Context: an optimization exercise on an open-source flow, tuned for small area, a short achievable clock period and few clock cycles per item. The choices shown serve that exercise and are no tape-out recipe. Where RTL was checked, it was by simulation tests only, not by an equivalence proof against the original. Some runs may be left out. An edit can pass the tests and still lose a function that they never use. Only the layout flow was run in runs 2 and 3; the RTL was not checked for function there. Power is estimated from default activity; no workload was simulated.

## flow/design.v

```verilog
`timescale 1ns/1ps
module CHIP(CLK, RESET, ENABLE, DATA_IN, DATA_OUT, READY);
input           CLK;         
input           RESET;       
input           ENABLE;      
input   [7:0]   DATA_IN;     
output  [7:0]   DATA_OUT;    
output          READY;       
reg change;
reg jump;
reg READY;
reg [2:0] state, next_state;
reg [5:0] data_count;
reg [7:0] DATA_OUT;
reg [7:0] A[0:7];
reg [7:0] B[0:7];
reg store_sign;
reg [10:0] store_exp;
reg [51:0] store_frac;
reg [105:0] calc_frac;
reg [10:0] calc_exp;
reg [52:0] frac_A;
reg [52:0] frac_B;
reg round_up;
reg [105:0] shift;
wire [63:0] result;
parameter data=3'd0, count=3'd1, show=3'd2;
integer i;
assign result = {store_sign, store_exp, store_frac};
always @(posedge CLK or posedge RESET) begin
    if(RESET) state<=data;
    else state<=next_state;
end
always @(*) begin
    case(state)
        data: next_state = (data_count==6'd0 && change==1'b1) ? count : data;
        count: next_state = (jump==1'b1) ? show : ((data_count==6'd56) ? show : count);
        show: next_state = (data_count==6'd8) ? data : show;
        default: next_state = data;
    endcase
end
always @(posedge CLK or posedge RESET) begin
    if(RESET) data_count<=6'd7;
    else if(state==data) begin
        if(data_count==6'd0 && change==1'b1) data_count<=6'd0;
        else if(data_count==6'd0) data_count<=6'd7;
        else if(ENABLE==1'b1) data_count<=data_count-6'd1;
    end
    else if(state==count) begin
        if(data_count<=6'd1 && jump==1'b1) data_count<=6'd0;
        else if(data_count==6'd56) data_count<=6'd0;
        else data_count<=data_count+6'd1;
    end
    else if(state==show) begin
        if(data_count==6'd8) data_count<=6'd7;
        else data_count<=data_count+6'd1;
    end
end
always @(posedge CLK or posedge RESET) begin
    if(RESET) change<=1'b0;
    else if(state==data) begin
        if(change==1'b1) begin
            if(data_count==6'd0) change<=1'b0;
        end
        else if(data_count==6'd0) change<=1'b1;
    end
end
always @(posedge CLK or posedge RESET) begin
    if(RESET) begin
        for(i=0; i<8; i=i+1) A[i]<=8'd0;
    end
    else if(state==data) begin
        if(change==1'b0 && ENABLE==1'b1) A[data_count]<=DATA_IN;
    end
end
always @(posedge CLK or posedge RESET) begin
    if(RESET) begin
        for(i=0; i<8; i=i+1) B[i]<=8'd0;
    end
    else if(state==data) begin
        if(change==1'b1 && ENABLE==1'b1) B[data_count]<=DATA_IN;
    end
end
always @(posedge CLK or posedge RESET) begin
    if(RESET) store_sign<=1'b0;
    else if(state==count) begin
        if({(A[0][6:0]), A[1][7:4]}==11'b11111111111) begin
            if(({(A[1][3:0]), A[2], A[3], A[4], A[5], A[6], A[7]})==52'd0) store_sign<=A[0][7];
            else if({B[0][6:0], B[1][7:4]}==11'b11111111111 && {(B[1][3:0]), B[2], B[3], B[4], B[5], B[6], B[7]}!=52'd0) store_sign<=B[0][7];
            else if({A[1][3:0], A[2], A[3], A[4], A[5], A[6], A[7]}==52'd0 && {B[1][3:0], B[2], B[3], B[4], B[5], B[6], B[7]}==52'd0) begin
                if({A[0][6:0], A[1][7:4]}==11'b11111111111 && {B[0][6:0], B[1][7:4]}==11'b11111111111)begin
                    store_sign<=(A[0][7])^(B[0][7]);
                end
                else store_sign<=1'b1;            
            end
            else store_sign<=(A[0][7])^(B[0][7]);
        end
        else if({B[0][6:0], B[1][7:4]}==11'b11111111111) begin
            if({A[0][6:0], A[1][7:4]}==11'b11111111111 && {(A[1][3:0]), A[2], A[3], A[4], A[5], A[6], A[7]}!=52'd0) store_sign<=A[0][7];
            else if({B[0][6:0], B[1][7:4]}==11'b11111111111 && {(B[1][3:0]), B[2], B[3], B[4], B[5], B[6], B[7]}!=52'd0) store_sign<=B[0][7];
            else if({(A[1][3:0]), A[2], A[3], A[4], A[5], A[6], A[7]}==52'd0 && {B[1][3:0], B[2], B[3], B[4], B[5], B[6], B[7]}==52'd0) begin
                if({A[0][6:0], A[1][7:4]}==11'b11111111111 && {B[0][6:0], B[1][7:4]}==11'b11111111111) begin
                    store_sign<=(A[0][7])^(B[0][7]);
                end
                else store_sign<=1'b1;
            end
            else store_sign<=(A[0][7])^(B[0][7]);
        end
        else if(data_count==6'd0) store_sign<=(A[0][7])^(B[0][7]);
    end
end
always @(posedge CLK or posedge RESET) begin
    if(RESET) store_exp<=11'd0;
    else if(state==count) begin
        if(({A[0][6:0], A[1][7:4]}==11'b11111111111) || ({B[0][6:0], B[1][7:4]}==11'b11111111111)) store_exp<=11'b11111111111;
        else if(({A[0][6:0], A[1][7:4]}==11'd0 && ({A[1][3:0], A[2], A[3], A[4], A[5], A[6], A[7]})==52'd0) || ({B[0][6:0], B[1][7:4]}==11'd0 && {B[1][3:0], B[2], B[3], B[4], B[5], B[6], B[7]}==52'd0)) store_exp<=11'b00000000000;
        else if(data_count==6'd55) store_exp<=calc_exp;
    end
end
always @(posedge CLK or posedge RESET) begin
    if(RESET) store_frac<=52'd0;
    else if(state==count) begin
        if({A[0][6:0], A[1][7:4]}==11'b11111111111 || {B[0][6:0], B[1][7:4]}==11'b11111111111) begin
            if({A[0][6:0], A[1][7:4]}==11'b11111111111 && {A[1][3:0], A[2], A[3], A[4], A[5], A[6], A[7]}==52'd0) begin
                store_frac[51]<=1'b1;
                store_frac[50:0]<={A[1][2:0], A[2], A[3], A[4], A[5], A[6], A[7]};
            end
            else if({B[0][6:0], B[1][7:4]}==11'b11111111111 && {B[1][3:0], B[2], B[3], B[4], B[5], B[6], B[7]}==52'd0) begin
                store_frac[51]<=1'b1;
                store_frac[50:0]<={B[1][2:0], B[2], B[3], B[4], B[5], B[6], B[7]};
            end
            else if({A[1][3:0], A[2], A[3], A[4], A[5], A[6], A[7]}==52'd0 && {B[1][3:0], B[2], B[3], B[4], B[5], B[6], B[7]}==52'd0) begin
                if({A[0][6:0], A[1][7:4]}==11'b11111111111 && {B[0][6:0], B[1][7:4]}==11'b11111111111) begin
                    store_frac[51]<=1'b0;
                    store_frac[50:0]<=51'b0;
                end
                else begin
                    store_frac[51]<=1'b1;
                    store_frac[50:0]<=51'b0;
                end
            end
            else store_frac<=52'd0;
        end
        else if(({A[0][6:0], A[1][7:4]}==11'd0 && {A[1][3:0], A[2], A[3], A[4], A[5], A[6], A[7]}==52'd0) || ({B[0][6:0], B[1][7:4]}==11'd0 && {B[1][3:0], B[2], B[3], B[4], B[5], B[6], B[7]}==52'd0)) store_frac<=52'd0;
        else if(data_count==6'd55) store_frac<=shift[104:53] + round_up;
    end
end
always @(posedge CLK or posedge RESET) begin
    if(RESET) frac_A<=53'd0;
    else if(state==data) begin
        if(data_count==6'd0) begin
            frac_A<={1'b1, {A[1][3:0], A[2], A[3], A[4], A[5], A[6], A[7]}};
        end
    end
end
always @(posedge CLK or posedge RESET) begin
    if(RESET) frac_B<=53'd0;
    else if(state==data) begin
        if(data_count==6'd0) begin
            frac_B<={1'b1, {B[1][3:0], B[2], B[3], B[4], B[5], B[6], B[7]}};
        end
    end
end
always @(posedge CLK or posedge RESET) begin
    if(RESET) calc_frac<=106'd0;
    else if(state==count) begin
        if(data_count<6'd53) begin
            if(data_count==6'd0) begin
                if(frac_B[0]==1'b0) begin
                    if(frac_B[1]==1'b1) calc_frac[53:0]<={frac_A, 1'b0};
                end
                else if(frac_B[0]==1'b1)begin
                    if(frac_B[1]==1'b0) calc_frac[52:0]<=frac_A;
                    else calc_frac<=(frac_A)+({frac_A, 1'b0});
                end    
            end
            else if(data_count>6'd1) begin
                if(frac_B[data_count]==1'b1) calc_frac<=calc_frac+(frac_A<<(data_count));
            end
        end
    end
    else if(state==show) begin
        calc_frac<=106'd0;
    end
end
always @(posedge CLK or posedge RESET) begin
    if(RESET) calc_exp<=11'd0;
    else if(state==count) begin
        if(data_count==6'd53) calc_exp<={A[0][6:0], A[1][7:4]}+{B[0][6:0], B[1][7:4]}+calc_frac[105];
        else if(data_count==6'd54) calc_exp<=calc_exp-11'b01111111111;
    end
end
always @(posedge CLK or posedge RESET) begin
    if(RESET) READY<=1'b0;
    else if(state==show) begin
        if(data_count==4'd8) READY<=1'b0;
        else READY<=1'b1;
    end
end
always @(posedge CLK or posedge RESET) begin
    if(RESET) DATA_OUT<=8'd0;
    else if(state==show) begin
        case(data_count)
            4'd0: DATA_OUT<=result[7:0];
            4'd1: DATA_OUT<=result[15:8];
            4'd2: DATA_OUT<=result[23:16];
            4'd3: DATA_OUT<=result[31:24];
            4'd4: DATA_OUT<=result[39:32];
            4'd5: DATA_OUT<=result[47:40];
            4'd6: DATA_OUT<=result[55:48];
            4'd7: DATA_OUT<=result[63:56];
        endcase
    end
end
always @(posedge CLK or posedge RESET) begin
    if(RESET) jump<=1'b0;
    else if(state==count) begin
        if({A[0][6:0], A[1][7:4]}==11'b11111111111 || {B[0][6:0], B[1][7:4]}==11'b11111111111) jump<=1'b1;
        else if(({A[0][6:0], A[1][7:4]}==11'd0 && {A[1][3:0], A[2], A[3], A[4], A[5], A[6], A[7]}==52'd0) || ({B[0][6:0], B[1][7:4]}==11'd0 && {B[1][3:0], B[2], B[3], B[4], B[5], B[6], B[7]}==52'd0)) jump<=1'b1;
    end
    else if(state==show) begin
        jump<=1'b0;
    end
end
always @(posedge CLK or posedge RESET) begin
    if(RESET) shift<=106'd0;
    else if(state==count) begin
        if(data_count==6'd53) begin
            shift<=(calc_frac[105]==1'b1) ? calc_frac : (calc_frac<<1);
        end
    end
end
always @(posedge CLK or posedge RESET) begin
    if(RESET) round_up<=1'b0;
    else if(state==count) begin
        if(data_count==6'd54) round_up<=shift[52] & (shift[51] | (|shift[50:0]) | shift[104:53]);
    end
end
endmodule
```

## flow/run.sh

```bash
#!/bin/bash
# synth_recipe.tcl (not shown) runs the flow's synth.tcl, then flattens the netlist and writes it again
# the make line also repeats each setting of config.mk as NAME=value (left out here)
make -C /OpenROAD-flow-scripts/flow DESIGN_CONFIG=/design/flow/config.mk WORK_HOME=/design/flow/orfs CLKGATE_MAP_FILE= SYNTH_SCRIPT=/design/flow/synth_recipe.tcl finish
```

## flow/config.mk

```make
export PLATFORM = sky130hd
export DESIGN_NAME = CHIP
export DESIGN_NICKNAME = CHIP
export VERILOG_FILES = /design/flow/design.v
export SDC_FILE = /design/flow/constraint.sdc
export NUM_CORES = 4
export LEC_CHECK = 0
export CAP_MARGIN = 20
export CORE_MARGIN = 2
export CORE_UTILIZATION = 40
export SLEW_MARGIN = 20
```

## flow/constraint.sdc

```tcl
create_clock -name core_clock -period 8.0 [get_ports {CLK}]
set_input_delay 1.6000 -clock core_clock [delete_from_list [all_inputs] [get_ports {CLK}]]
set_output_delay 1.6000 -clock core_clock [all_outputs]
set_load 0.01 [all_outputs]
```

Fig. 1: run 1, register map, names as in the netlist
The bar under the picture is 100 um long. Other sequential cells in the stronger grey, the rest of the logic in the fainter grey.
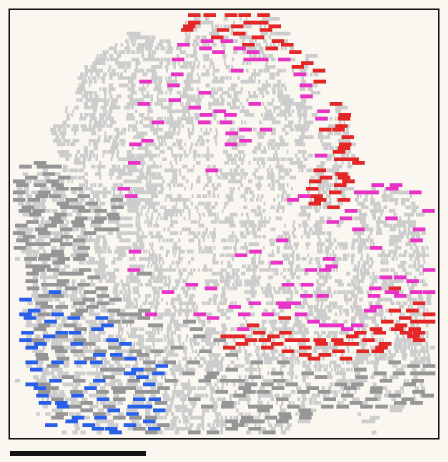
Key: shift = red [placed flops 105]; calc_frac = magenta [placed flops 106]; B = blue [placed flops 64, where bottom left]
Another 264 sequential cells are not coloured.

Fig. 2: run 1, signal routing as the flow saved it
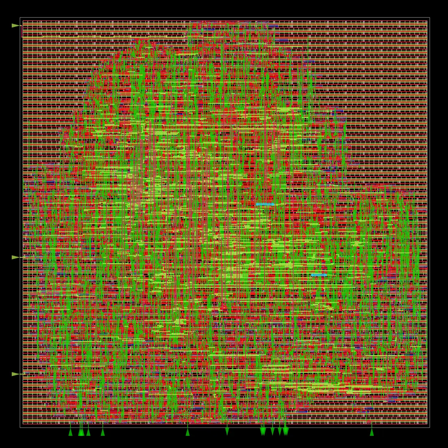
Global Route Usage Sum: 27.4%
via count: 34200
WL final: 138 mm
Met1 Routed Length: 61.9 mm
WL/cell: 24.8 um

Fig. 3: run 1, a small window of the routed layout
Window x 66 to 91, y 224 to 249 um. Cells in grey, sequential cells in the stronger grey; small squares are vias.
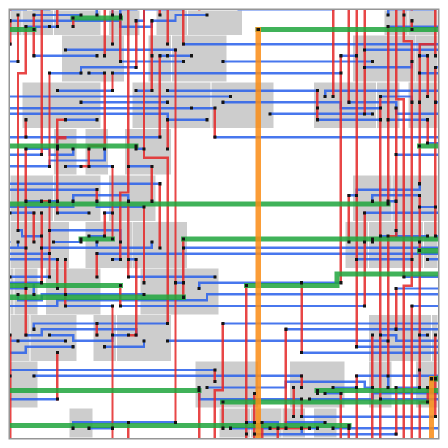
Key: metal 2 = red; metal 3 = green; metal 4 = orange; metal 1 = blue
Most frequent: nand2_1 (7), nor2_1 (6). Sequential cells in the window: 0. 48 logic cells have their middle in the window.

==> run notes, run 1 <==
* Outcome: complete, no violations
* Worst VDD drop at 0.243 mV
* Mapped Avg Cell Area at 8.85 um^2
* Detailed Routing Iterations Pass 1 at 8
* Layout cell share with drive strength beyond 1 at a little under an eighth
* CP bufs+invs at 0
* Leak pwr at between 15 and 20 nW
* Area occupied by multi-input gates at between 20000 and 25000 um^2
* Tapcells at 1276
* Worst-case hold path end point: shift[0]
* Sw Share at 49.8%
* Final Util at 43.8%
* Most common cell after layout, fill and taps aside: nand2_1
* Fin cells at 5565
* Clock latency on the worst-skew pair at 0.65 ns
* Max reg flops at 106
* Post-synthesis xor/xnor area fraction at 4.59%
* Seq pwr at 4.81 mW
* Final count of hold timing violations at 0
* # H-tree levels at 3
* Met1 usage at approximately two fifths
* Met2 routed WL at 60.4 mm
* Dpl ws at 0.998 ns
* Post-cts sizing count at 0
* Fraction of area in registers at around a third
* RR Endpoint: calc_frac[93]
* Die area at roughly 100000 um^2
* Num Clock Sinks at 539
* Top Consumer: combinational logic
* Die H at 315 um
* Startpoint class of the critical path: flip-flop
* Max cap viols at 0
* Clk pwr share at around 18%
* CTS max path bufs at 3
* Compound-gate portion of the synthesized area at 20.4%
* Synth top area cells: dfrtp_1 35%, mux2_2 7.0%, ha_1 5.9%
* Crit path to: calc_frac[93]
* Routed Antenna Nets at 0
* FMAX at 136 MHz
* Netlist cell types at 89
* RSZ-0062 raised after global routing: false
* Net switching power figure at 8.99 mW
* Met3 Use GR at 4.62%
* Pin count of the biggest net entering global routing at between 100 and 150
* Post-synthesis mux area share at about 15%
* Most frequent cells in the layout: 600 x nand2_1, 530 x dfrtp_1, 395 x o21ai_0, 324 x a21oi_1, 319 x nor2_1
* DRT iter0 DRCs at 3762
* Fin crit share at between 90% and 100%
* Hold WC Path Type: reg2reg
* Post-CTS setup buffers at 0
* Post-synthesis cell area at about 39000 um^2
* Fin. max-slew vios at 0
* Reg2reg start: data_count[1]
* First-pass GRT wire length at 208 mm
* Top reg by flops: calc_frac
* Met3 wire len at 9.89 mm
* R2r setup slk at 0.66 ns
* Top-Level Pins at 20
* Mapped Cells at roughly 4400
* Number of remaining DRC errors at 0
* Core Region at 96400 um^2
* Slowest CP cell: dfstp_4
* Crit-path leading delay family: compound AO/OA/AOI/OAI gates
* Worst Setup SP: data_count[1]
* Final setup vio count at 0
* Seq. cell area at 13500 um^2
* Clock network share of area at about 5.5%
* Data required time of the critical path at 8.55 ns
* Buffers, non-clock at 63
* Final instance area at between 40000 and 50000 um^2
* Antenna violations before repair at 2
* # clk buffers at 89
* Top-area cell type share of the netlist area at 34.6%
* Critical Path Stages at 19
* Setup tns final at 0 ns
* Top class by area: multi-input combinational cells
* Combinational power share at 55.5%
* Tmin final at 7.34 ns
* Layout fillers at 9572
* Pwr dens at 428 nW/um^2
* Clk_skew at roughly 0.031 ns
* Die Wd at approximately 320 um
* Most common cell in the netlist: nand2_1
* Root Driver: clkbuf_16
* CTS Hold Bufs at 0
* ANT cells at 1
* Async S/R FF share, synth at 100%
* Largest regs: calc_frac: 106 flops, shift: 105 flops
* Rows at between 100 and 150
* Max-slew headroom at roughly 30%
* Critical Path Fanout Max at 84
* Total congestion overflow at 0
* Hold Path Origin: shift[0]
* Inverters at just over 80
* Effective utilization at floorplan at 40.2%
* Synthesized flop and latch total at 539
* Reg2reg path depth at 19
Testbench counts for the RTL of run 1, summed over its fixed seeds: cycles 31,488, items 384.
## Run 2: files that changed since run 1, shown whole
==> flow/design.v <==
`timescale 1ns/1ps
module CHIP(CLK, RESET, ENABLE, DATA_IN, DATA_OUT, READY);
input           CLK;
input           RESET;
input           ENABLE;
input   [7:0]   DATA_IN;
output  [7:0]   DATA_OUT;
output          READY;
reg     [7:0]   DATA_OUT;
reg             READY;
reg     [4:0]   ph;
reg             stp;         
reg             st6;         
reg     [3:0]   one, two, neg;   
reg     [63:0]  A;
reg     [7:0]   bb;          
reg     [3:0]   eblo;        
reg     [53:0]  S;
reg     [53:0]  C;
reg     [7:0]   S_lo;
reg     [7:0]   C_lo;
reg             rcar;
reg             sticky;
reg     [7:0]   prev;
reg             p105;
reg     [10:0]  E;
reg             zf;
reg             nanf;
reg             sgn;
reg             fbnz;
reg             cy;
reg     [4:0]   ph_n;
always @(*) begin
    if (ph == 5'd0) ph_n = ENABLE ? 5'd1 : 5'd0;
    else if (ph == 5'd25) ph_n = 5'd0;
    else ph_n = ph + 5'd1;
end
always @(posedge CLK or posedge RESET) begin
    if (RESET) begin
        ph <= 5'd0;
        READY <= 1'b0;
    end else begin
        ph <= ph_n;
        READY <= (ph >= 5'd17) && (ph <= 5'd24);
    end
end
always @(posedge CLK) begin
    stp <= (ph_n >= 5'd9) && (ph_n <= 5'd15);
    st6 <= (ph_n == 5'd15);
end
always @(posedge CLK) begin
    if (ENABLE && ph[4:3] == 2'b00) A <= {DATA_IN, A[63:8]};
    bb <= DATA_IN;
    eblo <= bb[7:4];
end
wire        enc  = (ph >= 5'd8) && (ph <= 5'd14);
wire [7:0]  m_n  = enc ? ((ph == 5'd14) ? {4'b0001, DATA_IN[3:0]} : DATA_IN) : 8'd0;
wire [8:0]  mx   = {m_n, enc & (ph != 5'd8) & bb[7]};
wire [54:0] am   = {1'b0, 1'b1, A[51:0], 1'b0};    
reg  [3:0]  one_n, two_n, neg_n;
integer k;
always @(*) begin
    for (k = 0; k < 4; k = k + 1) begin
        one_n[k] = mx[2*k+1] ^ mx[2*k];
        two_n[k] = (mx[2*k+2] & ~mx[2*k+1] & ~mx[2*k]) | (~mx[2*k+2] & mx[2*k+1] & mx[2*k]);
        neg_n[k] = mx[2*k+2] & ~(mx[2*k+1] & mx[2*k]);
    end
end
always @(posedge CLK) begin
    one <= one_n;
    two <= two_n;
    neg <= neg_n;
end
wire [3:0]  bias = {4{stp}} & ~neg;
wire [51:0] kc = 52'hAAAAAAAAAAAAB;
wire [53:0] x0 = (({54{one[0]}} & am[54:1]) | ({54{two[0]}} & am[53:0])) ^ {54{neg[0]}};
wire [53:0] x1 = (({54{one[1]}} & am[54:1]) | ({54{two[1]}} & am[53:0])) ^ {54{neg[1]}};
wire [53:0] x2 = (({54{one[2]}} & am[54:1]) | ({54{two[2]}} & am[53:0])) ^ {54{neg[2]}};
wire [53:0] x3 = ((({54{one[3]}} & am[54:1]) | ({54{two[3]}} & am[53:0])) ^ {54{neg[3]}})
                 | {2'b00, {52{st6}} & kc};
wire [61:0] Sn, Cn;
wire s1, c2, s3, c4, s5, c6, s7, c8, s9, c10, s11, c12, s13, c14, s15, c16, s17, c18, s19, c20, s21, c22, s23, c24, s25, c26, s27, c28, s29, c30, s31, c32, s33, c34, s35, c36, s37, c38, s39, c40, s41, c42, s43, c44, s45, c46, s47, c48, s49, c50, s51, c52, s53, c54, s55, c56, s57, c58, s59, c60, s61, c62, s63, c64, s65, c66, s67, c68, s69, c70, s71, c72, s73, c74, s75, c76, s77, c78, s79, c80, s81, c82, s83, c84, s85, c86, s87, c88, s89, c90, s91, c92, s93, c94, s95, c96, s97, c98, s99, c100, s101, c102, s103, c104, s105, c106, s107, c108, s109, c110, s111, c112, s113, c114, s115, c116, s117, c118, s119, c120, s121, c122, s123, c124, s125, c126, s127, c128, s129, c130, s131, c132, s133, c134, s135, c136, s137, c138, s139, c140, s141, c142, s143, c144, s145, c146, s147, c148, s149, c150, s151, c152, s153, c154, s155, c156, s157, c158, s159, c160, s161, c162, s163, c164, s165, c166, s167, c168, s169, c170, s171, c172, s173, c174, s175, c176, s177, c178, s179, c180, s181, c182, s183, c184, s185, c186, s187, c188, s189, c190, s191, c192, s193, c194, s195, c196, s197, c198, s199, c200, s201, c202, s203, c204, s205, c206, s207, c208, s209, c210, s211, c212, s213, c214, s215, c216, s217, c218, s219, c220, s221, c222, s223, c224, s225, c226, s227, c228, s229, c230, s231, c232, s233, c234, s235, c236, s237, c238, s239, c240, s241, c242, s243, c244, s245, c246, s247, c248, s249, c250, s251, c252, s253, c254, s255, c256, s257, c258, s259, c260, s261, c262, s263, c264, s265, c266, s267, c268, s269, c270, s271, c272, s273, c274, s275, c276, s277, c278, s279, c280, s281, c282, s283, c284, s285, c286, s287, c288, s289, c290, s291, c292, s293, c294, s295, c296, s297, c298, s299, c300, s301, c302, s303, c304, s305, c306, s307, c308, s309, c310, s311, c312, s313, c314, s315, c316, s317, c318, s319, c320, s321, c322, s323, c324, s325, c326, s327, c328, s329, c330, s331, c332, s333, c334, s335, c336, s337, c338, s339, c340, s341, c342, s343, c344, s345, c346, s347, c348, s349, c350, s351, c352, s353, c354, s355, c356, s357, c358, s359, c360, s361, c362, s363, c364, s365, c366, s367, c368, s369, c370, s371, c372, s373, c374, s375, c376, s377, c378, s379, c380, s381, c382, s383, c384, s385, c386, s387, c388, s389, c390, s391, c392, s393, c394, s395, c396, s397, c398, s399, c400, s401, c402, s403, c404, s405, c406, s407, c408, s409, c410, s411, c412, s413, c414, s415, c416, s417, c418, s419, c420, s421, c422, s423, c424, s425, c426;
fa u2 (.a(S[0]), .b(C[0]), .c(neg[0]), .s(s1), .co(c2));
fa u4 (.a(S[1]), .b(C[1]), .c(x0[1]), .s(s3), .co(c4));
fa u6 (.a(S[2]), .b(C[2]), .c(neg[1]), .s(s5), .co(c6));
fa u8 (.a(x0[2]), .b(x1[0]), .c(s5), .s(s7), .co(c8));
fa u10 (.a(S[3]), .b(C[3]), .c(x0[3]), .s(s9), .co(c10));
fa u12 (.a(x1[1]), .b(c6), .c(s9), .s(s11), .co(c12));
fa u14 (.a(S[4]), .b(C[4]), .c(neg[2]), .s(s13), .co(c14));
fa u16 (.a(x0[4]), .b(x1[2]), .c(x2[0]), .s(s15), .co(c16));
fa u18 (.a(s13), .b(c10), .c(s15), .s(s17), .co(c18));
fa u20 (.a(S[5]), .b(C[5]), .c(x0[5]), .s(s19), .co(c20));
fa u22 (.a(x1[3]), .b(x2[1]), .c(c14), .s(s21), .co(c22));
fa u24 (.a(c16), .b(s19), .c(s21), .s(s23), .co(c24));
fa u26 (.a(S[6]), .b(C[6]), .c(neg[3]), .s(s25), .co(c26));
fa u28 (.a(x0[6]), .b(x1[4]), .c(x2[2]), .s(s27), .co(c28));
fa u30 (.a(x3[0]), .b(s25), .c(c20), .s(s29), .co(c30));
fa u32 (.a(s27), .b(c22), .c(s29), .s(s31), .co(c32));
fa u34 (.a(S[7]), .b(C[7]), .c(x0[7]), .s(s33), .co(c34));
fa u36 (.a(x1[5]), .b(x2[3]), .c(x3[1]), .s(s35), .co(c36));
fa u38 (.a(c26), .b(c28), .c(s33), .s(s37), .co(c38));
fa u40 (.a(s35), .b(c30), .c(s37), .s(s39), .co(c40));
fa u42 (.a(S[8]), .b(C[8]), .c(x0[8]), .s(s41), .co(c42));
fa u44 (.a(x1[6]), .b(x2[4]), .c(x3[2]), .s(s43), .co(c44));
fa u46 (.a(c34), .b(c36), .c(s41), .s(s45), .co(c46));
fa u48 (.a(s43), .b(c38), .c(s45), .s(s47), .co(c48));
fa u50 (.a(S[9]), .b(C[9]), .c(x0[9]), .s(s49), .co(c50));
fa u52 (.a(x1[7]), .b(x2[5]), .c(x3[3]), .s(s51), .co(c52));
fa u54 (.a(c42), .b(c44), .c(s49), .s(s53), .co(c54));
fa u56 (.a(s51), .b(c46), .c(s53), .s(s55), .co(c56));
fa u58 (.a(S[10]), .b(C[10]), .c(x0[10]), .s(s57), .co(c58));
fa u60 (.a(x1[8]), .b(x2[6]), .c(x3[4]), .s(s59), .co(c60));
fa u62 (.a(c50), .b(c52), .c(s57), .s(s61), .co(c62));
fa u64 (.a(s59), .b(c54), .c(s61), .s(s63), .co(c64));
fa u66 (.a(S[11]), .b(C[11]), .c(x0[11]), .s(s65), .co(c66));
fa u68 (.a(x1[9]), .b(x2[7]), .c(x3[5]), .s(s67), .co(c68));
fa u70 (.a(c58), .b(c60), .c(s65), .s(s69), .co(c70));
fa u72 (.a(s67), .b(c62), .c(s69), .s(s71), .co(c72));
fa u74 (.a(S[12]), .b(C[12]), .c(x0[12]), .s(s73), .co(c74));
fa u76 (.a(x1[10]), .b(x2[8]), .c(x3[6]), .s(s75), .co(c76));
fa u78 (.a(c66), .b(c68), .c(s73), .s(s77), .co(c78));
fa u80 (.a(s75), .b(c70), .c(s77), .s(s79), .co(c80));
fa u82 (.a(S[13]), .b(C[13]), .c(x0[13]), .s(s81), .co(c82));
fa u84 (.a(x1[11]), .b(x2[9]), .c(x3[7]), .s(s83), .co(c84));
fa u86 (.a(c74), .b(c76), .c(s81), .s(s85), .co(c86));
fa u88 (.a(s83), .b(c78), .c(s85), .s(s87), .co(c88));
fa u90 (.a(S[14]), .b(C[14]), .c(x0[14]), .s(s89), .co(c90));
fa u92 (.a(x1[12]), .b(x2[10]), .c(x3[8]), .s(s91), .co(c92));
fa u94 (.a(c82), .b(c84), .c(s89), .s(s93), .co(c94));
fa u96 (.a(s91), .b(c86), .c(s93), .s(s95), .co(c96));
fa u98 (.a(S[15]), .b(C[15]), .c(x0[15]), .s(s97), .co(c98));
fa u100 (.a(x1[13]), .b(x2[11]), .c(x3[9]), .s(s99), .co(c100));
fa u102 (.a(c90), .b(c92), .c(s97), .s(s101), .co(c102));
fa u104 (.a(s99), .b(c94), .c(s101), .s(s103), .co(c104));
fa u106 (.a(S[16]), .b(C[16]), .c(x0[16]), .s(s105), .co(c106));
fa u108 (.a(x1[14]), .b(x2[12]), .c(x3[10]), .s(s107), .co(c108));
fa u110 (.a(c98), .b(c100), .c(s105), .s(s109), .co(c110));
fa u112 (.a(s107), .b(c102), .c(s109), .s(s111), .co(c112));
fa u114 (.a(S[17]), .b(C[17]), .c(x0[17]), .s(s113), .co(c114));
fa u116 (.a(x1[15]), .b(x2[13]), .c(x3[11]), .s(s115), .co(c116));
fa u118 (.a(c106), .b(c108), .c(s113), .s(s117), .co(c118));
fa u120 (.a(s115), .b(c110), .c(s117), .s(s119), .co(c120));
fa u122 (.a(S[18]), .b(C[18]), .c(x0[18]), .s(s121), .co(c122));
fa u124 (.a(x1[16]), .b(x2[14]), .c(x3[12]), .s(s123), .co(c124));
fa u126 (.a(c114), .b(c116), .c(s121), .s(s125), .co(c126));
fa u128 (.a(s123), .b(c118), .c(s125), .s(s127), .co(c128));
fa u130 (.a(S[19]), .b(C[19]), .c(x0[19]), .s(s129), .co(c130));
fa u132 (.a(x1[17]), .b(x2[15]), .c(x3[13]), .s(s131), .co(c132));
fa u134 (.a(c122), .b(c124), .c(s129), .s(s133), .co(c134));
fa u136 (.a(s131), .b(c126), .c(s133), .s(s135), .co(c136));
fa u138 (.a(S[20]), .b(C[20]), .c(x0[20]), .s(s137), .co(c138));
fa u140 (.a(x1[18]), .b(x2[16]), .c(x3[14]), .s(s139), .co(c140));
fa u142 (.a(c130), .b(c132), .c(s137), .s(s141), .co(c142));
fa u144 (.a(s139), .b(c134), .c(s141), .s(s143), .co(c144));
fa u146 (.a(S[21]), .b(C[21]), .c(x0[21]), .s(s145), .co(c146));
fa u148 (.a(x1[19]), .b(x2[17]), .c(x3[15]), .s(s147), .co(c148));
fa u150 (.a(c138), .b(c140), .c(s145), .s(s149), .co(c150));
fa u152 (.a(s147), .b(c142), .c(s149), .s(s151), .co(c152));
fa u154 (.a(S[22]), .b(C[22]), .c(x0[22]), .s(s153), .co(c154));
fa u156 (.a(x1[20]), .b(x2[18]), .c(x3[16]), .s(s155), .co(c156));
fa u158 (.a(c146), .b(c148), .c(s153), .s(s157), .co(c158));
fa u160 (.a(s155), .b(c150), .c(s157), .s(s159), .co(c160));
fa u162 (.a(S[23]), .b(C[23]), .c(x0[23]), .s(s161), .co(c162));
fa u164 (.a(x1[21]), .b(x2[19]), .c(x3[17]), .s(s163), .co(c164));
fa u166 (.a(c154), .b(c156), .c(s161), .s(s165), .co(c166));
fa u168 (.a(s163), .b(c158), .c(s165), .s(s167), .co(c168));
fa u170 (.a(S[24]), .b(C[24]), .c(x0[24]), .s(s169), .co(c170));
fa u172 (.a(x1[22]), .b(x2[20]), .c(x3[18]), .s(s171), .co(c172));
fa u174 (.a(c162), .b(c164), .c(s169), .s(s173), .co(c174));
fa u176 (.a(s171), .b(c166), .c(s173), .s(s175), .co(c176));
fa u178 (.a(S[25]), .b(C[25]), .c(x0[25]), .s(s177), .co(c178));
fa u180 (.a(x1[23]), .b(x2[21]), .c(x3[19]), .s(s179), .co(c180));
fa u182 (.a(c170), .b(c172), .c(s177), .s(s181), .co(c182));
fa u184 (.a(s179), .b(c174), .c(s181), .s(s183), .co(c184));
fa u186 (.a(S[26]), .b(C[26]), .c(x0[26]), .s(s185), .co(c186));
fa u188 (.a(x1[24]), .b(x2[22]), .c(x3[20]), .s(s187), .co(c188));
fa u190 (.a(c178), .b(c180), .c(s185), .s(s189), .co(c190));
fa u192 (.a(s187), .b(c182), .c(s189), .s(s191), .co(c192));
fa u194 (.a(S[27]), .b(C[27]), .c(x0[27]), .s(s193), .co(c194));
fa u196 (.a(x1[25]), .b(x2[23]), .c(x3[21]), .s(s195), .co(c196));
fa u198 (.a(c186), .b(c188), .c(s193), .s(s197), .co(c198));
fa u200 (.a(s195), .b(c190), .c(s197), .s(s199), .co(c200));
fa u202 (.a(S[28]), .b(C[28]), .c(x0[28]), .s(s201), .co(c202));
fa u204 (.a(x1[26]), .b(x2[24]), .c(x3[22]), .s(s203), .co(c204));
fa u206 (.a(c194), .b(c196), .c(s201), .s(s205), .co(c206));
fa u208 (.a(s203), .b(c198), .c(s205), .s(s207), .co(c208));
fa u210 (.a(S[29]), .b(C[29]), .c(x0[29]), .s(s209), .co(c210));
fa u212 (.a(x1[27]), .b(x2[25]), .c(x3[23]), .s(s211), .co(c212));
fa u214 (.a(c202), .b(c204), .c(s209), .s(s213), .co(c214));
fa u216 (.a(s211), .b(c206), .c(s213), .s(s215), .co(c216));
fa u218 (.a(S[30]), .b(C[30]), .c(x0[30]), .s(s217), .co(c218));
fa u220 (.a(x1[28]), .b(x2[26]), .c(x3[24]), .s(s219), .co(c220));
fa u222 (.a(c210), .b(c212), .c(s217), .s(s221), .co(c222));
fa u224 (.a(s219), .b(c214), .c(s221), .s(s223), .co(c224));
fa u226 (.a(S[31]), .b(C[31]), .c(x0[31]), .s(s225), .co(c226));
fa u228 (.a(x1[29]), .b(x2[27]), .c(x3[25]), .s(s227), .co(c228));
fa u230 (.a(c218), .b(c220), .c(s225), .s(s229), .co(c230));
fa u232 (.a(s227), .b(c222), .c(s229), .s(s231), .co(c232));
fa u234 (.a(S[32]), .b(C[32]), .c(x0[32]), .s(s233), .co(c234));
fa u236 (.a(x1[30]), .b(x2[28]), .c(x3[26]), .s(s235), .co(c236));
fa u238 (.a(c226), .b(c228), .c(s233), .s(s237), .co(c238));
fa u240 (.a(s235), .b(c230), .c(s237), .s(s239), .co(c240));
fa u242 (.a(S[33]), .b(C[33]), .c(x0[33]), .s(s241), .co(c242));
fa u244 (.a(x1[31]), .b(x2[29]), .c(x3[27]), .s(s243), .co(c244));
fa u246 (.a(c234), .b(c236), .c(s241), .s(s245), .co(c246));
fa u248 (.a(s243), .b(c238), .c(s245), .s(s247), .co(c248));
fa u250 (.a(S[34]), .b(C[34]), .c(x0[34]), .s(s249), .co(c250));
fa u252 (.a(x1[32]), .b(x2[30]), .c(x3[28]), .s(s251), .co(c252));
fa u254 (.a(c242), .b(c244), .c(s249), .s(s253), .co(c254));
fa u256 (.a(s251), .b(c246), .c(s253), .s(s255), .co(c256));
fa u258 (.a(S[35]), .b(C[35]), .c(x0[35]), .s(s257), .co(c258));
fa u260 (.a(x1[33]), .b(x2[31]), .c(x3[29]), .s(s259), .co(c260));
fa u262 (.a(c250), .b(c252), .c(s257), .s(s261), .co(c262));
fa u264 (.a(s259), .b(c254), .c(s261), .s(s263), .co(c264));
fa u266 (.a(S[36]), .b(C[36]), .c(x0[36]), .s(s265), .co(c266));
fa u268 (.a(x1[34]), .b(x2[32]), .c(x3[30]), .s(s267), .co(c268));
fa u270 (.a(c258), .b(c260), .c(s265), .s(s269), .co(c270));
fa u272 (.a(s267), .b(c262), .c(s269), .s(s271), .co(c272));
fa u274 (.a(S[37]), .b(C[37]), .c(x0[37]), .s(s273), .co(c274));
fa u276 (.a(x1[35]), .b(x2[33]), .c(x3[31]), .s(s275), .co(c276));
fa u278 (.a(c266), .b(c268), .c(s273), .s(s277), .co(c278));
fa u280 (.a(s275), .b(c270), .c(s277), .s(s279), .co(c280));
fa u282 (.a(S[38]), .b(C[38]), .c(x0[38]), .s(s281), .co(c282));
fa u284 (.a(x1[36]), .b(x2[34]), .c(x3[32]), .s(s283), .co(c284));
fa u286 (.a(c274), .b(c276), .c(s281), .s(s285), .co(c286));
fa u288 (.a(s283), .b(c278), .c(s285), .s(s287), .co(c288));
fa u290 (.a(S[39]), .b(C[39]), .c(x0[39]), .s(s289), .co(c290));
fa u292 (.a(x1[37]), .b(x2[35]), .c(x3[33]), .s(s291), .co(c292));
fa u294 (.a(c282), .b(c284), .c(s289), .s(s293), .co(c294));
fa u296 (.a(s291), .b(c286), .c(s293), .s(s295), .co(c296));
fa u298 (.a(S[40]), .b(C[40]), .c(x0[40]), .s(s297), .co(c298));
fa u300 (.a(x1[38]), .b(x2[36]), .c(x3[34]), .s(s299), .co(c300));
fa u302 (.a(c290), .b(c292), .c(s297), .s(s301), .co(c302));
fa u304 (.a(s299), .b(c294), .c(s301), .s(s303), .co(c304));
fa u306 (.a(S[41]), .b(C[41]), .c(x0[41]), .s(s305), .co(c306));
fa u308 (.a(x1[39]), .b(x2[37]), .c(x3[35]), .s(s307), .co(c308));
fa u310 (.a(c298), .b(c300), .c(s305), .s(s309), .co(c310));
fa u312 (.a(s307), .b(c302), .c(s309), .s(s311), .co(c312));
fa u314 (.a(S[42]), .b(C[42]), .c(x0[42]), .s(s313), .co(c314));
fa u316 (.a(x1[40]), .b(x2[38]), .c(x3[36]), .s(s315), .co(c316));
fa u318 (.a(c306), .b(c308), .c(s313), .s(s317), .co(c318));
fa u320 (.a(s315), .b(c310), .c(s317), .s(s319), .co(c320));
fa u322 (.a(S[43]), .b(C[43]), .c(x0[43]), .s(s321), .co(c322));
fa u324 (.a(x1[41]), .b(x2[39]), .c(x3[37]), .s(s323), .co(c324));
fa u326 (.a(c314), .b(c316), .c(s321), .s(s325), .co(c326));
fa u328 (.a(s323), .b(c318), .c(s325), .s(s327), .co(c328));
fa u330 (.a(S[44]), .b(C[44]), .c(x0[44]), .s(s329), .co(c330));
fa u332 (.a(x1[42]), .b(x2[40]), .c(x3[38]), .s(s331), .co(c332));
fa u334 (.a(c322), .b(c324), .c(s329), .s(s333), .co(c334));
fa u336 (.a(s331), .b(c326), .c(s333), .s(s335), .co(c336));
fa u338 (.a(S[45]), .b(C[45]), .c(x0[45]), .s(s337), .co(c338));
fa u340 (.a(x1[43]), .b(x2[41]), .c(x3[39]), .s(s339), .co(c340));
fa u342 (.a(c330), .b(c332), .c(s337), .s(s341), .co(c342));
fa u344 (.a(s339), .b(c334), .c(s341), .s(s343), .co(c344));
fa u346 (.a(S[46]), .b(C[46]), .c(x0[46]), .s(s345), .co(c346));
fa u348 (.a(x1[44]), .b(x2[42]), .c(x3[40]), .s(s347), .co(c348));
fa u350 (.a(c338), .b(c340), .c(s345), .s(s349), .co(c350));
fa u352 (.a(s347), .b(c342), .c(s349), .s(s351), .co(c352));
fa u354 (.a(S[47]), .b(C[47]), .c(x0[47]), .s(s353), .co(c354));
fa u356 (.a(x1[45]), .b(x2[43]), .c(x3[41]), .s(s355), .co(c356));
fa u358 (.a(c346), .b(c348), .c(s353), .s(s357), .co(c358));
fa u360 (.a(s355), .b(c350), .c(s357), .s(s359), .co(c360));
fa u362 (.a(S[48]), .b(C[48]), .c(x0[48]), .s(s361), .co(c362));
fa u364 (.a(x1[46]), .b(x2[44]), .c(x3[42]), .s(s363), .co(c364));
fa u366 (.a(c354), .b(c356), .c(s361), .s(s365), .co(c366));
fa u368 (.a(s363), .b(c358), .c(s365), .s(s367), .co(c368));
fa u370 (.a(S[49]), .b(C[49]), .c(x0[49]), .s(s369), .co(c370));
fa u372 (.a(x1[47]), .b(x2[45]), .c(x3[43]), .s(s371), .co(c372));
fa u374 (.a(c362), .b(c364), .c(s369), .s(s373), .co(c374));
fa u376 (.a(s371), .b(c366), .c(s373), .s(s375), .co(c376));
fa u378 (.a(S[50]), .b(C[50]), .c(x0[50]), .s(s377), .co(c378));
fa u380 (.a(x1[48]), .b(x2[46]), .c(x3[44]), .s(s379), .co(c380));
fa u382 (.a(c370), .b(c372), .c(s377), .s(s381), .co(c382));
fa u384 (.a(s379), .b(c374), .c(s381), .s(s383), .co(c384));
fa u386 (.a(S[51]), .b(C[51]), .c(x0[51]), .s(s385), .co(c386));
fa u388 (.a(x1[49]), .b(x2[47]), .c(x3[45]), .s(s387), .co(c388));
fa u390 (.a(c378), .b(c380), .c(s385), .s(s389), .co(c390));
fa u392 (.a(s387), .b(c382), .c(s389), .s(s391), .co(c392));
fa u394 (.a(S[52]), .b(C[52]), .c(x0[52]), .s(s393), .co(c394));
fa u396 (.a(x1[50]), .b(x2[48]), .c(x3[46]), .s(s395), .co(c396));
fa u398 (.a(c386), .b(c388), .c(s393), .s(s397), .co(c398));
fa u400 (.a(s395), .b(c390), .c(s397), .s(s399), .co(c400));
fa u402 (.a(S[53]), .b(C[53]), .c(x0[53]), .s(s401), .co(c402));
fa u404 (.a(x1[51]), .b(x2[49]), .c(x3[47]), .s(s403), .co(c404));
fa u406 (.a(c394), .b(c396), .c(s401), .s(s405), .co(c406));
fa u408 (.a(s403), .b(c398), .c(s405), .s(s407), .co(c408));
fa u410 (.a(bias[0]), .b(x1[52]), .c(x2[50]), .s(s409), .co(c410));
fa u412 (.a(x3[48]), .b(c402), .c(c404), .s(s411), .co(c412));
fa u414 (.a(s409), .b(c406), .c(s411), .s(s413), .co(c414));
fa u416 (.a(x1[53]), .b(x2[51]), .c(x3[49]), .s(s415), .co(c416));
fa u418 (.a(c410), .b(s415), .c(c412), .s(s417), .co(c418));
fa u420 (.a(bias[1]), .b(x2[52]), .c(x3[50]), .s(s419), .co(c420));
fa u422 (.a(c416), .b(s419), .c(c418), .s(s421), .co(c422));
fa u424 (.a(x2[53]), .b(x3[51]), .c(c420), .s(s423), .co(c424));
fa u426 (.a(bias[2]), .b(x3[52]), .c(c424), .s(s425), .co(c426));
assign Sn = {1'b0, bias[3], x3[53], s425, c422, s421, c414, c408, c400, c392, c384, c376, c368, c360, c352, c344, c336, c328, c320, c312, c304, c296, c288, c280, c272, c264, c256, c248, c240, c232, c224, c216, c208, c200, c192, c184, c176, c168, c160, c152, c144, c136, c128, c120, c112, c104, c96, c88, c80, c72, c64, c56, c48, c40, c32, c24, c18, c12, c8, c4, c2, x0[0]};
assign Cn = {1'b0, 1'b0, c426, 1'b0, s423, 1'b0, s417, s413, s407, s399, s391, s383, s375, s367, s359, s351, s343, s335, s327, s319, s311, s303, s295, s287, s279, s271, s263, s255, s247, s239, s231, s223, s215, s207, s199, s191, s183, s175, s167, s159, s151, s143, s135, s127, s119, s111, s103, s95, s87, s79, s71, s63, s55, s47, s39, s31, s23, s17, s11, s7, s3, s1};
always @(posedge CLK) begin
    S <= Sn[61:8];
    C <= Cn[61:8];
    S_lo <= Sn[7:0];
    C_lo <= Cn[7:0];
end
wire        rcin = rcar & (ph != 5'd10);
wire [8:0]  rsum = {1'b0, S_lo} + {1'b0, C_lo} + {8'd0, rcin};
wire [7:0]  res  = rsum[7:0];
wire        rco  = rsum[8];
always @(posedge CLK) begin
    rcar <= rco;
    prev <= res;
    if (ph >= 5'd10 && ph <= 5'd15)
        sticky <= ((ph == 5'd10) ? 1'b0 : sticky) | (|res);
end
reg  [48:0] tg, tp;
integer l, q;
always @(*) begin
    tg = S[48:0] & C[48:0];
    tp = S[48:0] | C[48:0];
    for (l = 1; l < 64; l = l * 2)
        for (q = 0; q < 49; q = q + 1)
            if ((q % (2 * l)) == 0 && q + l < 49) begin
                tg[q] = tg[q + l] | (tp[q + l] & tg[q]);
                tp[q] = tp[q + l] & tp[q];
            end
end
wire        c49  = tg[0] | (tp[0] & rco);
wire        hs49 = S[49] ^ C[49] ^ c49;
wire        fa0 = ~|A[51:0];
wire        aE  = &A[62:52];
wire        aZ  = ~|A[62:52] & fa0;
wire [10:0] eb  = {bb[6:0], eblo};
wire        bE  = &eb;
wire        bZ  = ~|eb & ~fbnz;
wire        sa  = A[63];
wire        sb  = bb[7];
wire        s_n = aE ? (fa0 ? sa : ((bE & fbnz) ? sb : sa ^ sb))
                : bE ? (fbnz ? sb : (fa0 ? 1'b1 : sa ^ sb))
                : sa ^ sb;
always @(posedge CLK) begin
    if (stp)
        fbnz <= ((ph == 5'd9) ? 1'b0 : fbnz) | (|(st6 ? {4'd0, bb[3:0]} : bb));
    if (ph == 5'd16) begin
        p105 <= hs49;
        zf   <= aE | bE | aZ | bZ;
        nanf <= (aE & fa0) | (bE & ~fbnz);
        sgn  <= s_n;
        E    <= (aE | bE) ? 11'h7ff : (aZ | bZ) ? 11'd0 : A[62:52] + eb + 11'd1025;
    end else if (ph == 5'd17) begin
        E    <= E + {10'd0, p105 & ~zf};
    end
end
wire        ru1 = prev[4] & (prev[3] | prev[2] | prev[1] | prev[0] | sticky | prev[5]);
wire        ru0 = prev[3] & (prev[2] | prev[1] | prev[0] | sticky | prev[4]);
wire        ru  = p105 ? ru1 : ru0;
wire [7:0]  win = p105 ? {res[4:0], prev[7:5]} : {res[3:0], prev[7:4]};
wire        cin = (ph == 5'd17) ? ru : cy;
wire [7:0]  inc = win + {7'd0, cin};
always @(posedge CLK) begin
    cy <= cin & (&win);
    if (ph == 5'd24)
        DATA_OUT <= {sgn, E[10:4]};
    else if (ph == 5'd23)
        DATA_OUT <= {E[3:0], zf ? {nanf, 3'b000} : inc[3:0]};
    else
        DATA_OUT <= zf ? 8'd0 : inc;
end
endmodule
module fa(a, b, c, s, co);
input a, b, c;
output s, co;
assign s = a ^ b ^ c;
assign co = (a & b) | (a & c) | (b & c);
endmodule
==> flow/config.mk <==
export PLATFORM = sky130hd
export DESIGN_NAME = CHIP
export DESIGN_NICKNAME = CHIP
export VERILOG_FILES = /design/flow/design.v
export SDC_FILE = /design/flow/constraint.sdc
export NUM_CORES = 4
export LEC_CHECK = 0
export CAP_MARGIN = 20
export CORE_MARGIN = 2
export CORE_UTILIZATION = 40
export SETUP_SLACK_MARGIN = 5
export SLEW_MARGIN = 20
export SYNTH_HIERARCHICAL = 1
export SYNTH_MINIMUM_KEEP_SIZE = 0
Fig. 4: run 2, register map, names as in the netlist
The bar under the picture is 50 um long. Other sequential cells in the stronger grey, the rest of the logic in the fainter grey.
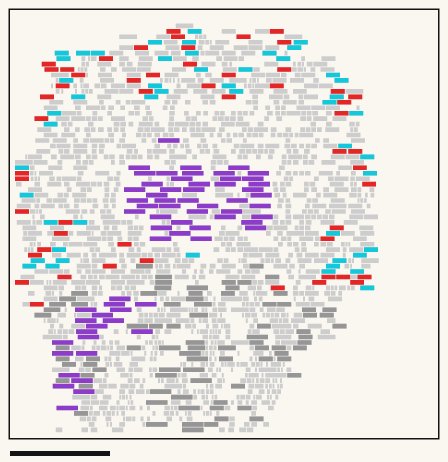
Key: A = purple [placed flops 64]; S = red [placed flops 53]; C = cyan [placed flops 50]
Seq. cell area: 5890 um^2
Final Util: 44.9%

Fig. 5: run 2, I/O nets highlighted
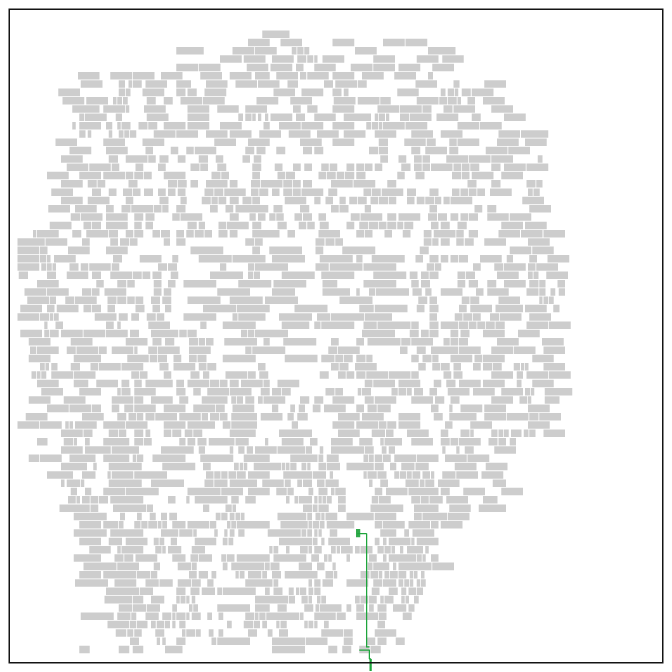
Key: RESET = green [direction input, edge bottom, end cells 1, buffers 1, wire 48.2 um]

Fig. 6: run 2, signal routing as the flow saved it
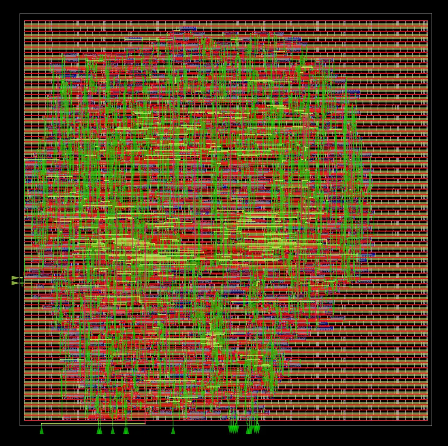
met2 routed WL: 21.6 mm
Global Route Usage Sum: 20.1%
via count: 12000

Fig. 7: run 2, a small window of the routed layout
Window x 41 to 66, y 147 to 172 um. Cells in grey, sequential cells in the stronger grey; small squares are vias.
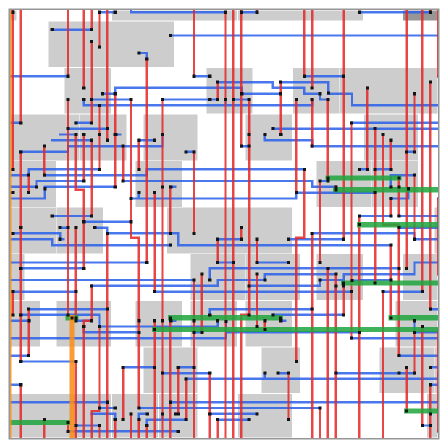
Key: metal 2 = red; metal 1 = blue; metal 3 = green; metal 4 = orange
Most frequent: a22oi_1 (15), xnor2_1 (8), fa_1 (5). Sequential cells in the window: 0. 33 logic cells have their middle in the window.

==> run 2 against run 1 <==
Register-to-register slack better by 4.0 ns. Largest cell class unchanged. Sequential cell count is 289 lower. Still clean. Core utilization is 1.1 points higher. Worst hold slack worse by 0.062 ns. Clock-buffer cell count is 42 lower. Clock skew is 0.0059 ns lower. Critical path depth is 5 lower. Routed wire length is 67% lower. Sequential power is 45% lower. Synthesized area is 55% lower.
==> run notes, run 2 <==
* Combinational power share at 51.5% (was 55.5%)
* Netlist cell types at 68 (was 89)
* # clk buffers at 47 (was 89)
* Final count of hold timing violations at 0 (unchanged)
* Die Wd at 213 um (was 315 um)
* Leak pwr at 7.27 nW (was 18.1 nW)
* Most common cell in the netlist: fa_1 (was nand2_1)
* Top reg by flops: A (was calc_frac)
* Layout fillers at 3952 (was 9572)
* Seq pwr at 2.63 mW (was 4.81 mW)
* First-pass GRT wire length at 71.3 mm (was 208 mm)
* Post-synthesis xor/xnor area fraction at 12.2% (was 4.59%)
* Mapped Avg Cell Area at 11.3 um^2 (was 8.85 um^2)
* Max reg flops at 64 (was 106)
* Met1 Routed Length at 20.2 mm (was 61.9 mm)
* Fin. max-slew vios at 0 (unchanged)
* Fraction of area in registers at 30.4% (was 32.0%)
* Max cap viols at 0 (unchanged)
* Most frequent cells in the layout: 214 x fa_1, 211 x a22oi_1, 201 x xnor2_1, 151 x dfxtp_1, 81 x edfxtp_1 (was 600 x nand2_1, 530 x dfrtp_1, 395 x o21ai_0, 324 x a21oi_1, 319 x nor2_1)
* Die area at 45500 um^2 (was 99400 um^2)
* Max-slew headroom at 27.6% (was 29.8%)
* Hold Path Origin: bb[5] (was shift[0])
* Pin count of the biggest net entering global routing at 66 (was 149)
* DRT iter0 DRCs at 1099 (was 3762)
* Number of remaining DRC errors at 0 (unchanged)
* Die H at 213 um (was 315 um)
* Top class by area: multi-input combinational cells (unchanged)
* Hold WC Path Type: reg2reg (unchanged)
* Reg2reg path depth at 14 (was 19)
* Tmin final at 3.32 ns (was 7.34 ns)
* Area occupied by multi-input gates at 11200 um^2 (was 23900 um^2)
* Outcome: complete, no violations (unchanged)
* Synth top area cells: fa_1 25%, dfxtp_1 19%, edfxtp_1 14% (was dfrtp_1 35%, mux2_2 7.0%, ha_1 5.9%)
* Worst Setup SP: ph[4] (was data_count[1])
* Sw Share at 42.9% (was 49.8%)
* Top-area cell type share of the netlist area at 24.7% (was 34.6%)
* R2r setup slk at 4.68 ns (was 0.66 ns)
* Worst VDD drop at 0.267 mV (was 0.243 mV)
* Detailed Routing Iterations Pass 1 at 7 (was 8)
* Routed Antenna Nets at 0 (unchanged)
* Crit path to: p105 (was calc_frac[93])
* Clock network share of area at 5.29% (was 5.52%)
* Post-cts sizing count at 25 (was 0)
* Met3 wire len at 2.67 mm (was 9.89 mm)
* Post-CTS setup buffers at 11 (was 0)
* Antenna violations before repair at 0 (was 2)
* Crit-path leading delay family: compound AO/OA/AOI/OAI gates (unchanged)
* FMAX at 302 MHz (was 136 MHz)
* RSZ-0062 raised after global routing: true (was false)
* Worst-case hold path end point: eblo[1] (was shift[0])
* CTS Hold Bufs at 0 (unchanged)
* Total congestion overflow at 0 (unchanged)
* Largest regs: A: 64 flops, S: 53 flops, C: 50 flops (was calc_frac: 106 flops, shift: 105 flops)
* Clock latency on the worst-skew pair at 0.59 ns (was 0.65 ns)
* Setup tns final at 0 ns (unchanged)
* Reg2reg start: ph[4] (was data_count[1])
* Final instance area at 19400 um^2 (was 42200 um^2)
* Net switching power figure at 3.57 mW (was 8.99 mW)
* Inverters at 21 (was 81)
* Critical Path Stages at 14 (was 19)
* Dpl ws at 4.51 ns (was 0.998 ns)
* Slowest CP cell: dfrtp_1 (was dfstp_4)
* Critical Path Fanout Max at 3 (was 84)
* RR Endpoint: p105 (was calc_frac[93])
* Fin crit share at 41.4% (was 91.8%)
* Async S/R FF share, synth at 2.40% (was 100%)
* Buffers, non-clock at 44 (was 63)
* Clk pwr share at 16.8% (was 17.9%)
* Layout cell share with drive strength beyond 1 at 8.45% (was 11.8%)
* Final setup vio count at 0 (unchanged)
==> run 3: changes to the inputs <==
--- a/flow/config.mk
+++ b/flow/config.mk
@@ -10,3 +10,2 @@
 export CORE_UTILIZATION = 40
-export SETUP_SLACK_MARGIN = 5
 export SLEW_MARGIN = 20
Fig. 8: run 3, I/O nets highlighted
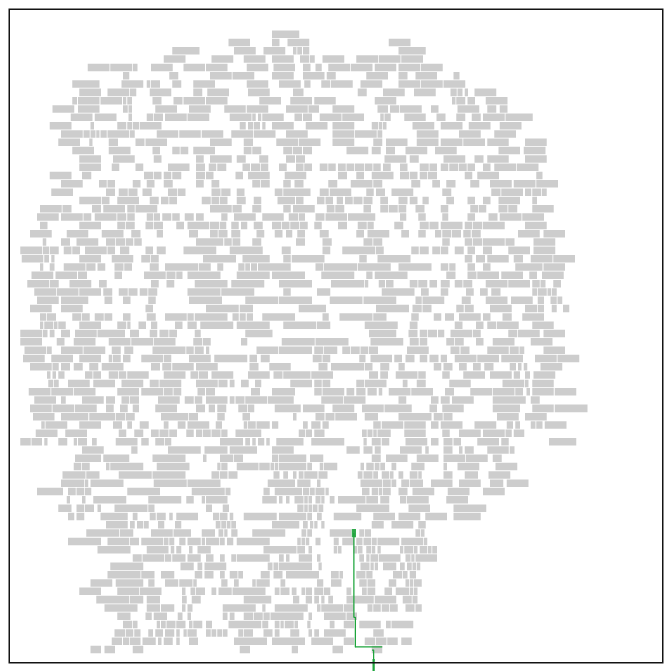
Key: RESET = green [direction input, edge bottom, end cells 1, buffers 1, wire 50.4 um]
PortBufs: 19
Top-Level Pins: 20

Fig. 9: run 3, placement by cell class
The bar under the picture is 50 um long.
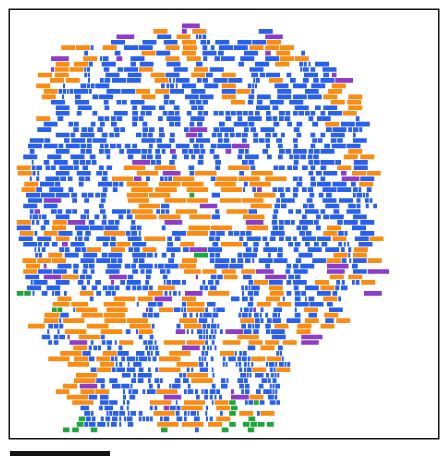
Key: clock drivers and dummy loads = purple [cells 56, share of their area 5.7%]; remaining buffers and delay cells = green [cells 24, share of their area 1.3%]; sequential cells = orange [cells 250, share of their area 32%]; combinational and other logic = blue [cells 1164, share of their area 61%]

Fig. 10: run 3, a small window of the routed layout
Window x 41 to 66, y 147 to 172 um. Cells in grey, sequential cells in the stronger grey; small squares are vias.
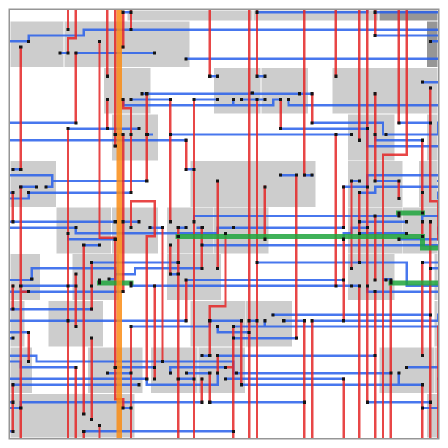
Key: metal 1 = blue; metal 4 = orange; metal 2 = red; metal 3 = green
29 logic cells have their middle in the window. Most frequent: a22oi_1 (15), xnor2_1 (10), fa_1 (4). Sequential cells in the window: 0.

Fig. 11: run 3, signal routing as the flow saved it
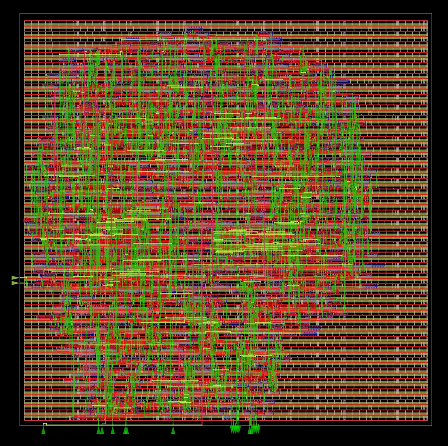
WL/cell: 20.5 um
Global Route Usage Sum: 19.5%
met3 wire len: 2.22 mm
Met1 Routed Length: 19.2 mm
met2 routed WL: 19.9 mm

==> run 3 against run 2 <==
Sequential cell count unchanged. Largest cell class unchanged. Still clean on timing, DRC and antenna. Sequential share of layout area grew 0.54 points. Design area decreased by 2.0%. Die area did not move. Via count is 3.0% lower. Critical endpoint is now sticky. Setup slack lost 0.29 ns.
==> run notes, run 3 <==
* Net switching power figure at 3.49 mW (was 3.57 mW)
* Rows at 76 (unchanged)
* Root Driver: clkbuf_16 (unchanged)
* Inverters at 21 (unchanged)
* Routed Antenna Nets at 0 (unchanged)
* Synth top area cells: fa_1 25%, dfxtp_1 19%, edfxtp_1 14% (unchanged)
* Tmin final at 3.60 ns (was 3.32 ns)
* Most frequent cells in the layout: 216 x fa_1, 211 x a22oi_1, 201 x xnor2_1, 151 x dfxtp_1, 81 x edfxtp_1 (was 214 x fa_1, 211 x a22oi_1, 201 x xnor2_1, 151 x dfxtp_1, 81 x edfxtp_1)
* Antenna violations before repair at 0 (unchanged)
* Post-synthesis xor/xnor area fraction at 12.2% (unchanged)
* Post-CTS setup buffers at 0 (was 11)
* Seq pwr at 2.65 mW (was 2.63 mW)
* Synthesized flop and latch total at 250 (unchanged)
* Layout cell share with drive strength beyond 1 at 5.89% (was 8.45%)
* Compound-gate portion of the synthesized area at 15.6% (unchanged)
* Async S/R FF share, synth at 2.40% (unchanged)
* Most common cell after layout, fill and taps aside: fa_1 (unchanged)
* Hold WC Path Type: reg2reg (unchanged)
* Synth Area in Simple Gates at 7.41% (unchanged)
* DRT iter0 DRCs at 1021 (was 1099)
* Post-cts sizing count at 0 (was 25)
* Met3 Use GR at 2.32% (was 3.03%)
* Most common cell in the netlist: fa_1 (unchanged)
* Outcome: complete, no violations (unchanged)
* Core Region at 43200 um^2 (unchanged)
* Combinational power share at 50.0% (was 51.5%)
* Effective utilization at floorplan at 40.6% (unchanged)
* Hold Path Origin: bb[7] (was bb[5])
* Top reg by flops: A (unchanged)
* Data required time of the critical path at 8.32 ns (was 8.33 ns)
* CP bufs+invs at 1 (unchanged)
* Largest regs: A: 64 flops, S: 53 flops, C: 50 flops (unchanged)
* Top-area cell type share of the netlist area at 24.7% (unchanged)
* Seq. cell area at 5880 um^2 (was 5890 um^2)
* Worst Setup SP: ph[4] (unchanged)
* RR Endpoint: sticky (was p105)
* Final count of hold timing violations at 0 (unchanged)
* Netlist cell types at 68 (unchanged)
* Die Wd at 213 um (unchanged)
* CTS Hold Bufs at 0 (unchanged)
* Detailed Routing Iterations Pass 1 at 5 (was 7)
* Critical Path Stages at 13 (was 14)
* Clock latency on the worst-skew pair at 0.58 ns (was 0.59 ns)
* Fin cells at 2079 (was 2099)
* Layout fillers at 4047 (was 3952)
* Final setup vio count at 0 (unchanged)
* Crit-path leading delay family: simple AND/OR/NAND/NOR gates (was compound AO/OA/AOI/OAI gates)
* Number of remaining DRC errors at 0 (unchanged)
* Mapped Cells at 1547 (unchanged)
* Critical Path Fanout Max at 8 (was 3)
* Buffers, non-clock at 24 (was 44)
* Reg2reg start: ph[4] (unchanged)
* Fin crit share at 45.0% (was 41.4%)
* First-pass GRT wire length at 69.4 mm (was 71.3 mm)
* Clk_skew at 0.0133 ns (was 0.0248 ns)
* # clk buffers at 34 (was 47)
* Post-synthesis cell area at 17500 um^2 (unchanged)
* Max cap viols at 0 (unchanged)
* Slowest CP cell: or4_1 (was dfrtp_1)
* Max-slew headroom at 21.9% (was 27.6%)
* Final Util at 44.0% (was 44.9%)
* Fraction of area in registers at 30.9% (was 30.4%)
* Leak pwr at 7.07 nW (was 7.27 nW)
* FMAX at 278 MHz (was 302 MHz)
* Clk pwr share at 17.4% (was 16.8%)
* Area occupied by multi-input gates at 11000 um^2 (was 11200 um^2)
* Post-synthesis mux area share at 0.179% (unchanged)
* Setup tns final at 0 ns (unchanged)
* Worst VDD drop at 0.251 mV (was 0.267 mV)
* Top class by area: multi-input combinational cells (unchanged)
* Met1 usage at 27.6% (was 27.7%)
* Startpoint class of the critical path: flip-flop (unchanged)
* R2r setup slk at 4.40 ns (was 4.68 ns)
* Num Clock Sinks at 250 (unchanged)
* Die H at 213 um (unchanged)
* Pwr dens at 429 nW/um^2 (about the same)
* Mapped Avg Cell Area at 11.3 um^2 (unchanged)
* # H-tree levels at 1 (unchanged)
* Via count at 11700 (was 12000)
* Clock network share of area at 5.48% (was 5.29%)
* Total congestion overflow at 0 (unchanged)
* Max reg flops at 64 (unchanged)
* Reg2reg path depth at 13 (was 14)
* Fin. max-slew vios at 0 (unchanged)
* Top Consumer: combinational logic (unchanged)
* CTS max path bufs at 3 (unchanged)
* Dpl ws at 4.44 ns (was 4.51 ns)
* RSZ-0062 raised after global routing: false (was true)
* Crit path to: sticky (was p105)
==> run 4: changes to the inputs <==
--- a/flow/design.v
+++ b/flow/design.v
@@ -14,2 +14,14 @@
 reg     [3:0]   one, two, neg;   
+reg     [3:0]   onb, twb, ngb;   
+reg             lo8;         
+reg             enc;         
+reg             e8;          
+reg             e14;         
+reg             st0;         
+reg             r10;         
+reg             stk;         
+reg             x16;         
+reg             x17;         
+reg             o23;         
+reg             o24;         
 reg     [63:0]  A;
@@ -25,4 +37,6 @@
 reg             p105;
+reg             p105n;       
 reg     [10:0]  E;
 reg             zf;
+reg             ex;
 reg             nanf;
@@ -30,2 +44,5 @@
 reg             fbnz;
+reg             fa0;         
+reg             aE;          
+reg             aZe;         
 reg             cy;
@@ -38,10 +55,7 @@
 always @(posedge CLK or posedge RESET) begin
-    if (RESET) begin
-        ph <= 5'd0;
-        READY <= 1'b0;
-    end else begin
-        ph <= ph_n;
-        READY <= (ph >= 5'd17) && (ph <= 5'd24);
-    end
+    if (RESET) ph <= 5'd0;
+    else ph <= ph_n;
 end
+always @(posedge CLK)
+    READY <= ~RESET & (ph >= 5'd17) & (ph <= 5'd24);
 always @(posedge CLK) begin
@@ -49,5 +63,16 @@
     st6 <= (ph_n == 5'd15);
+    lo8 <= (ph_n < 5'd8);
+    enc <= (ph_n >= 5'd8) && (ph_n <= 5'd14);
+    e8  <= (ph_n == 5'd8);
+    e14 <= (ph_n == 5'd14);
+    st0 <= (ph_n == 5'd9);
+    r10 <= (ph_n == 5'd10);
+    stk <= (ph_n >= 5'd10) && (ph_n <= 5'd15);
+    x16 <= (ph_n == 5'd16);
+    x17 <= (ph_n == 5'd17);
+    o23 <= (ph_n == 5'd23);
+    o24 <= (ph_n == 5'd24);
 end
 always @(posedge CLK) begin
-    if (ENABLE && ph[4:3] == 2'b00) A <= {DATA_IN, A[63:8]};
+    if (ENABLE && lo8) A <= {DATA_IN, A[63:8]};
     bb <= DATA_IN;
@@ -55,5 +80,4 @@
 end
-wire        enc  = (ph >= 5'd8) && (ph <= 5'd14);
-wire [7:0]  m_n  = enc ? ((ph == 5'd14) ? {4'b0001, DATA_IN[3:0]} : DATA_IN) : 8'd0;
-wire [8:0]  mx   = {m_n, enc & (ph != 5'd8) & bb[7]};
+wire [7:0]  m_n  = enc ? (e14 ? {4'b0001, DATA_IN[3:0]} : DATA_IN) : 8'd0;
+wire [8:0]  mx   = {m_n, enc & ~e8 & bb[7]};
 wire [54:0] am   = {1'b0, 1'b1, A[51:0], 1'b0};    
@@ -72,9 +96,20 @@
     neg <= neg_n;
+    onb <= ~one_n;
+    twb <= ~two_n;
+    ngb <= ~neg_n;
 end
-wire [3:0]  bias = {4{stp}} & ~neg;
+wire [3:0]  bias = {4{stp}} & ngb;
 wire [51:0] kc = 52'hAAAAAAAAAAAAB;
-wire [53:0] x0 = (({54{one[0]}} & am[54:1]) | ({54{two[0]}} & am[53:0])) ^ {54{neg[0]}};
-wire [53:0] x1 = (({54{one[1]}} & am[54:1]) | ({54{two[1]}} & am[53:0])) ^ {54{neg[1]}};
-wire [53:0] x2 = (({54{one[2]}} & am[54:1]) | ({54{two[2]}} & am[53:0])) ^ {54{neg[2]}};
-wire [53:0] x3 = ((({54{one[3]}} & am[54:1]) | ({54{two[3]}} & am[53:0])) ^ {54{neg[3]}})
+function [53:0] brow;
+    input o, t, n, ob, tb, nb;
+    input [54:0] a;
+    begin
+        brow[26:0]  = (({27{o}} & a[27:1]) | ({27{t}} & a[26:0])) ^ {27{n}};
+        brow[53:27] = (({27{~ob}} & a[54:28]) | ({27{~tb}} & a[53:27])) ^ {27{~nb}};
+    end
+endfunction
+wire [53:0] x0 = brow(one[0], two[0], neg[0], onb[0], twb[0], ngb[0], am);
+wire [53:0] x1 = brow(one[1], two[1], neg[1], onb[1], twb[1], ngb[1], am);
+wire [53:0] x2 = brow(one[2], two[2], neg[2], onb[2], twb[2], ngb[2], am);
+wire [53:0] x3 = brow(one[3], two[3], neg[3], onb[3], twb[3], ngb[3], am)
                  | {2'b00, {52{st6}} & kc};
@@ -303,6 +338,6 @@
 end
-wire        rcin = rcar & (ph != 5'd10);
-wire [8:0]  rsum = {1'b0, S_lo} + {1'b0, C_lo} + {8'd0, rcin};
-wire [7:0]  res  = rsum[7:0];
-wire        rco  = rsum[8];
+wire        rcin = rcar & ~r10;
+wire [9:0]  rsum = {1'b0, S_lo, rcin} + {1'b0, C_lo, rcin};
+wire [7:0]  res  = rsum[8:1];
+wire        rco  = rsum[9];
 always @(posedge CLK) begin
@@ -310,13 +345,13 @@
     prev <= res;
-    if (ph >= 5'd10 && ph <= 5'd15)
-        sticky <= ((ph == 5'd10) ? 1'b0 : sticky) | (|res);
+    if (stk)
+        sticky <= (~r10 & sticky) | (|((S_lo ^ C_lo) ^ {S_lo[6:0] | C_lo[6:0], rcin}));
 end
-reg  [48:0] tg, tp;
+reg  [56:0] tg, tp;
 integer l, q;
 always @(*) begin
-    tg = S[48:0] & C[48:0];
-    tp = S[48:0] | C[48:0];
+    tg = {S[48:0], S_lo} & {C[48:0], C_lo};
+    tp = {S[48:0], S_lo} | {C[48:0], C_lo};
     for (l = 1; l < 64; l = l * 2)
-        for (q = 0; q < 49; q = q + 1)
-            if ((q % (2 * l)) == 0 && q + l < 49) begin
+        for (q = 0; q < 57; q = q + 1)
+            if ((q % (2 * l)) == 0 && q + l < 57) begin
                 tg[q] = tg[q + l] | (tp[q + l] & tg[q]);
@@ -325,7 +360,5 @@
 end
-wire        c49  = tg[0] | (tp[0] & rco);
+wire        c49  = tg[0] | (tp[0] & rcin);
 wire        hs49 = S[49] ^ C[49] ^ c49;
-wire        fa0 = ~|A[51:0];
-wire        aE  = &A[62:52];
-wire        aZ  = ~|A[62:52] & fa0;
+wire        aZ  = aZe & fa0;
 wire [10:0] eb  = {bb[6:0], eblo};
@@ -339,6 +372,10 @@
 always @(posedge CLK) begin
+    fa0 <= ~|A[51:0];
+    aE  <= &A[62:52];
+    aZe <= ~|A[62:52];
     if (stp)
-        fbnz <= ((ph == 5'd9) ? 1'b0 : fbnz) | (|(st6 ? {4'd0, bb[3:0]} : bb));
-    if (ph == 5'd16) begin
+        fbnz <= (~st0 & fbnz) | (|(st6 ? {4'd0, bb[3:0]} : bb));
+    if (x16) begin
         p105 <= hs49;
+        p105n <= ~hs49;
         zf   <= aE | bE | aZ | bZ;
@@ -346,5 +383,6 @@
         sgn  <= s_n;
-        E    <= (aE | bE) ? 11'h7ff : (aZ | bZ) ? 11'd0 : A[62:52] + eb + 11'd1025;
-    end else if (ph == 5'd17) begin
-        E    <= E + {10'd0, p105 & ~zf};
+        ex   <= aE | bE;
+        E    <= A[62:52] + eb;
+    end else if (x17) begin
+        E    <= ex ? 11'h7ff : zf ? 11'd0 : E + {1'b1, 8'd0, p105, ~p105};
     end
@@ -354,4 +392,4 @@
 wire        ru  = p105 ? ru1 : ru0;
-wire [7:0]  win = p105 ? {res[4:0], prev[7:5]} : {res[3:0], prev[7:4]};
-wire        cin = (ph == 5'd17) ? ru : cy;
+wire [7:0]  win = p105n ? {res[3:0], prev[7:4]} : {res[4:0], prev[7:5]};
+wire        cin = x17 ? ru : cy;
 wire [7:0]  inc = win + {7'd0, cin};
@@ -359,5 +397,5 @@
     cy <= cin & (&win);
-    if (ph == 5'd24)
+    if (o24)
         DATA_OUT <= {sgn, E[10:4]};
-    else if (ph == 5'd23)
+    else if (o23)
         DATA_OUT <= {E[3:0], zf ? {nanf, 3'b000} : inc[3:0]};
--- a/flow/config.mk
+++ b/flow/config.mk
@@ -9,3 +9,4 @@
 export CORE_MARGIN = 2
-export CORE_UTILIZATION = 40
+export CORE_UTILIZATION = 65
+export SETUP_SLACK_MARGIN = 5
 export SLEW_MARGIN = 20
Fig. 12: run 4, I/O nets highlighted
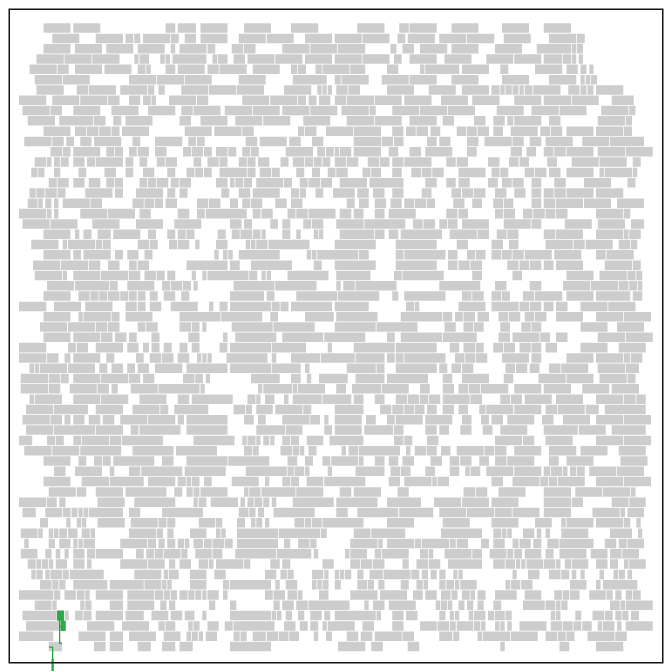
Key: RESET = green [direction input, edge bottom, end cells 2, buffers 1, wire 12.4 um]

Fig. 13: run 4, register map, names as in the netlist
The bar under the picture is 50 um long. Other sequential cells in the stronger grey, the rest of the logic in the fainter grey.
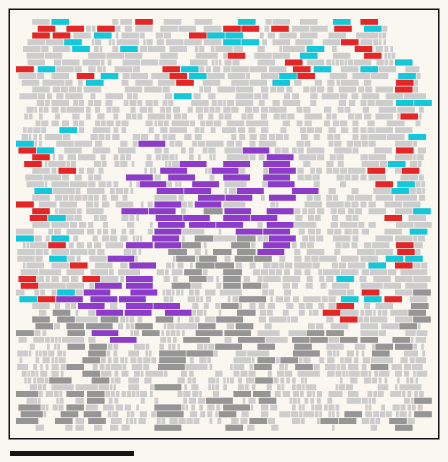
Key: C = cyan [placed flops 50]; A = purple [placed flops 64]; S = red [placed flops 53, where all over the die]
Another 111 sequential cells are not coloured.

Fig. 14: run 4, placement by cell class
The bar under the picture is 50 um long.
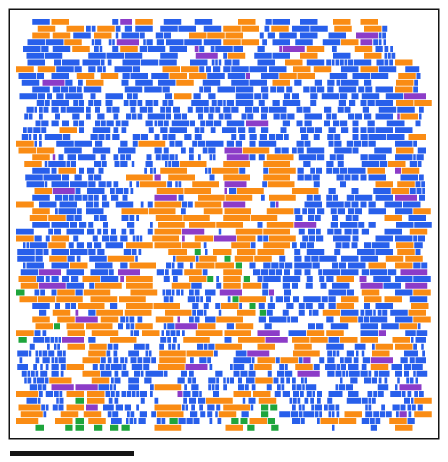
Final Util: 71.0%
Rows: 61
Core Region: 27800 um^2
final instance area: 19700 um^2
fraction of area in registers: 32.7%

Fig. 15: run 4, a small window of the routed layout
Window x 31 to 56, y 117 to 142 um. Cells in grey, sequential cells in the stronger grey; small squares are vias.
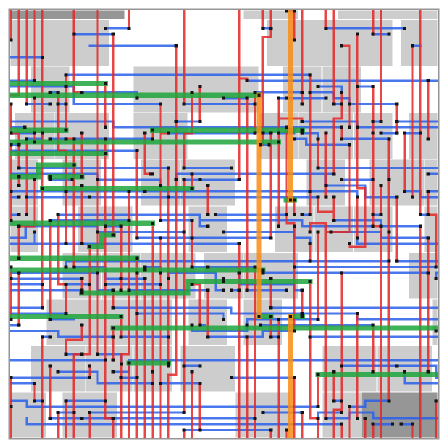

==> run 4 against run 3 <==
Still clean. Die area is 35% lower. Worst hold slack worse by 0.0019 ns. Via count is 6.8% higher. Non-clock buffer count is 4 higher. Critical path type unchanged.
==> run notes, run 4 <==
* Outcome: complete, no violations (unchanged)
* WL final at 42.7 mm (was 42.6 mm)
* Cell taking the most area after synthesis: fa_1 (unchanged)
* Area occupied by multi-input gates at 11200 um^2 (was 11000 um^2)
* Data required time of the critical path at 8.44 ns (was 8.32 ns)
* Met2 routed WL at 20.4 mm (was 19.9 mm)
* Inverters at 85 (was 21)
* Mapped Cells at 1656 (was 1547)
* Total congestion overflow at 0 (unchanged)
* Global Route Usage Sum at 30.1% (was 19.5%)
* Seq. cell area at 6440 um^2 (was 5880 um^2)
* # clk buffers at 45 (was 34)
* Routed Antenna Nets at 0 (unchanged)
* Met1 Routed Length at 18.9 mm (was 19.2 mm)
* R2r setup slk at 5.12 ns (was 4.40 ns)
* Crit-path leading delay family: adder cells (was simple AND/OR/NAND/NOR gates)
* Max-slew headroom at 25.2% (was 21.9%)
* Leak pwr at 7.64 nW (was 7.07 nW)
* Die H at 172 um (was 213 um)
* Max reg flops at 64 (unchanged)
* Most common cell in the netlist: fa_1 (unchanged)
* Worst-case hold path end point: eblo[0] (was eblo[3])
* Async S/R FF share, synth at 1.80% (was 2.40%)
* RR Endpoint: S[48] (was sticky)
* Clock latency on the worst-skew pair at 0.58 ns (about the same)
* Via count at 12500 (was 11700)
* Effective utilization at floorplan at 66.1% (was 40.6%)
* Worst VDD drop at 0.235 mV (was 0.251 mV)
* ANT cells at 0 (unchanged)
* Dpl ws at 4.73 ns (was 4.44 ns)
* Net switching power figure at 3.56 mW (was 3.49 mW)
* Seq pwr at 2.79 mW (was 2.65 mW)
* Number of remaining DRC errors at 0 (unchanged)
* Pin count of the biggest net entering global routing at 65 (was 66)
* Largest regs: A: 64 flops, S: 53 flops, C: 50 flops (unchanged)
* Layout fillers at 2048 (was 4047)
* Layout cell share with drive strength beyond 1 at 5.71% (was 5.89%)
* Slowest CP cell: dfxtp_2 (was or4_1)
* Num Clock Sinks at 278 (was 250)
* Fin. max-slew vios at 0 (unchanged)
* CTS buffer count at 31 (was 30)
* Top reg by flops: A (unchanged)
* Seq/Total Area, Yosys at 35.0% (was 33.4%)
* Most common cell after layout, fill and taps aside: fa_1 (unchanged)
* Mapped Avg Cell Area at 11.1 um^2 (was 11.3 um^2)
* Worst Setup SP: onb[3] (was ph[4])
* Final count of hold timing violations at 0 (unchanged)
* Synth top area cells: fa_1 24%, dfxtp_1 21%, edfxtp_1 14% (was fa_1 25%, dfxtp_1 19%, edfxtp_1 14%)
* Critical Path Fanout Max at 26 (was 8)
* Critical Path Stages at 7 (was 13)
* Met3 Use GR at 3.36% (was 2.32%)
* DRT iter0 DRCs at 1161 (was 1021)
* Post-Synth Adder-Cell Area at 26.3% (was 27.5%)
* Fin cells at 2008 (was 2079)
* Post-cts sizing count at 22 (was 0)
* Pwr dens at 430 nW/um^2 (was 429 nW/um^2)
* Fin crit share at 36.0% (was 45.0%)
* Startpoint class of the critical path: flip-flop (unchanged)
* Top class by area: multi-input combinational cells (unchanged)
* Antenna violations before repair at 0 (unchanged)
* Met1 usage at 44.1% (was 27.6%)
* Final setup vio count at 0 (unchanged)
* Post-synthesis mux area share at 0.0545% (was 0.179%)
* Root Driver: clkbuf_16 (unchanged)
* Synthesized flop and latch total at 278 (was 250)
* Post-CTS setup buffers at 0 (unchanged)
* Clk_skew at 0.0213 ns (was 0.0133 ns)
* Die area at 29600 um^2 (was 45500 um^2)
* Netlist cell types at 72 (was 68)
* Hold Path Origin: bb[4] (was bb[7])
* Clk pwr share at 17.2% (was 17.4%)
* RSZ-0062 raised after global routing: false (unchanged)
* Post-synthesis cell area at 18400 um^2 (was 17500 um^2)
* Crit path to: S[48] (was sticky)
* First-pass GRT wire length at 69.1 mm (was 69.4 mm)
* CTS max path bufs at 3 (unchanged)
* # H-tree levels at 1 (unchanged)
* Buffers, non-clock at 28 (was 24)
* Most frequent cells in the layout: 216 x fa_1, 207 x xnor2_1, 174 x dfxtp_1, 116 x o22ai_1, 111 x a22oi_1 (was 216 x fa_1, 211 x a22oi_1, 201 x xnor2_1, 151 x dfxtp_1, 81 x edfxtp_1)
* Hold WC Path Type: reg2reg (unchanged)
* Clock network share of area at 5.35% (was 5.48%)
* Top-Level Pins at 20 (unchanged)
* Detailed Routing Iterations Pass 1 at 5 (unchanged)
* Nets at 1869 (was 1735)
* Top Consumer: combinational logic (unchanged)
* Max cap viols at 0 (unchanged)
* Top-area cell type share of the netlist area at 23.6% (was 24.7%)
* Met3 wire len at 2.57 mm (was 2.22 mm)
* Critical path arrival at 3.32 ns (was 3.92 ns)
* CP bufs+invs at 0 (was 1)
* Compound-gate portion of the synthesized area at 14.4% (was 15.6%)
* FMAX at 347 MHz (was 278 MHz)
* Setup tns final at 0 ns (unchanged)
* Combinational power share at 49.9% (was 50.0%)
* Synth Area in Simple Gates at 7.82% (was 7.41%)
* PortBufs at 19 (unchanged)
* CTS Hold Bufs at 0 (unchanged)
* Sw Share at 42.1% (was 42.9%)
* Reg2reg start: onb[3] (was ph[4])
Testbench counts for the RTL of run 4, summed over its fixed seeds: cycles 9,984, items 384.
==> run 5: changes to the inputs <==
==> flow/flow/run.sh (new file) <==
#!/bin/bash
# Layout flow: the standard flow (standard.sh), unchanged for synthesis and
# floorplan/power grid, with these settings for the steps after synthesis:
#  - the delay cells (clkdlybuf4s*, dlygate4sd*, dlymetal6s*) join the platform's
#    don't-use list, so that port, fanout and repair buffers are plain buffers;
#  - timing repair may change a cell's footprint (MATCH_CELL_FOOTPRINT=0);
#  - timing repair aims 0.4 ns beyond the clock period (SETUP_SLACK_MARGIN=5.4)
#    using sizing, pin swaps and cloning only.
# Each step's output goes to a log file in the folder the flow runs in; ORFS keeps
# its own logs under orfs/logs.
set -euo pipefail
cd "$(dirname "$0")/.."
PLATFORM_DONT_USE="sky130_fd_sc_hd__probe_p_8 sky130_fd_sc_hd__probec_p_8 sky130_fd_sc_hd__lpflow_bleeder_1 sky130_fd_sc_hd__lpflow_clkbufkapwr_1 sky130_fd_sc_hd__lpflow_clkbufkapwr_16 sky130_fd_sc_hd__lpflow_clkbufkapwr_2 sky130_fd_sc_hd__lpflow_clkbufkapwr_4 sky130_fd_sc_hd__lpflow_clkbufkapwr_8 sky130_fd_sc_hd__lpflow_clkinvkapwr_1 sky130_fd_sc_hd__lpflow_clkinvkapwr_16 sky130_fd_sc_hd__lpflow_clkinvkapwr_2 sky130_fd_sc_hd__lpflow_clkinvkapwr_4 sky130_fd_sc_hd__lpflow_clkinvkapwr_8 sky130_fd_sc_hd__lpflow_decapkapwr_12 sky130_fd_sc_hd__lpflow_decapkapwr_3 sky130_fd_sc_hd__lpflow_decapkapwr_4 sky130_fd_sc_hd__lpflow_decapkapwr_6 sky130_fd_sc_hd__lpflow_decapkapwr_8 sky130_fd_sc_hd__lpflow_inputiso0n_1 sky130_fd_sc_hd__lpflow_inputiso0p_1 sky130_fd_sc_hd__lpflow_inputiso1n_1 sky130_fd_sc_hd__lpflow_inputiso1p_1 sky130_fd_sc_hd__lpflow_inputisolatch_1 sky130_fd_sc_hd__lpflow_isobufsrc_1 sky130_fd_sc_hd__lpflow_isobufsrc_16 sky130_fd_sc_hd__lpflow_isobufsrc_2 sky130_fd_sc_hd__lpflow_isobufsrc_4 sky130_fd_sc_hd__lpflow_isobufsrc_8 sky130_fd_sc_hd__lpflow_isobufsrckapwr_16 sky130_fd_sc_hd__lpflow_lsbuf_lh_hl_isowell_tap_1 sky130_fd_sc_hd__lpflow_lsbuf_lh_hl_isowell_tap_2 sky130_fd_sc_hd__lpflow_lsbuf_lh_hl_isowell_tap_4 sky130_fd_sc_hd__lpflow_lsbuf_lh_isowell_4 sky130_fd_sc_hd__lpflow_lsbuf_lh_isowell_tap_1 sky130_fd_sc_hd__lpflow_lsbuf_lh_isowell_tap_2 sky130_fd_sc_hd__lpflow_lsbuf_lh_isowell_tap_4"
DELAY_CELLS="sky130_fd_sc_hd__clkdlybuf4s15_1 sky130_fd_sc_hd__clkdlybuf4s15_2 sky130_fd_sc_hd__clkdlybuf4s18_1 sky130_fd_sc_hd__clkdlybuf4s18_2 sky130_fd_sc_hd__clkdlybuf4s25_1 sky130_fd_sc_hd__clkdlybuf4s25_2 sky130_fd_sc_hd__clkdlybuf4s50_1 sky130_fd_sc_hd__clkdlybuf4s50_2 sky130_fd_sc_hd__dlygate4sd1_1 sky130_fd_sc_hd__dlygate4sd2_1 sky130_fd_sc_hd__dlygate4sd3_1 sky130_fd_sc_hd__dlymetal6s2s_1 sky130_fd_sc_hd__dlymetal6s4s_1 sky130_fd_sc_hd__dlymetal6s6s_1"
bash standard.sh synth > synth.log 2>&1
bash standard.sh "DONT_USE_CELLS=$PLATFORM_DONT_USE $DELAY_CELLS" MATCH_CELL_FOOTPRINT=0 \
    SETUP_SLACK_MARGIN=5.4 SETUP_MOVE_SEQUENCE=sizeup,swap,clone finish > layout.log 2>&1
==> flow/standard.sh (new file) <==
#!/bin/bash
# synth_recipe.tcl (not shown) runs the flow's synth.tcl, then flattens the netlist and writes it again
# the make line also repeats each setting of config.mk as NAME=value (left out here)
make -C /OpenROAD-flow-scripts/flow DESIGN_CONFIG=/design/flow/config.mk WORK_HOME=/design/flow/orfs CLKGATE_MAP_FILE= SYNTH_SCRIPT=/design/flow/synth_recipe.tcl "${@:-finish}"
removed: flow/run.sh
Fig. 16: run 5, register map, names as in the netlist
The bar under the picture is 50 um long. Other sequential cells in the stronger grey, the rest of the logic in the fainter grey.
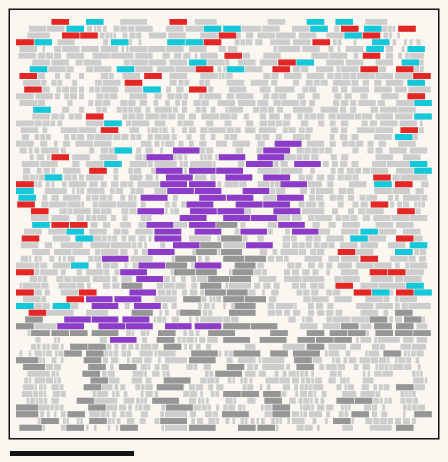
seq pwr: 2.84 mW
fraction of area in registers: 32.3%
Final Util: 72.5%
Seq. cell area: 6510 um^2

Fig. 17: run 5, I/O nets highlighted
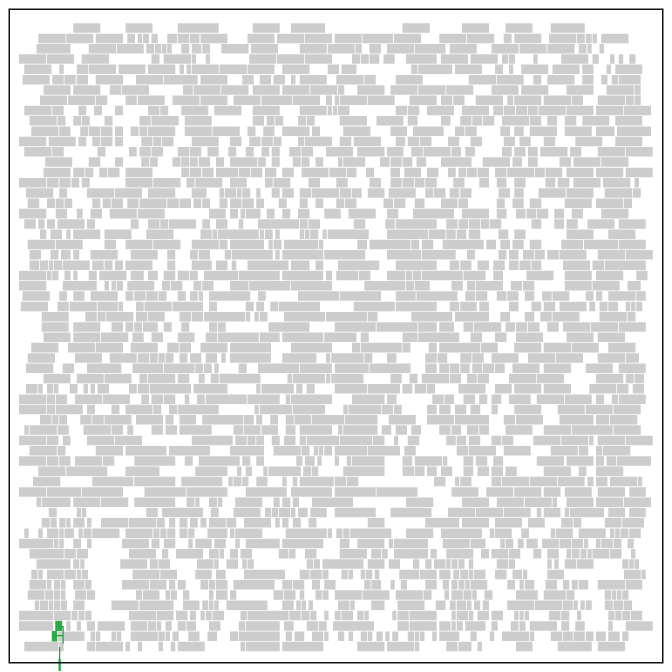

Fig. 18: run 5, a small window of the routed layout
Window x 31 to 56, y 117 to 142 um. Cells in grey, sequential cells in the stronger grey; small squares are vias.
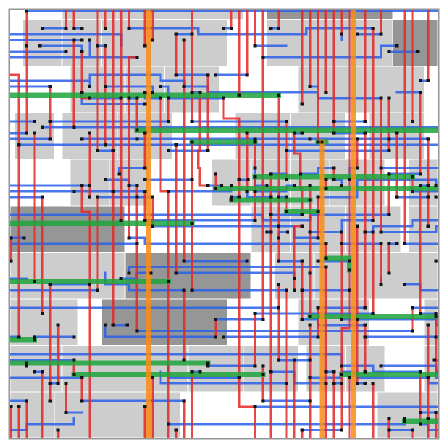
Key: metal 1 = blue; metal 4 = orange; metal 2 = red; metal 3 = green
41 logic cells have their middle in the window. Most frequent: o22ai_1 (13), xnor2_1 (12), fa_1 (8). Netlist names of flops here include S (2), C (1). Sequential cells in the window: 3.

Fig. 19: run 5, placement by cell class
The bar under the picture is 50 um long.
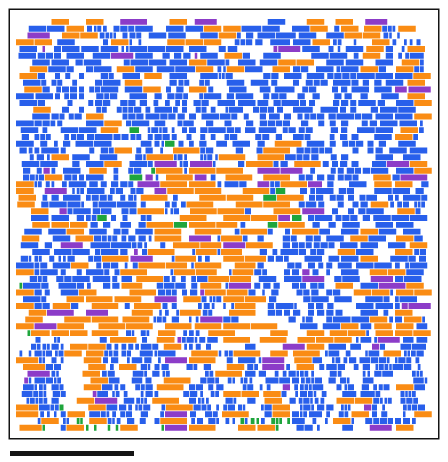
Key: combinational and other logic = blue [cells 1266, share of their area 60%]; sequential cells = orange [cells 278, share of their area 33%]; clock drivers and dummy loads = purple [cells 62, share of their area 6.2%]; remaining buffers and delay cells = green [cells 29, share of their area 0.99%]
final instance area: 20100 um^2

==> run 5 against run 4 <==
Clock-buffer cell count down 4. Non-clock buffer count grew 1. Global-route usage up 0.81 points. Clock skew fell by 0.0068 ns. Critical path type unchanged. Critical endpoint is now C[20].
==> run notes, run 5 <==
* Outcome: complete, no violations (unchanged)
* Top-area cell type share of the netlist area at 23.6% (unchanged)
* Met1 Routed Length at 19.2 mm (was 18.9 mm)
* # H-tree levels at 2 (was 1)
* WL final at 43.9 mm (was 42.7 mm)
* Post-Synth Adder-Cell Area at 26.3% (unchanged)
* R2r setup slk at 5.37 ns (was 5.12 ns)
* Met1 usage at 44.8% (was 44.1%)
* Final setup vio count at 0 (unchanged)
* Clock latency on the worst-skew pair at 0.52 ns (was 0.58 ns)
* Area occupied by multi-input gates at 11400 um^2 (was 11200 um^2)
* Combinational power share at 49.1% (was 49.9%)
* Clk_skew at 0.0145 ns (was 0.0213 ns)
* Pwr dens at 436 nW/um^2 (was 430 nW/um^2)
* Tmin final at 2.63 ns (was 2.88 ns)
* Clock network share of area at 6.02% (was 5.35%)
* Leak pwr at 7.70 nW (was 7.64 nW)
* Post-CTS setup buffers at 0 (unchanged)
* Post-synthesis mux area share at 0.0545% (unchanged)
* Buffers, non-clock at 29 (was 28)
* Top reg by flops: A (unchanged)
* Total congestion overflow at 0 (unchanged)
* Root Driver: clkbuf_16 (unchanged)
* Max cap viols at 0 (unchanged)
* Worst-case hold path end point: eblo[2] (was eblo[0])
* Setup tns final at 0 ns (unchanged)
* Die H at 172 um (unchanged)
* WL/cell at 21.8 um (was 21.3 um)
* Fin cells at 2013 (was 2008)
* Most common cell after layout, fill and taps aside: fa_1 (unchanged)
* Synth top area cells: fa_1 24%, dfxtp_1 21%, edfxtp_1 14% (unchanged)
* CP bufs+invs at 0 (unchanged)
* Dpl ws at 4.32 ns (was 4.73 ns)
* Synthesized flop and latch total at 278 (unchanged)
* # clk buffers at 41 (was 45)
* Reg2reg start: onb[0] (was onb[3])
* Worst Setup SP: onb[0] (was onb[3])
* Async S/R FF share, synth at 1.80% (unchanged)
* Seq/Total Area, Yosys at 35.0% (unchanged)
* ANT cells at 0 (unchanged)
* Max-slew headroom at 31.4% (was 25.2%)
* FMAX at 380 MHz (was 347 MHz)
* Clk pwr share at 18.6% (was 17.2%)
* Worst VDD drop at 0.254 mV (was 0.235 mV)
* Routed Antenna Nets at 0 (unchanged)
* CTS buffer count at 34 (was 31)
* Most frequent cells in the layout: 207 x fa_1, 203 x xnor2_1, 165 x dfxtp_1, 108 x o22ai_1, 100 x a22oi_1 (was 216 x fa_1, 207 x xnor2_1, 174 x dfxtp_1, 116 x o22ai_1, 111 x a22oi_1)
* Met2 routed WL at 20.9 mm (was 20.4 mm)
* Largest regs: A: 64 flops, S: 53 flops, C: 50 flops (unchanged)
* Global Route Usage Sum at 30.9% (was 30.1%)
* Mapped Cells at 1656 (unchanged)
* Critical path arrival at 3.01 ns (was 3.32 ns)
* Inverters at 85 (unchanged)
* Top class by area: multi-input combinational cells (unchanged)
* Rows at 61 (unchanged)
* Hold WC Path Type: reg2reg (unchanged)
* Core Region at 27800 um^2 (unchanged)
* Data required time of the critical path at 8.38 ns (was 8.44 ns)
* Hold Path Origin: bb[6] (was bb[4])
* CTS max path bufs at 3 (unchanged)
* Synth Area in Simple Gates at 7.82% (unchanged)
* Antenna violations before repair at 0 (unchanged)
* First-pass GRT wire length at 70.2 mm (was 69.1 mm)
* Critical Path Fanout Max at 26 (unchanged)
* Nets at 1873 (was 1869)
* Post-synthesis xor/xnor area fraction at 12.2% (unchanged)
* PortBufs at 19 (unchanged)
* Fin crit share at 32.9% (was 36.0%)
* Detailed Routing Iterations Pass 1 at 5 (unchanged)
* Crit-path leading delay family: adder cells (unchanged)
* RSZ-0062 raised after global routing: true (was false)
* Startpoint class of the critical path: flip-flop (unchanged)
* Effective utilization at floorplan at 66.1% (unchanged)
* Post-synthesis cell area at 18400 um^2 (unchanged)
* Number of remaining DRC errors at 0 (unchanged)
* Sw Share at 41.8% (was 42.1%)
* Post-cts sizing count at 111 (was 22)
* Num Clock Sinks at 278 (unchanged)
* Layout cell share with drive strength beyond 1 at 11.7% (was 5.71%)
* Crit path to: C[20] (was S[48])
* Die area at 29600 um^2 (unchanged)
==> run 6: changes to the inputs <==
--- a/flow/flow/run.sh
+++ b/flow/flow/run.sh
@@ -7,3 +7,5 @@
 #  - timing repair aims 0.4 ns beyond the clock period (SETUP_SLACK_MARGIN=5.4)
-#    using sizing, pin swaps and cloning only.
+#    using sizing, pin swaps and cloning only;
+#  - clock tree synthesis clusters up to 24 sinks within 60 um per leaf buffer
+#    and inserts no dummy loads (CTS_ARGS).
 # Each step's output goes to a log file in the folder the flow runs in; ORFS keeps
@@ -16,2 +18,4 @@
 bash standard.sh "DONT_USE_CELLS=$PLATFORM_DONT_USE $DELAY_CELLS" MATCH_CELL_FOOTPRINT=0 \
-    SETUP_SLACK_MARGIN=5.4 SETUP_MOVE_SEQUENCE=sizeup,swap,clone finish > layout.log 2>&1
+    SETUP_SLACK_MARGIN=5.4 SETUP_MOVE_SEQUENCE=sizeup,swap,clone \
+    "CTS_ARGS=-sink_clustering_enable -repair_clock_nets -dont_use_dummy_load -sink_clustering_size 24 -sink_clustering_max_diameter 60" \
+    finish > layout.log 2>&1
Fig. 20: run 6, a small window of the routed layout
Window x 31 to 56, y 117 to 142 um. Cells in grey, sequential cells in the stronger grey; small squares are vias.
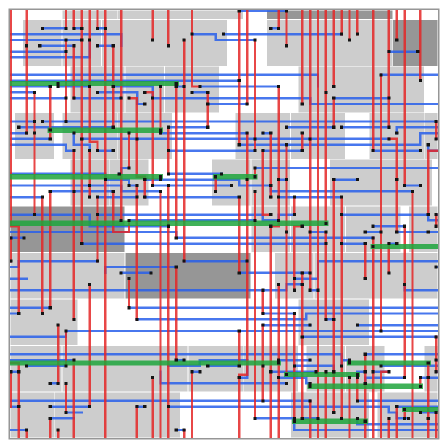
Key: metal 1 = blue; metal 2 = red; metal 3 = green
39 logic cells have their middle in the window. Sequential cells in the window: 2. Netlist names of flops here include C (1), S (1). Most frequent: xnor2_1 (12), o22ai_1 (11), fa_1 (8).

Fig. 21: run 6, I/O nets highlighted
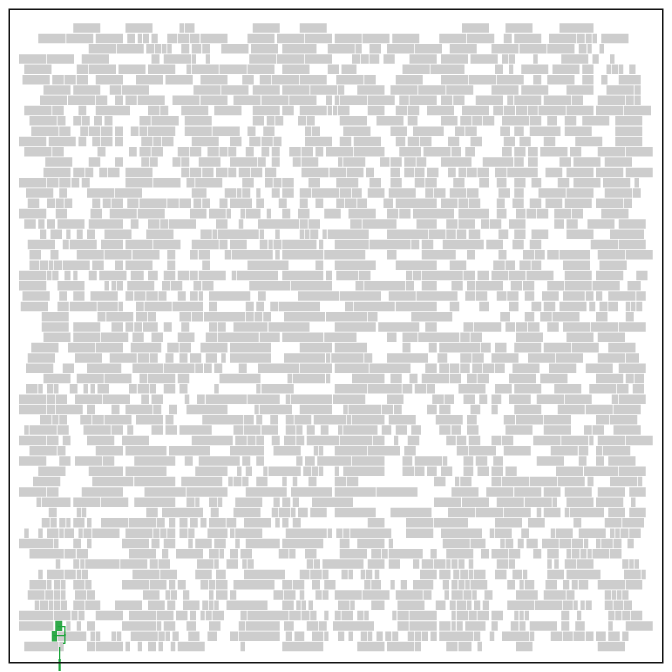

Fig. 22: run 6, placement by cell class
The bar under the picture is 50 um long.
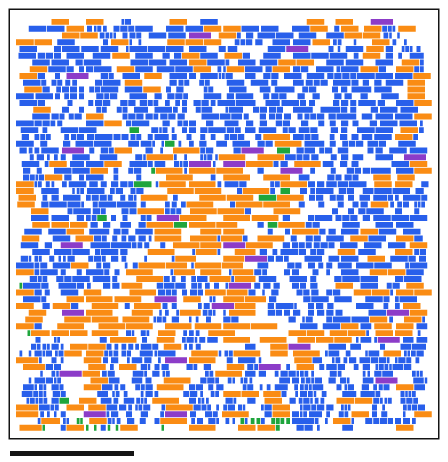
fraction of area in registers: 33.0%
Final Util: 71.1%

Fig. 23: run 6, register map, names as in the netlist
The bar under the picture is 50 um long. Other sequential cells in the stronger grey, the rest of the logic in the fainter grey.
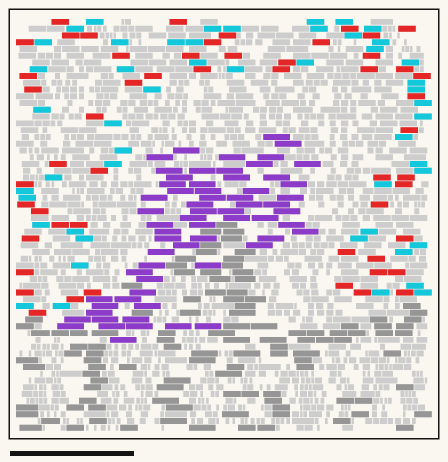
Key: C = cyan [placed flops 50]; S = red [placed flops 53]; A = purple [placed flops 64]
Another 111 sequential cells are not coloured.

==> run 6 against run 5 <==
Register-to-register slack is essentially flat. Global-route usage decreased by 0.66 points. Setup slack worse by 0.0046 ns. Die area unchanged. Routed wire length shrank 1.6%. Synthesized cell count stayed put. Synthesized area unchanged. Clock-buffer cell count down 14. Sequential cell count unchanged. Via count down 0.82%. Power down 6.2%. Non-clock buffer count did not move.
==> run notes, run 6 <==
* Hold WC Path Type: reg2reg (unchanged)
* # H-tree levels at 1 (was 2)
* Actual slew at the worst max-slew pin at 1.03 ns (about the same)
* Global Route Usage Sum at 30.3% (was 30.9%)
* Synthesized flop and latch total at 278 (unchanged)
* Startpoint class of the critical path: flip-flop (unchanged)
* Nets at 1866 (was 1873)
* CP bufs+invs at 0 (unchanged)
* Outcome: complete, no violations (unchanged)
* Sw Share at 42.8% (was 41.8%)
* Critical path arrival at 3.03 ns (was 3.01 ns)
* Clk pwr share at 13.1% (was 18.6%)
* Met2 routed WL at 20.6 mm (was 20.9 mm)
* Max reg flops at 64 (unchanged)
* Combinational power share at 52.5% (was 49.1%)
* Post-synthesis xor/xnor area fraction at 12.2% (unchanged)
* Top reg by flops: A (unchanged)
* Top-area cell type share of the netlist area at 23.6% (unchanged)
* Rows at 61 (unchanged)
* Post-synthesis cell area at 18400 um^2 (unchanged)
* Clk_skew at 0.0505 ns (was 0.0145 ns)
* Mapped Cells at 1656 (unchanged)
* Die H at 172 um (unchanged)
* First-pass GRT wire length at 69.0 mm (was 70.2 mm)
* Synth Area in Simple Gates at 7.82% (unchanged)
* Max-slew headroom at 31.0% (was 31.4%)
* RSZ-0062 raised after global routing: true (unchanged)
* Hold Path Origin: bb[5] (was bb[6])
* Hold WS at 0.415 ns (was 0.413 ns)
* Buffers, non-clock at 29 (unchanged)
* Synth top area cells: fa_1 24%, dfxtp_1 21%, edfxtp_1 14% (unchanged)
* Worst VDD drop at 0.258 mV (was 0.254 mV)
* Seq/Total Area, Yosys at 35.0% (unchanged)
* # clk buffers at 27 (was 41)
* Cell taking the most area after synthesis: fa_1 (unchanged)
* ANT cells at 0 (unchanged)
* Post-synthesis mux area share at 0.0545% (unchanged)
* Effective utilization at floorplan at 66.1% (unchanged)
* WL final at 43.2 mm (was 43.9 mm)
* Dpl ws at 4.32 ns (unchanged)
* Seq pwr at 2.84 mW (about the same)
* Leak pwr at 7.48 nW (was 7.70 nW)
* Tmin final at 2.64 ns (was 2.63 ns)
* FMAX at 379 MHz (was 380 MHz)
* CTS max path bufs at 3 (unchanged)
* Fin cells at 1978 (was 2013)
* Final setup vio count at 0 (unchanged)
* Number of remaining DRC errors at 0 (unchanged)
* Area occupied by multi-input gates at 11500 um^2 (was 11400 um^2)
* Fin. max-slew vios at 0 (unchanged)
* Fin crit share at 33.0% (was 32.9%)
* Layout fillers at 2054 (was 1996)
* Clock latency on the worst-skew pair at 0.56 ns (was 0.52 ns)
* RR Endpoint: C[26] (was C[20])
* Post-Synth Adder-Cell Area at 26.3% (unchanged)
* Post-cts sizing count at 121 (was 111)
* Met3 Use GR at 3.69% (was 4.62%)
* CTS Hold Bufs at 0 (unchanged)
* Most common cell in the netlist: fa_1 (unchanged)
* Data required time of the critical path at 8.39 ns (was 8.38 ns)
* Post-CTS setup buffers at 0 (unchanged)
* Critical Path Fanout Max at 26 (unchanged)
* Layout cell share with drive strength beyond 1 at 11.6% (was 11.7%)
* Clk. pwr at 1.08 mW (was 1.63 mW)
* Die area at 29600 um^2 (unchanged)
* Tapcells at 378 (unchanged)
* Via count at 12400 (was 12500)
* Total congestion overflow at 0 (unchanged)
* Final instance area at 19700 um^2 (was 20100 um^2)
* Core Region at 27800 um^2 (unchanged)
* R2r setup slk at 5.36 ns (was 5.37 ns)
* Slowest CP cell: dfxtp_4 (unchanged)
* Met3 wire len at 2.54 mm (was 2.77 mm)
* Antenna violations before repair at 0 (unchanged)
* WL/cell at 21.8 um (about the same)
* DRT iter0 DRCs at 957 (was 1330)
* Root Driver: clkbuf_16 (unchanged)
* Net switching power figure at 3.53 mW (was 3.67 mW)
* PortBufs at 19 (unchanged)
* Top-Level Pins at 20 (unchanged)
* Crit-path leading delay family: adder cells (unchanged)
* Compound-gate portion of the synthesized area at 14.4% (unchanged)
* Multi-input combinational area share at 58.4% (was 56.7%)
* Num Clock Sinks at 278 (unchanged)
* Reg2reg path depth at 5 (unchanged)
* Mapped Avg Cell Area at 11.1 um^2 (unchanged)
* Top class by area: multi-input combinational cells (unchanged)
* Async S/R FF share, synth at 1.80% (unchanged)
* CTS buffer count at 27 (was 34)
* Worst-case hold path end point: eblo[1] (was eblo[2])
* Max cap viols at 0 (unchanged)
* Detailed Routing Iterations Pass 1 at 5 (unchanged)
* Inverters at 85 (unchanged)
* Clock network share of area at 3.42% (was 6.02%)
* Final count of hold timing violations at 0 (unchanged)
* Reg2reg start: onb[0] (unchanged)
* Routed Antenna Nets at 0 (unchanged)
* Pin count of the biggest net entering global routing at 65 (unchanged)
* Clock slew at reported path FFs at 0.07 ns (was 0.06 ns)
* Met1 Routed Length at 19.3 mm (was 19.2 mm)
* Most frequent cells in the layout: 204 x fa_1, 199 x xnor2_1, 164 x dfxtp_1, 108 x o22ai_1, 89 x a22oi_1 (was 207 x fa_1, 203 x xnor2_1, 165 x dfxtp_1, 108 x o22ai_1, 100 x a22oi_1)
==> run 7: changes to the inputs <==
--- a/flow/design.v
+++ b/flow/design.v
@@ -38,3 +38,2 @@
 reg             p105n;       
-reg     [10:0]  E;
 reg             zf;
@@ -77,2 +76,4 @@
     if (ENABLE && lo8) A <= {DATA_IN, A[63:8]};
+    else if (x16) A[62:52] <= A[62:52] + eb;
+    else if (x17) A[62:52] <= ex ? 11'h7ff : zf ? 11'd0 : A[62:52] + {1'b1, 8'd0, p105, ~p105};
     bb <= DATA_IN;
@@ -348,10 +349,10 @@
 end
-reg  [56:0] tg, tp;
+reg  [48:0] tg, tp;
 integer l, q;
 always @(*) begin
-    tg = {S[48:0], S_lo} & {C[48:0], C_lo};
-    tp = {S[48:0], S_lo} | {C[48:0], C_lo};
+    tg = S[48:0] & C[48:0];
+    tp = S[48:0] | C[48:0];
     for (l = 1; l < 64; l = l * 2)
-        for (q = 0; q < 57; q = q + 1)
-            if ((q % (2 * l)) == 0 && q + l < 57) begin
+        for (q = 0; q < 49; q = q + 1)
+            if ((q % (2 * l)) == 0 && q + l < 49) begin
                 tg[q] = tg[q + l] | (tp[q + l] & tg[q]);
@@ -360,3 +361,3 @@
 end
-wire        c49  = tg[0] | (tp[0] & rcin);
+wire        c49  = tg[0] | (tp[0] & rco);
 wire        hs49 = S[49] ^ C[49] ^ c49;
@@ -384,5 +385,2 @@
         ex   <= aE | bE;
-        E    <= A[62:52] + eb;
-    end else if (x17) begin
-        E    <= ex ? 11'h7ff : zf ? 11'd0 : E + {1'b1, 8'd0, p105, ~p105};
     end
@@ -398,5 +396,5 @@
     if (o24)
-        DATA_OUT <= {sgn, E[10:4]};
+        DATA_OUT <= {sgn, A[62:56]};
     else if (o23)
-        DATA_OUT <= {E[3:0], zf ? {nanf, 3'b000} : inc[3:0]};
+        DATA_OUT <= {A[55:52], zf ? {nanf, 3'b000} : inc[3:0]};
     else
Fig. 24: run 7, placement by cell class
The bar under the picture is 50 um long.
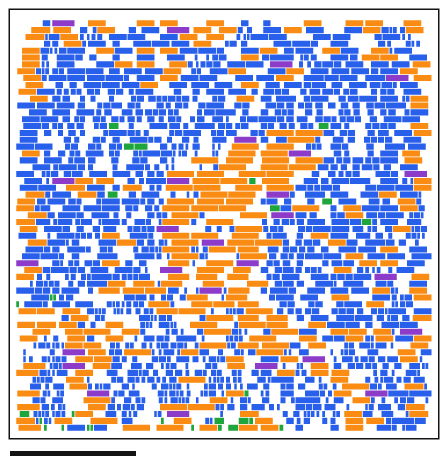
Key: clock drivers = purple [cells 26, share of their area 3.4%]; sequential cells = orange [cells 267, share of their area 32%]; combinational and other logic = blue [cells 1252, share of their area 63%]; remaining buffers and delay cells = green [cells 28, share of their area 1.1%]

Fig. 25: run 7, signal routing as the flow saved it
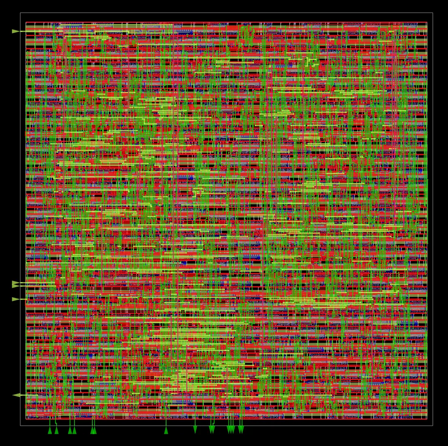
WL/cell: 23.1 um
Global Route Usage Sum: 31.5%
Met1 Routed Length: 19.2 mm
met2 routed WL: 20.4 mm
via count: 12500

Fig. 26: run 7, register map, names as in the netlist
The bar under the picture is 50 um long. Other sequential cells in the stronger grey, the rest of the logic in the fainter grey.
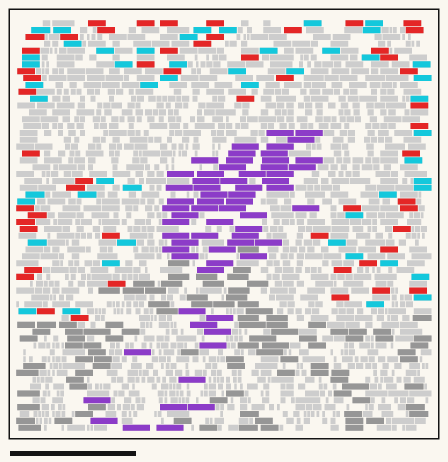
Final Util: 72.4%
seq pwr: 2.99 mW
fraction of area in registers: 31.8%
Seq. cell area: 6200 um^2

Fig. 27: run 7, I/O nets highlighted
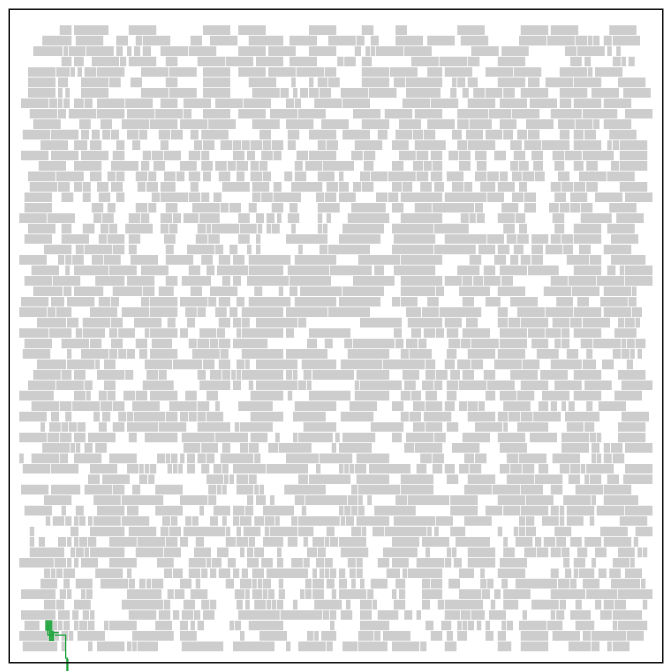
Key: RESET = green [direction input, edge bottom, end cells 2, buffers 1, wire 15.7 um]

==> run 7 against run 6 <==
Synthesized area decreased by 2.6%. Sequential power increased by 5%. Highest routed layer unchanged. Sequential share of layout area decreased by 1.2 points. Sequential cell count decreased by 11. Via count increased by 0.90%. Power increased by 17%. Synthesized cell count decreased by 1.6%.
==> run notes, run 7 <==
* Async S/R FF share, synth at 1.87% (was 1.80%)
* Met3 wire len at 3.55 mm (was 2.54 mm)
* DRT iter0 DRCs at 1061 (was 957)
* Startpoint class of the critical path: flip-flop (unchanged)
* Die H at 170 um (was 172 um)
* R2r setup slk at 5.32 ns (was 5.36 ns)
* Slowest CP cell: dfxtp_4 (unchanged)
* Nets at 1838 (was 1866)
* Number of remaining DRC errors at 0 (unchanged)
* Reg2reg start: onb[0] (unchanged)
* CTS max path bufs at 3 (unchanged)
* Final setup vio count at 0 (unchanged)
* Fin. max-slew vios at 0 (unchanged)
* Crit path to: C[39] (was C[26])
* Met3 Use GR at 4.47% (was 3.69%)
* Reg2reg path depth at 5 (unchanged)
* Critical Path Stages at 5 (unchanged)
* Top class by area: multi-input combinational cells (unchanged)
* Core Region at 27000 um^2 (was 27800 um^2)
* Data required time of the critical path at 8.40 ns (was 8.39 ns)
* First-pass GRT wire length at 70.9 mm (was 69.0 mm)
* Tmin final at 2.68 ns (was 2.64 ns)
* Max-slew headroom at 29.6% (was 31.0%)
* Compound-gate portion of the synthesized area at 14.5% (was 14.4%)
* P_int at 5.30 mW (was 4.71 mW)
* Hold Path Origin: bb[4] (was bb[5])
* Synth top area cells: fa_1 24%, dfxtp_1 21%, edfxtp_1 12% (was fa_1 24%, dfxtp_1 21%, edfxtp_1 14%)
* Clock latency on the worst-skew pair at 0.54 ns (was 0.56 ns)
* Pin count of the biggest net entering global routing at 29 (was 65)
* FMAX at 373 MHz (was 379 MHz)
* Netlist cell types at 64 (was 72)
* RSZ-0062 raised after global routing: true (unchanged)
* CTS buffer count at 26 (was 27)
* Post-cts sizing count at 142 (was 121)
* Met1 usage at 47.2% (was 45.0%)
* Num Clock Sinks at 267 (was 278)
* Crit-path leading delay family: adder cells (unchanged)
* Final instance area at 19500 um^2 (was 19700 um^2)
* Detailed Routing Iterations Pass 1 at 6 (was 5)
* Design Power at 9.66 mW (was 8.24 mW)
* # H-tree levels at 1 (unchanged)
* Top Consumer: combinational logic (unchanged)
* CP bufs+invs at 0 (unchanged)
* Seq/Total Area, Yosys at 34.1% (was 35.0%)
* Hold WC Path Type: reg2reg (unchanged)
* Total congestion overflow at 0 (unchanged)
* Mapped Avg Cell Area at 11.0 um^2 (was 11.1 um^2)
* Multi-input combinational area share at 60.0% (was 58.4%)
* Worst-case hold path end point: eblo[0] (was eblo[1])
* Net switching power figure at 4.36 mW (was 3.53 mW)
* Setup tns final at 0 ns (unchanged)
* Post-CTS setup buffers at 0 (unchanged)
* Mapped Cells at 1629 (was 1656)
* Cell taking the most area after synthesis: fa_1 (unchanged)
* Die area at 28800 um^2 (was 29600 um^2)
* Routed Antenna Nets at 0 (unchanged)
* RR Endpoint: C[39] (was C[26])
* Data buffer area share at 1.06% (was 1.12%)
* Post-Synth Adder-Cell Area at 26.9% (was 26.3%)
* Clock slew at reported path FFs at 0.08 ns (was 0.07 ns)
* Pwr dens at 495 nW/um^2 (was 417 nW/um^2)
* Synth Area in Simple Gates at 7.95% (was 7.82%)
* Most frequent cells in the layout: 197 x fa_1, 196 x xnor2_1, 148 x dfxtp_1, 101 x o22ai_1, 72 x edfxtp_1 (was 204 x fa_1, 199 x xnor2_1, 164 x dfxtp_1, 108 x o22ai_1, 89 x a22oi_1)
* Layout cell share with drive strength beyond 1 at 15.8% (was 11.6%)
* Clk. pwr at 1.05 mW (was 1.08 mW)
* Most common cell in the netlist: fa_1 (unchanged)
* Final count of hold timing violations at 0 (unchanged)
* Tapcells at 341 (was 378)
* CTS Hold Bufs at 0 (unchanged)
* Clk_skew at 0.0382 ns (was 0.0505 ns)
* # clk buffers at 26 (was 27)
* Dpl ws at 4.21 ns (was 4.32 ns)
* WL final at 44.3 mm (was 43.2 mm)
* Worst VDD drop at 0.330 mV (was 0.258 mV)
* Fin cells at 1914 (was 1978)
* Synthesized flop and latch total at 267 (was 278)
* Effective utilization at floorplan at 66.3% (was 66.1%)
* Sw Share at 45.1% (was 42.8%)
* Top-area cell type share of the netlist area at 24.2% (was 23.6%)
* Buffers, non-clock at 28 (was 29)
* Inverters at 79 (was 85)
* Max reg flops at 64 (unchanged)
* Max incr delay on CP at 0.58 ns (was 0.60 ns)
* Die Wd at 170 um (was 172 um)
* Clk pwr share at 10.8% (was 13.1%)
* Most common cell after layout, fill and taps aside: fa_1 (unchanged)
* PortBufs at 19 (unchanged)
* Fin crit share at 33.5% (was 33.0%)
* Area occupied by multi-input gates at 11700 um^2 (was 11500 um^2)
* Comb. pwr at 5.62 mW (was 4.32 mW)
* Largest regs: A: 64 flops, S: 53 flops, C: 50 flops (unchanged)
* Critical Path Fanout Max at 26 (unchanged)
* Critical path arrival at 3.08 ns (was 3.03 ns)
* Outcome: complete, no violations (unchanged)
* ANT cells at 0 (unchanged)
* Clock network share of area at 3.33% (was 3.42%)
* Root Driver: clkbuf_16 (unchanged)
* Max cap viols at 0 (unchanged)
* Top reg by flops: A (unchanged)
* Leak pwr at 7.36 nW (was 7.48 nW)
* Post-synthesis xor/xnor area fraction at 12.3% (was 12.2%)
* Post-synthesis cell area at 17900 um^2 (was 18400 um^2)
* Top-Level Pins at 20 (unchanged)
* Actual slew at the worst max-slew pin at 1.05 ns (was 1.03 ns)
* Layout fillers at 1951 (was 2054)
* Combinational power share at 58.2% (was 52.5%)
* Rows at 60 (was 61)
* Hold WS at 0.425 ns (was 0.415 ns)
* Antenna violations before repair at 0 (unchanged)
Testbench counts for the RTL of run 7, summed over its fixed seeds: cycles 9,984, items 384.
==> run 8: changes to the inputs <==
--- a/flow/flow/run.sh
+++ b/flow/flow/run.sh
@@ -8,4 +8,5 @@
 #    using sizing, pin swaps and cloning only;
-#  - clock tree synthesis clusters up to 24 sinks within 60 um per leaf buffer
-#    and inserts no dummy loads (CTS_ARGS).
+#  - clock tree synthesis uses a clkbuf_16 root and clkbuf_8 buffers below it,
+#    clusters up to 20 sinks within 50 um per leaf buffer and inserts no dummy
+#    loads (CTS_ARGS).
 # Each step's output goes to a log file in the folder the flow runs in; ORFS keeps
@@ -19,3 +20,3 @@
     SETUP_SLACK_MARGIN=5.4 SETUP_MOVE_SEQUENCE=sizeup,swap,clone \
-    "CTS_ARGS=-sink_clustering_enable -repair_clock_nets -dont_use_dummy_load -sink_clustering_size 24 -sink_clustering_max_diameter 60" \
+    "CTS_ARGS=-sink_clustering_enable -repair_clock_nets -dont_use_dummy_load -sink_clustering_size 20 -sink_clustering_max_diameter 50 -buf_list sky130_fd_sc_hd__clkbuf_8 -root_buf sky130_fd_sc_hd__clkbuf_16" \
     finish > layout.log 2>&1
Fig. 28: run 8, signal routing as the flow saved it
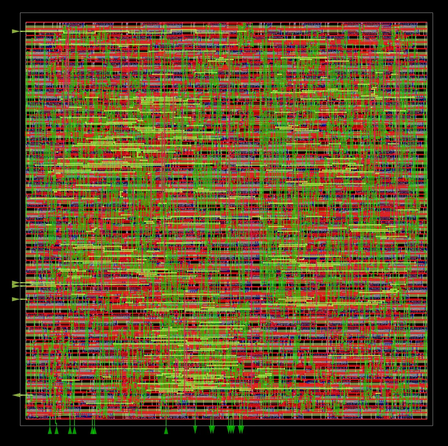
met2 routed WL: 20.6 mm
met3 wire len: 3.30 mm
via count: 12600

Fig. 29: run 8, register map, names as in the netlist
The bar under the picture is 50 um long. Other sequential cells in the stronger grey, the rest of the logic in the fainter grey.
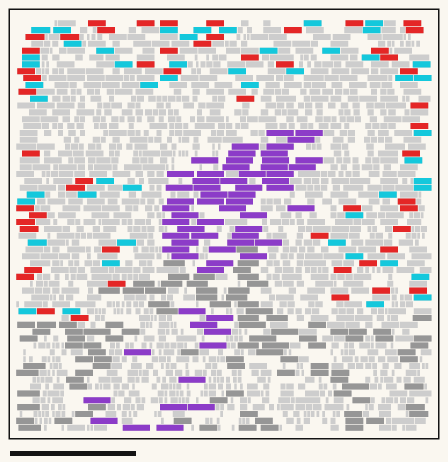
Key: A = purple [placed flops 64]; C = cyan [placed flops 50]; S = red [placed flops 53, where all over the die]
fraction of area in registers: 31.7%
Final Util: 72.7%

Fig. 30: run 8, a small window of the routed layout
Window x 30 to 55, y 115 to 140 um. Cells in grey, sequential cells in the stronger grey; small squares are vias.
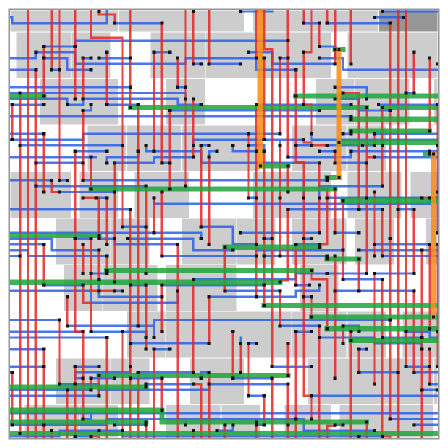
Key: metal 1 = blue; metal 4 = orange; metal 3 = green; metal 2 = red
Most frequent: o22ai_1 (13), xnor2_1 (13). 44 logic cells have their middle in the window. Sequential cells in the window: 0.

Fig. 31: run 8, I/O nets highlighted
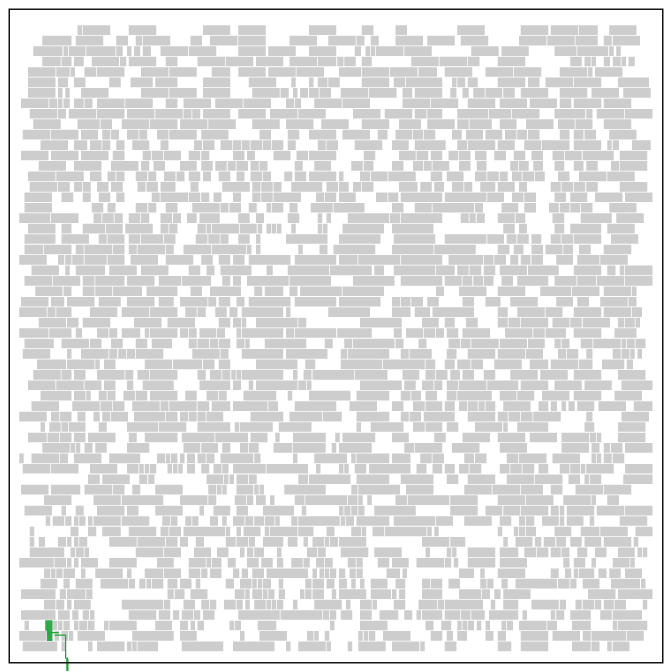
Key: RESET = green [direction input, edge bottom, end cells 2, buffers 1, wire 15.2 um]

==> run 8 against run 7 <==
Clock-buffer cell count grew 8. Synthesized cell count is the same. Setup slack lost 0.075 ns. Register-to-register slack lost 0.07 ns. Non-clock buffer count is the same. First-iteration DRC count grew 10%. Highest routed layer unchanged. Worst hold slack lost 0.035 ns. Sequential cell count is the same. Routed wire length grew 0.35%. Clock power shrank 13%. Final cell count grew 0.47%.
==> run notes, run 8 <==
* Combinational power share at 59.4% (was 58.2%)
* Die H at 170 um (unchanged)
* Top Consumer: combinational logic (unchanged)
* Hold Path Origin: bb[4] (unchanged)
* ANT cells at 0 (unchanged)
* Synth Area in Simple Gates at 7.95% (unchanged)
* Hold WS at 0.390 ns (was 0.425 ns)
* Critical path arrival at 3.12 ns (was 3.08 ns)
* FMAX at 363 MHz (was 373 MHz)
* Worst VDD drop at 0.307 mV (was 0.330 mV)
* WL/cell at 23.1 um (about the same)
* Max-slew headroom at 29.8% (was 29.6%)
* Post-cts sizing count at 141 (was 142)
* Data buffer area share at 0.888% (was 1.06%)
* Slowest CP cell: dfxtp_4 (unchanged)
* Comb. pwr at 5.72 mW (was 5.62 mW)
* Layout cell share with drive strength beyond 1 at 17.6% (was 15.8%)
* Final count of hold timing violations at 0 (unchanged)
* DRT iter0 DRCs at 1167 (was 1061)
* Layout fillers at 1942 (was 1951)
* Crit-path leading delay family: adder cells (unchanged)
* Global Route Usage Sum at 31.6% (was 31.5%)
* Fin cells at 1923 (was 1914)
* Outcome: complete, no violations (unchanged)
* Post-synthesis cell area at 17900 um^2 (unchanged)
* First-pass GRT wire length at 70.9 mm (about the same)
* Pin count of the biggest net entering global routing at 29 (unchanged)
* Number of remaining DRC errors at 0 (unchanged)
* Post-CTS setup buffers at 0 (unchanged)
* Core Region at 27000 um^2 (unchanged)
* Most frequent cells in the layout: 187 x fa_1, 185 x xnor2_1, 151 x dfxtp_1, 91 x o22ai_1, 72 x edfxtp_1 (was 197 x fa_1, 196 x xnor2_1, 148 x dfxtp_1, 101 x o22ai_1, 72 x edfxtp_1)
* Actual slew at the worst max-slew pin at 1.05 ns (about the same)
* Buffers, non-clock at 28 (unchanged)
* CTS max path bufs at 3 (unchanged)
* Tmin final at 2.75 ns (was 2.68 ns)
* Met1 usage at 47.1% (was 47.2%)
* Tapcells at 341 (unchanged)
* PortBufs at 19 (unchanged)
* Final instance area at 19600 um^2 (was 19500 um^2)
* Max reg flops at 64 (unchanged)
* RSZ-0062 raised after global routing: true (unchanged)
* Startpoint class of the critical path: flip-flop (unchanged)
* Sw Share at 45.8% (was 45.1%)
* Critical Path Fanout Max at 27 (was 26)
* P_int at 5.22 mW (was 5.30 mW)
* Rows at 60 (unchanged)
* CTS buffer count at 34 (was 26)
* Max incr delay on CP at 0.70 ns (was 0.58 ns)
* Fin crit share at 34.4% (was 33.5%)
* Top-area cell type share of the netlist area at 24.2% (unchanged)
* Pwr dens at 492 nW/um^2 (was 495 nW/um^2)
* Reg2reg start: twb[0] (was onb[0])
* Top class by area: multi-input combinational cells (unchanged)
* # clk buffers at 34 (was 26)
* Most common cell in the netlist: fa_1 (unchanged)
* Seq/Total Area, Yosys at 34.1% (unchanged)
* Final setup vio count at 0 (unchanged)
* Effective utilization at floorplan at 66.3% (unchanged)
* Netlist cell types at 64 (unchanged)
* Most common cell after layout, fill and taps aside: fa_1 (unchanged)
* Clock latency on the worst-skew pair at 0.50 ns (was 0.54 ns)
* Clk pwr share at 9.5% (was 10.8%)
* RR Endpoint: C[38] (was C[39])
* Clk_skew at 0.0576 ns (was 0.0382 ns)
* Seq. cell area at 6200 um^2 (about the same)
* Net switching power figure at 4.41 mW (was 4.36 mW)
* Reg2reg path depth at 5 (unchanged)
* Worst-case hold path end point: eblo[0] (unchanged)
* Mapped Cells at 1629 (unchanged)
* Post-Synth Adder-Cell Area at 26.9% (unchanged)
* Critical Path Stages at 5 (unchanged)
* Cell taking the most area after synthesis: fa_1 (unchanged)
* Synth top area cells: fa_1 24%, dfxtp_1 21%, edfxtp_1 12% (unchanged)
* Fin. max-slew vios at 0 (unchanged)

static timing again, ports no longer ideal:
The results above use ideal ports. As a check the final layouts listed here were re-extracted and re-timed, cells and wires unchanged.
Step 1 sets driving cells, clkbuf_16 on the clock port and buf_2 on the other inputs (assumed; they add their load-dependent delay and slew).
Step 2 also shifts input and output timing later by t, the mid clock arrival at the registers, as if the neighbouring blocks saw the same clock.
Slacks: ideal / step 1 / step 2; pairs: ideal / step 1.
run	shift t [ns]	setup WS [ns]	worst data-port slew with drivers (ns)
run 1	0.710	0.658 / 0.658 / 0.658	0.06
run 2	0.627	4.684 / 4.684 / 4.631	0.05
run 3	0.625	4.397 / 4.397 / 4.397	0.05
run 4	0.623	5.122 / 5.122 / 4.716	0.03
run 5	0.569	5.368 / 5.368 / 5.093	0.03
run 6	0.584	5.363 / 5.363 / 5.087	0.03
run 7	0.577	5.321 / 5.321 / 4.913	0.04
run 8	0.527	5.246 / 5.246 / 5.020	0.04
After both steps setup and hold are still met in every run listed. The setup slack of run 7, which loses most, moves by 0.000 ns with the drivers and by -0.408 ns with both steps.
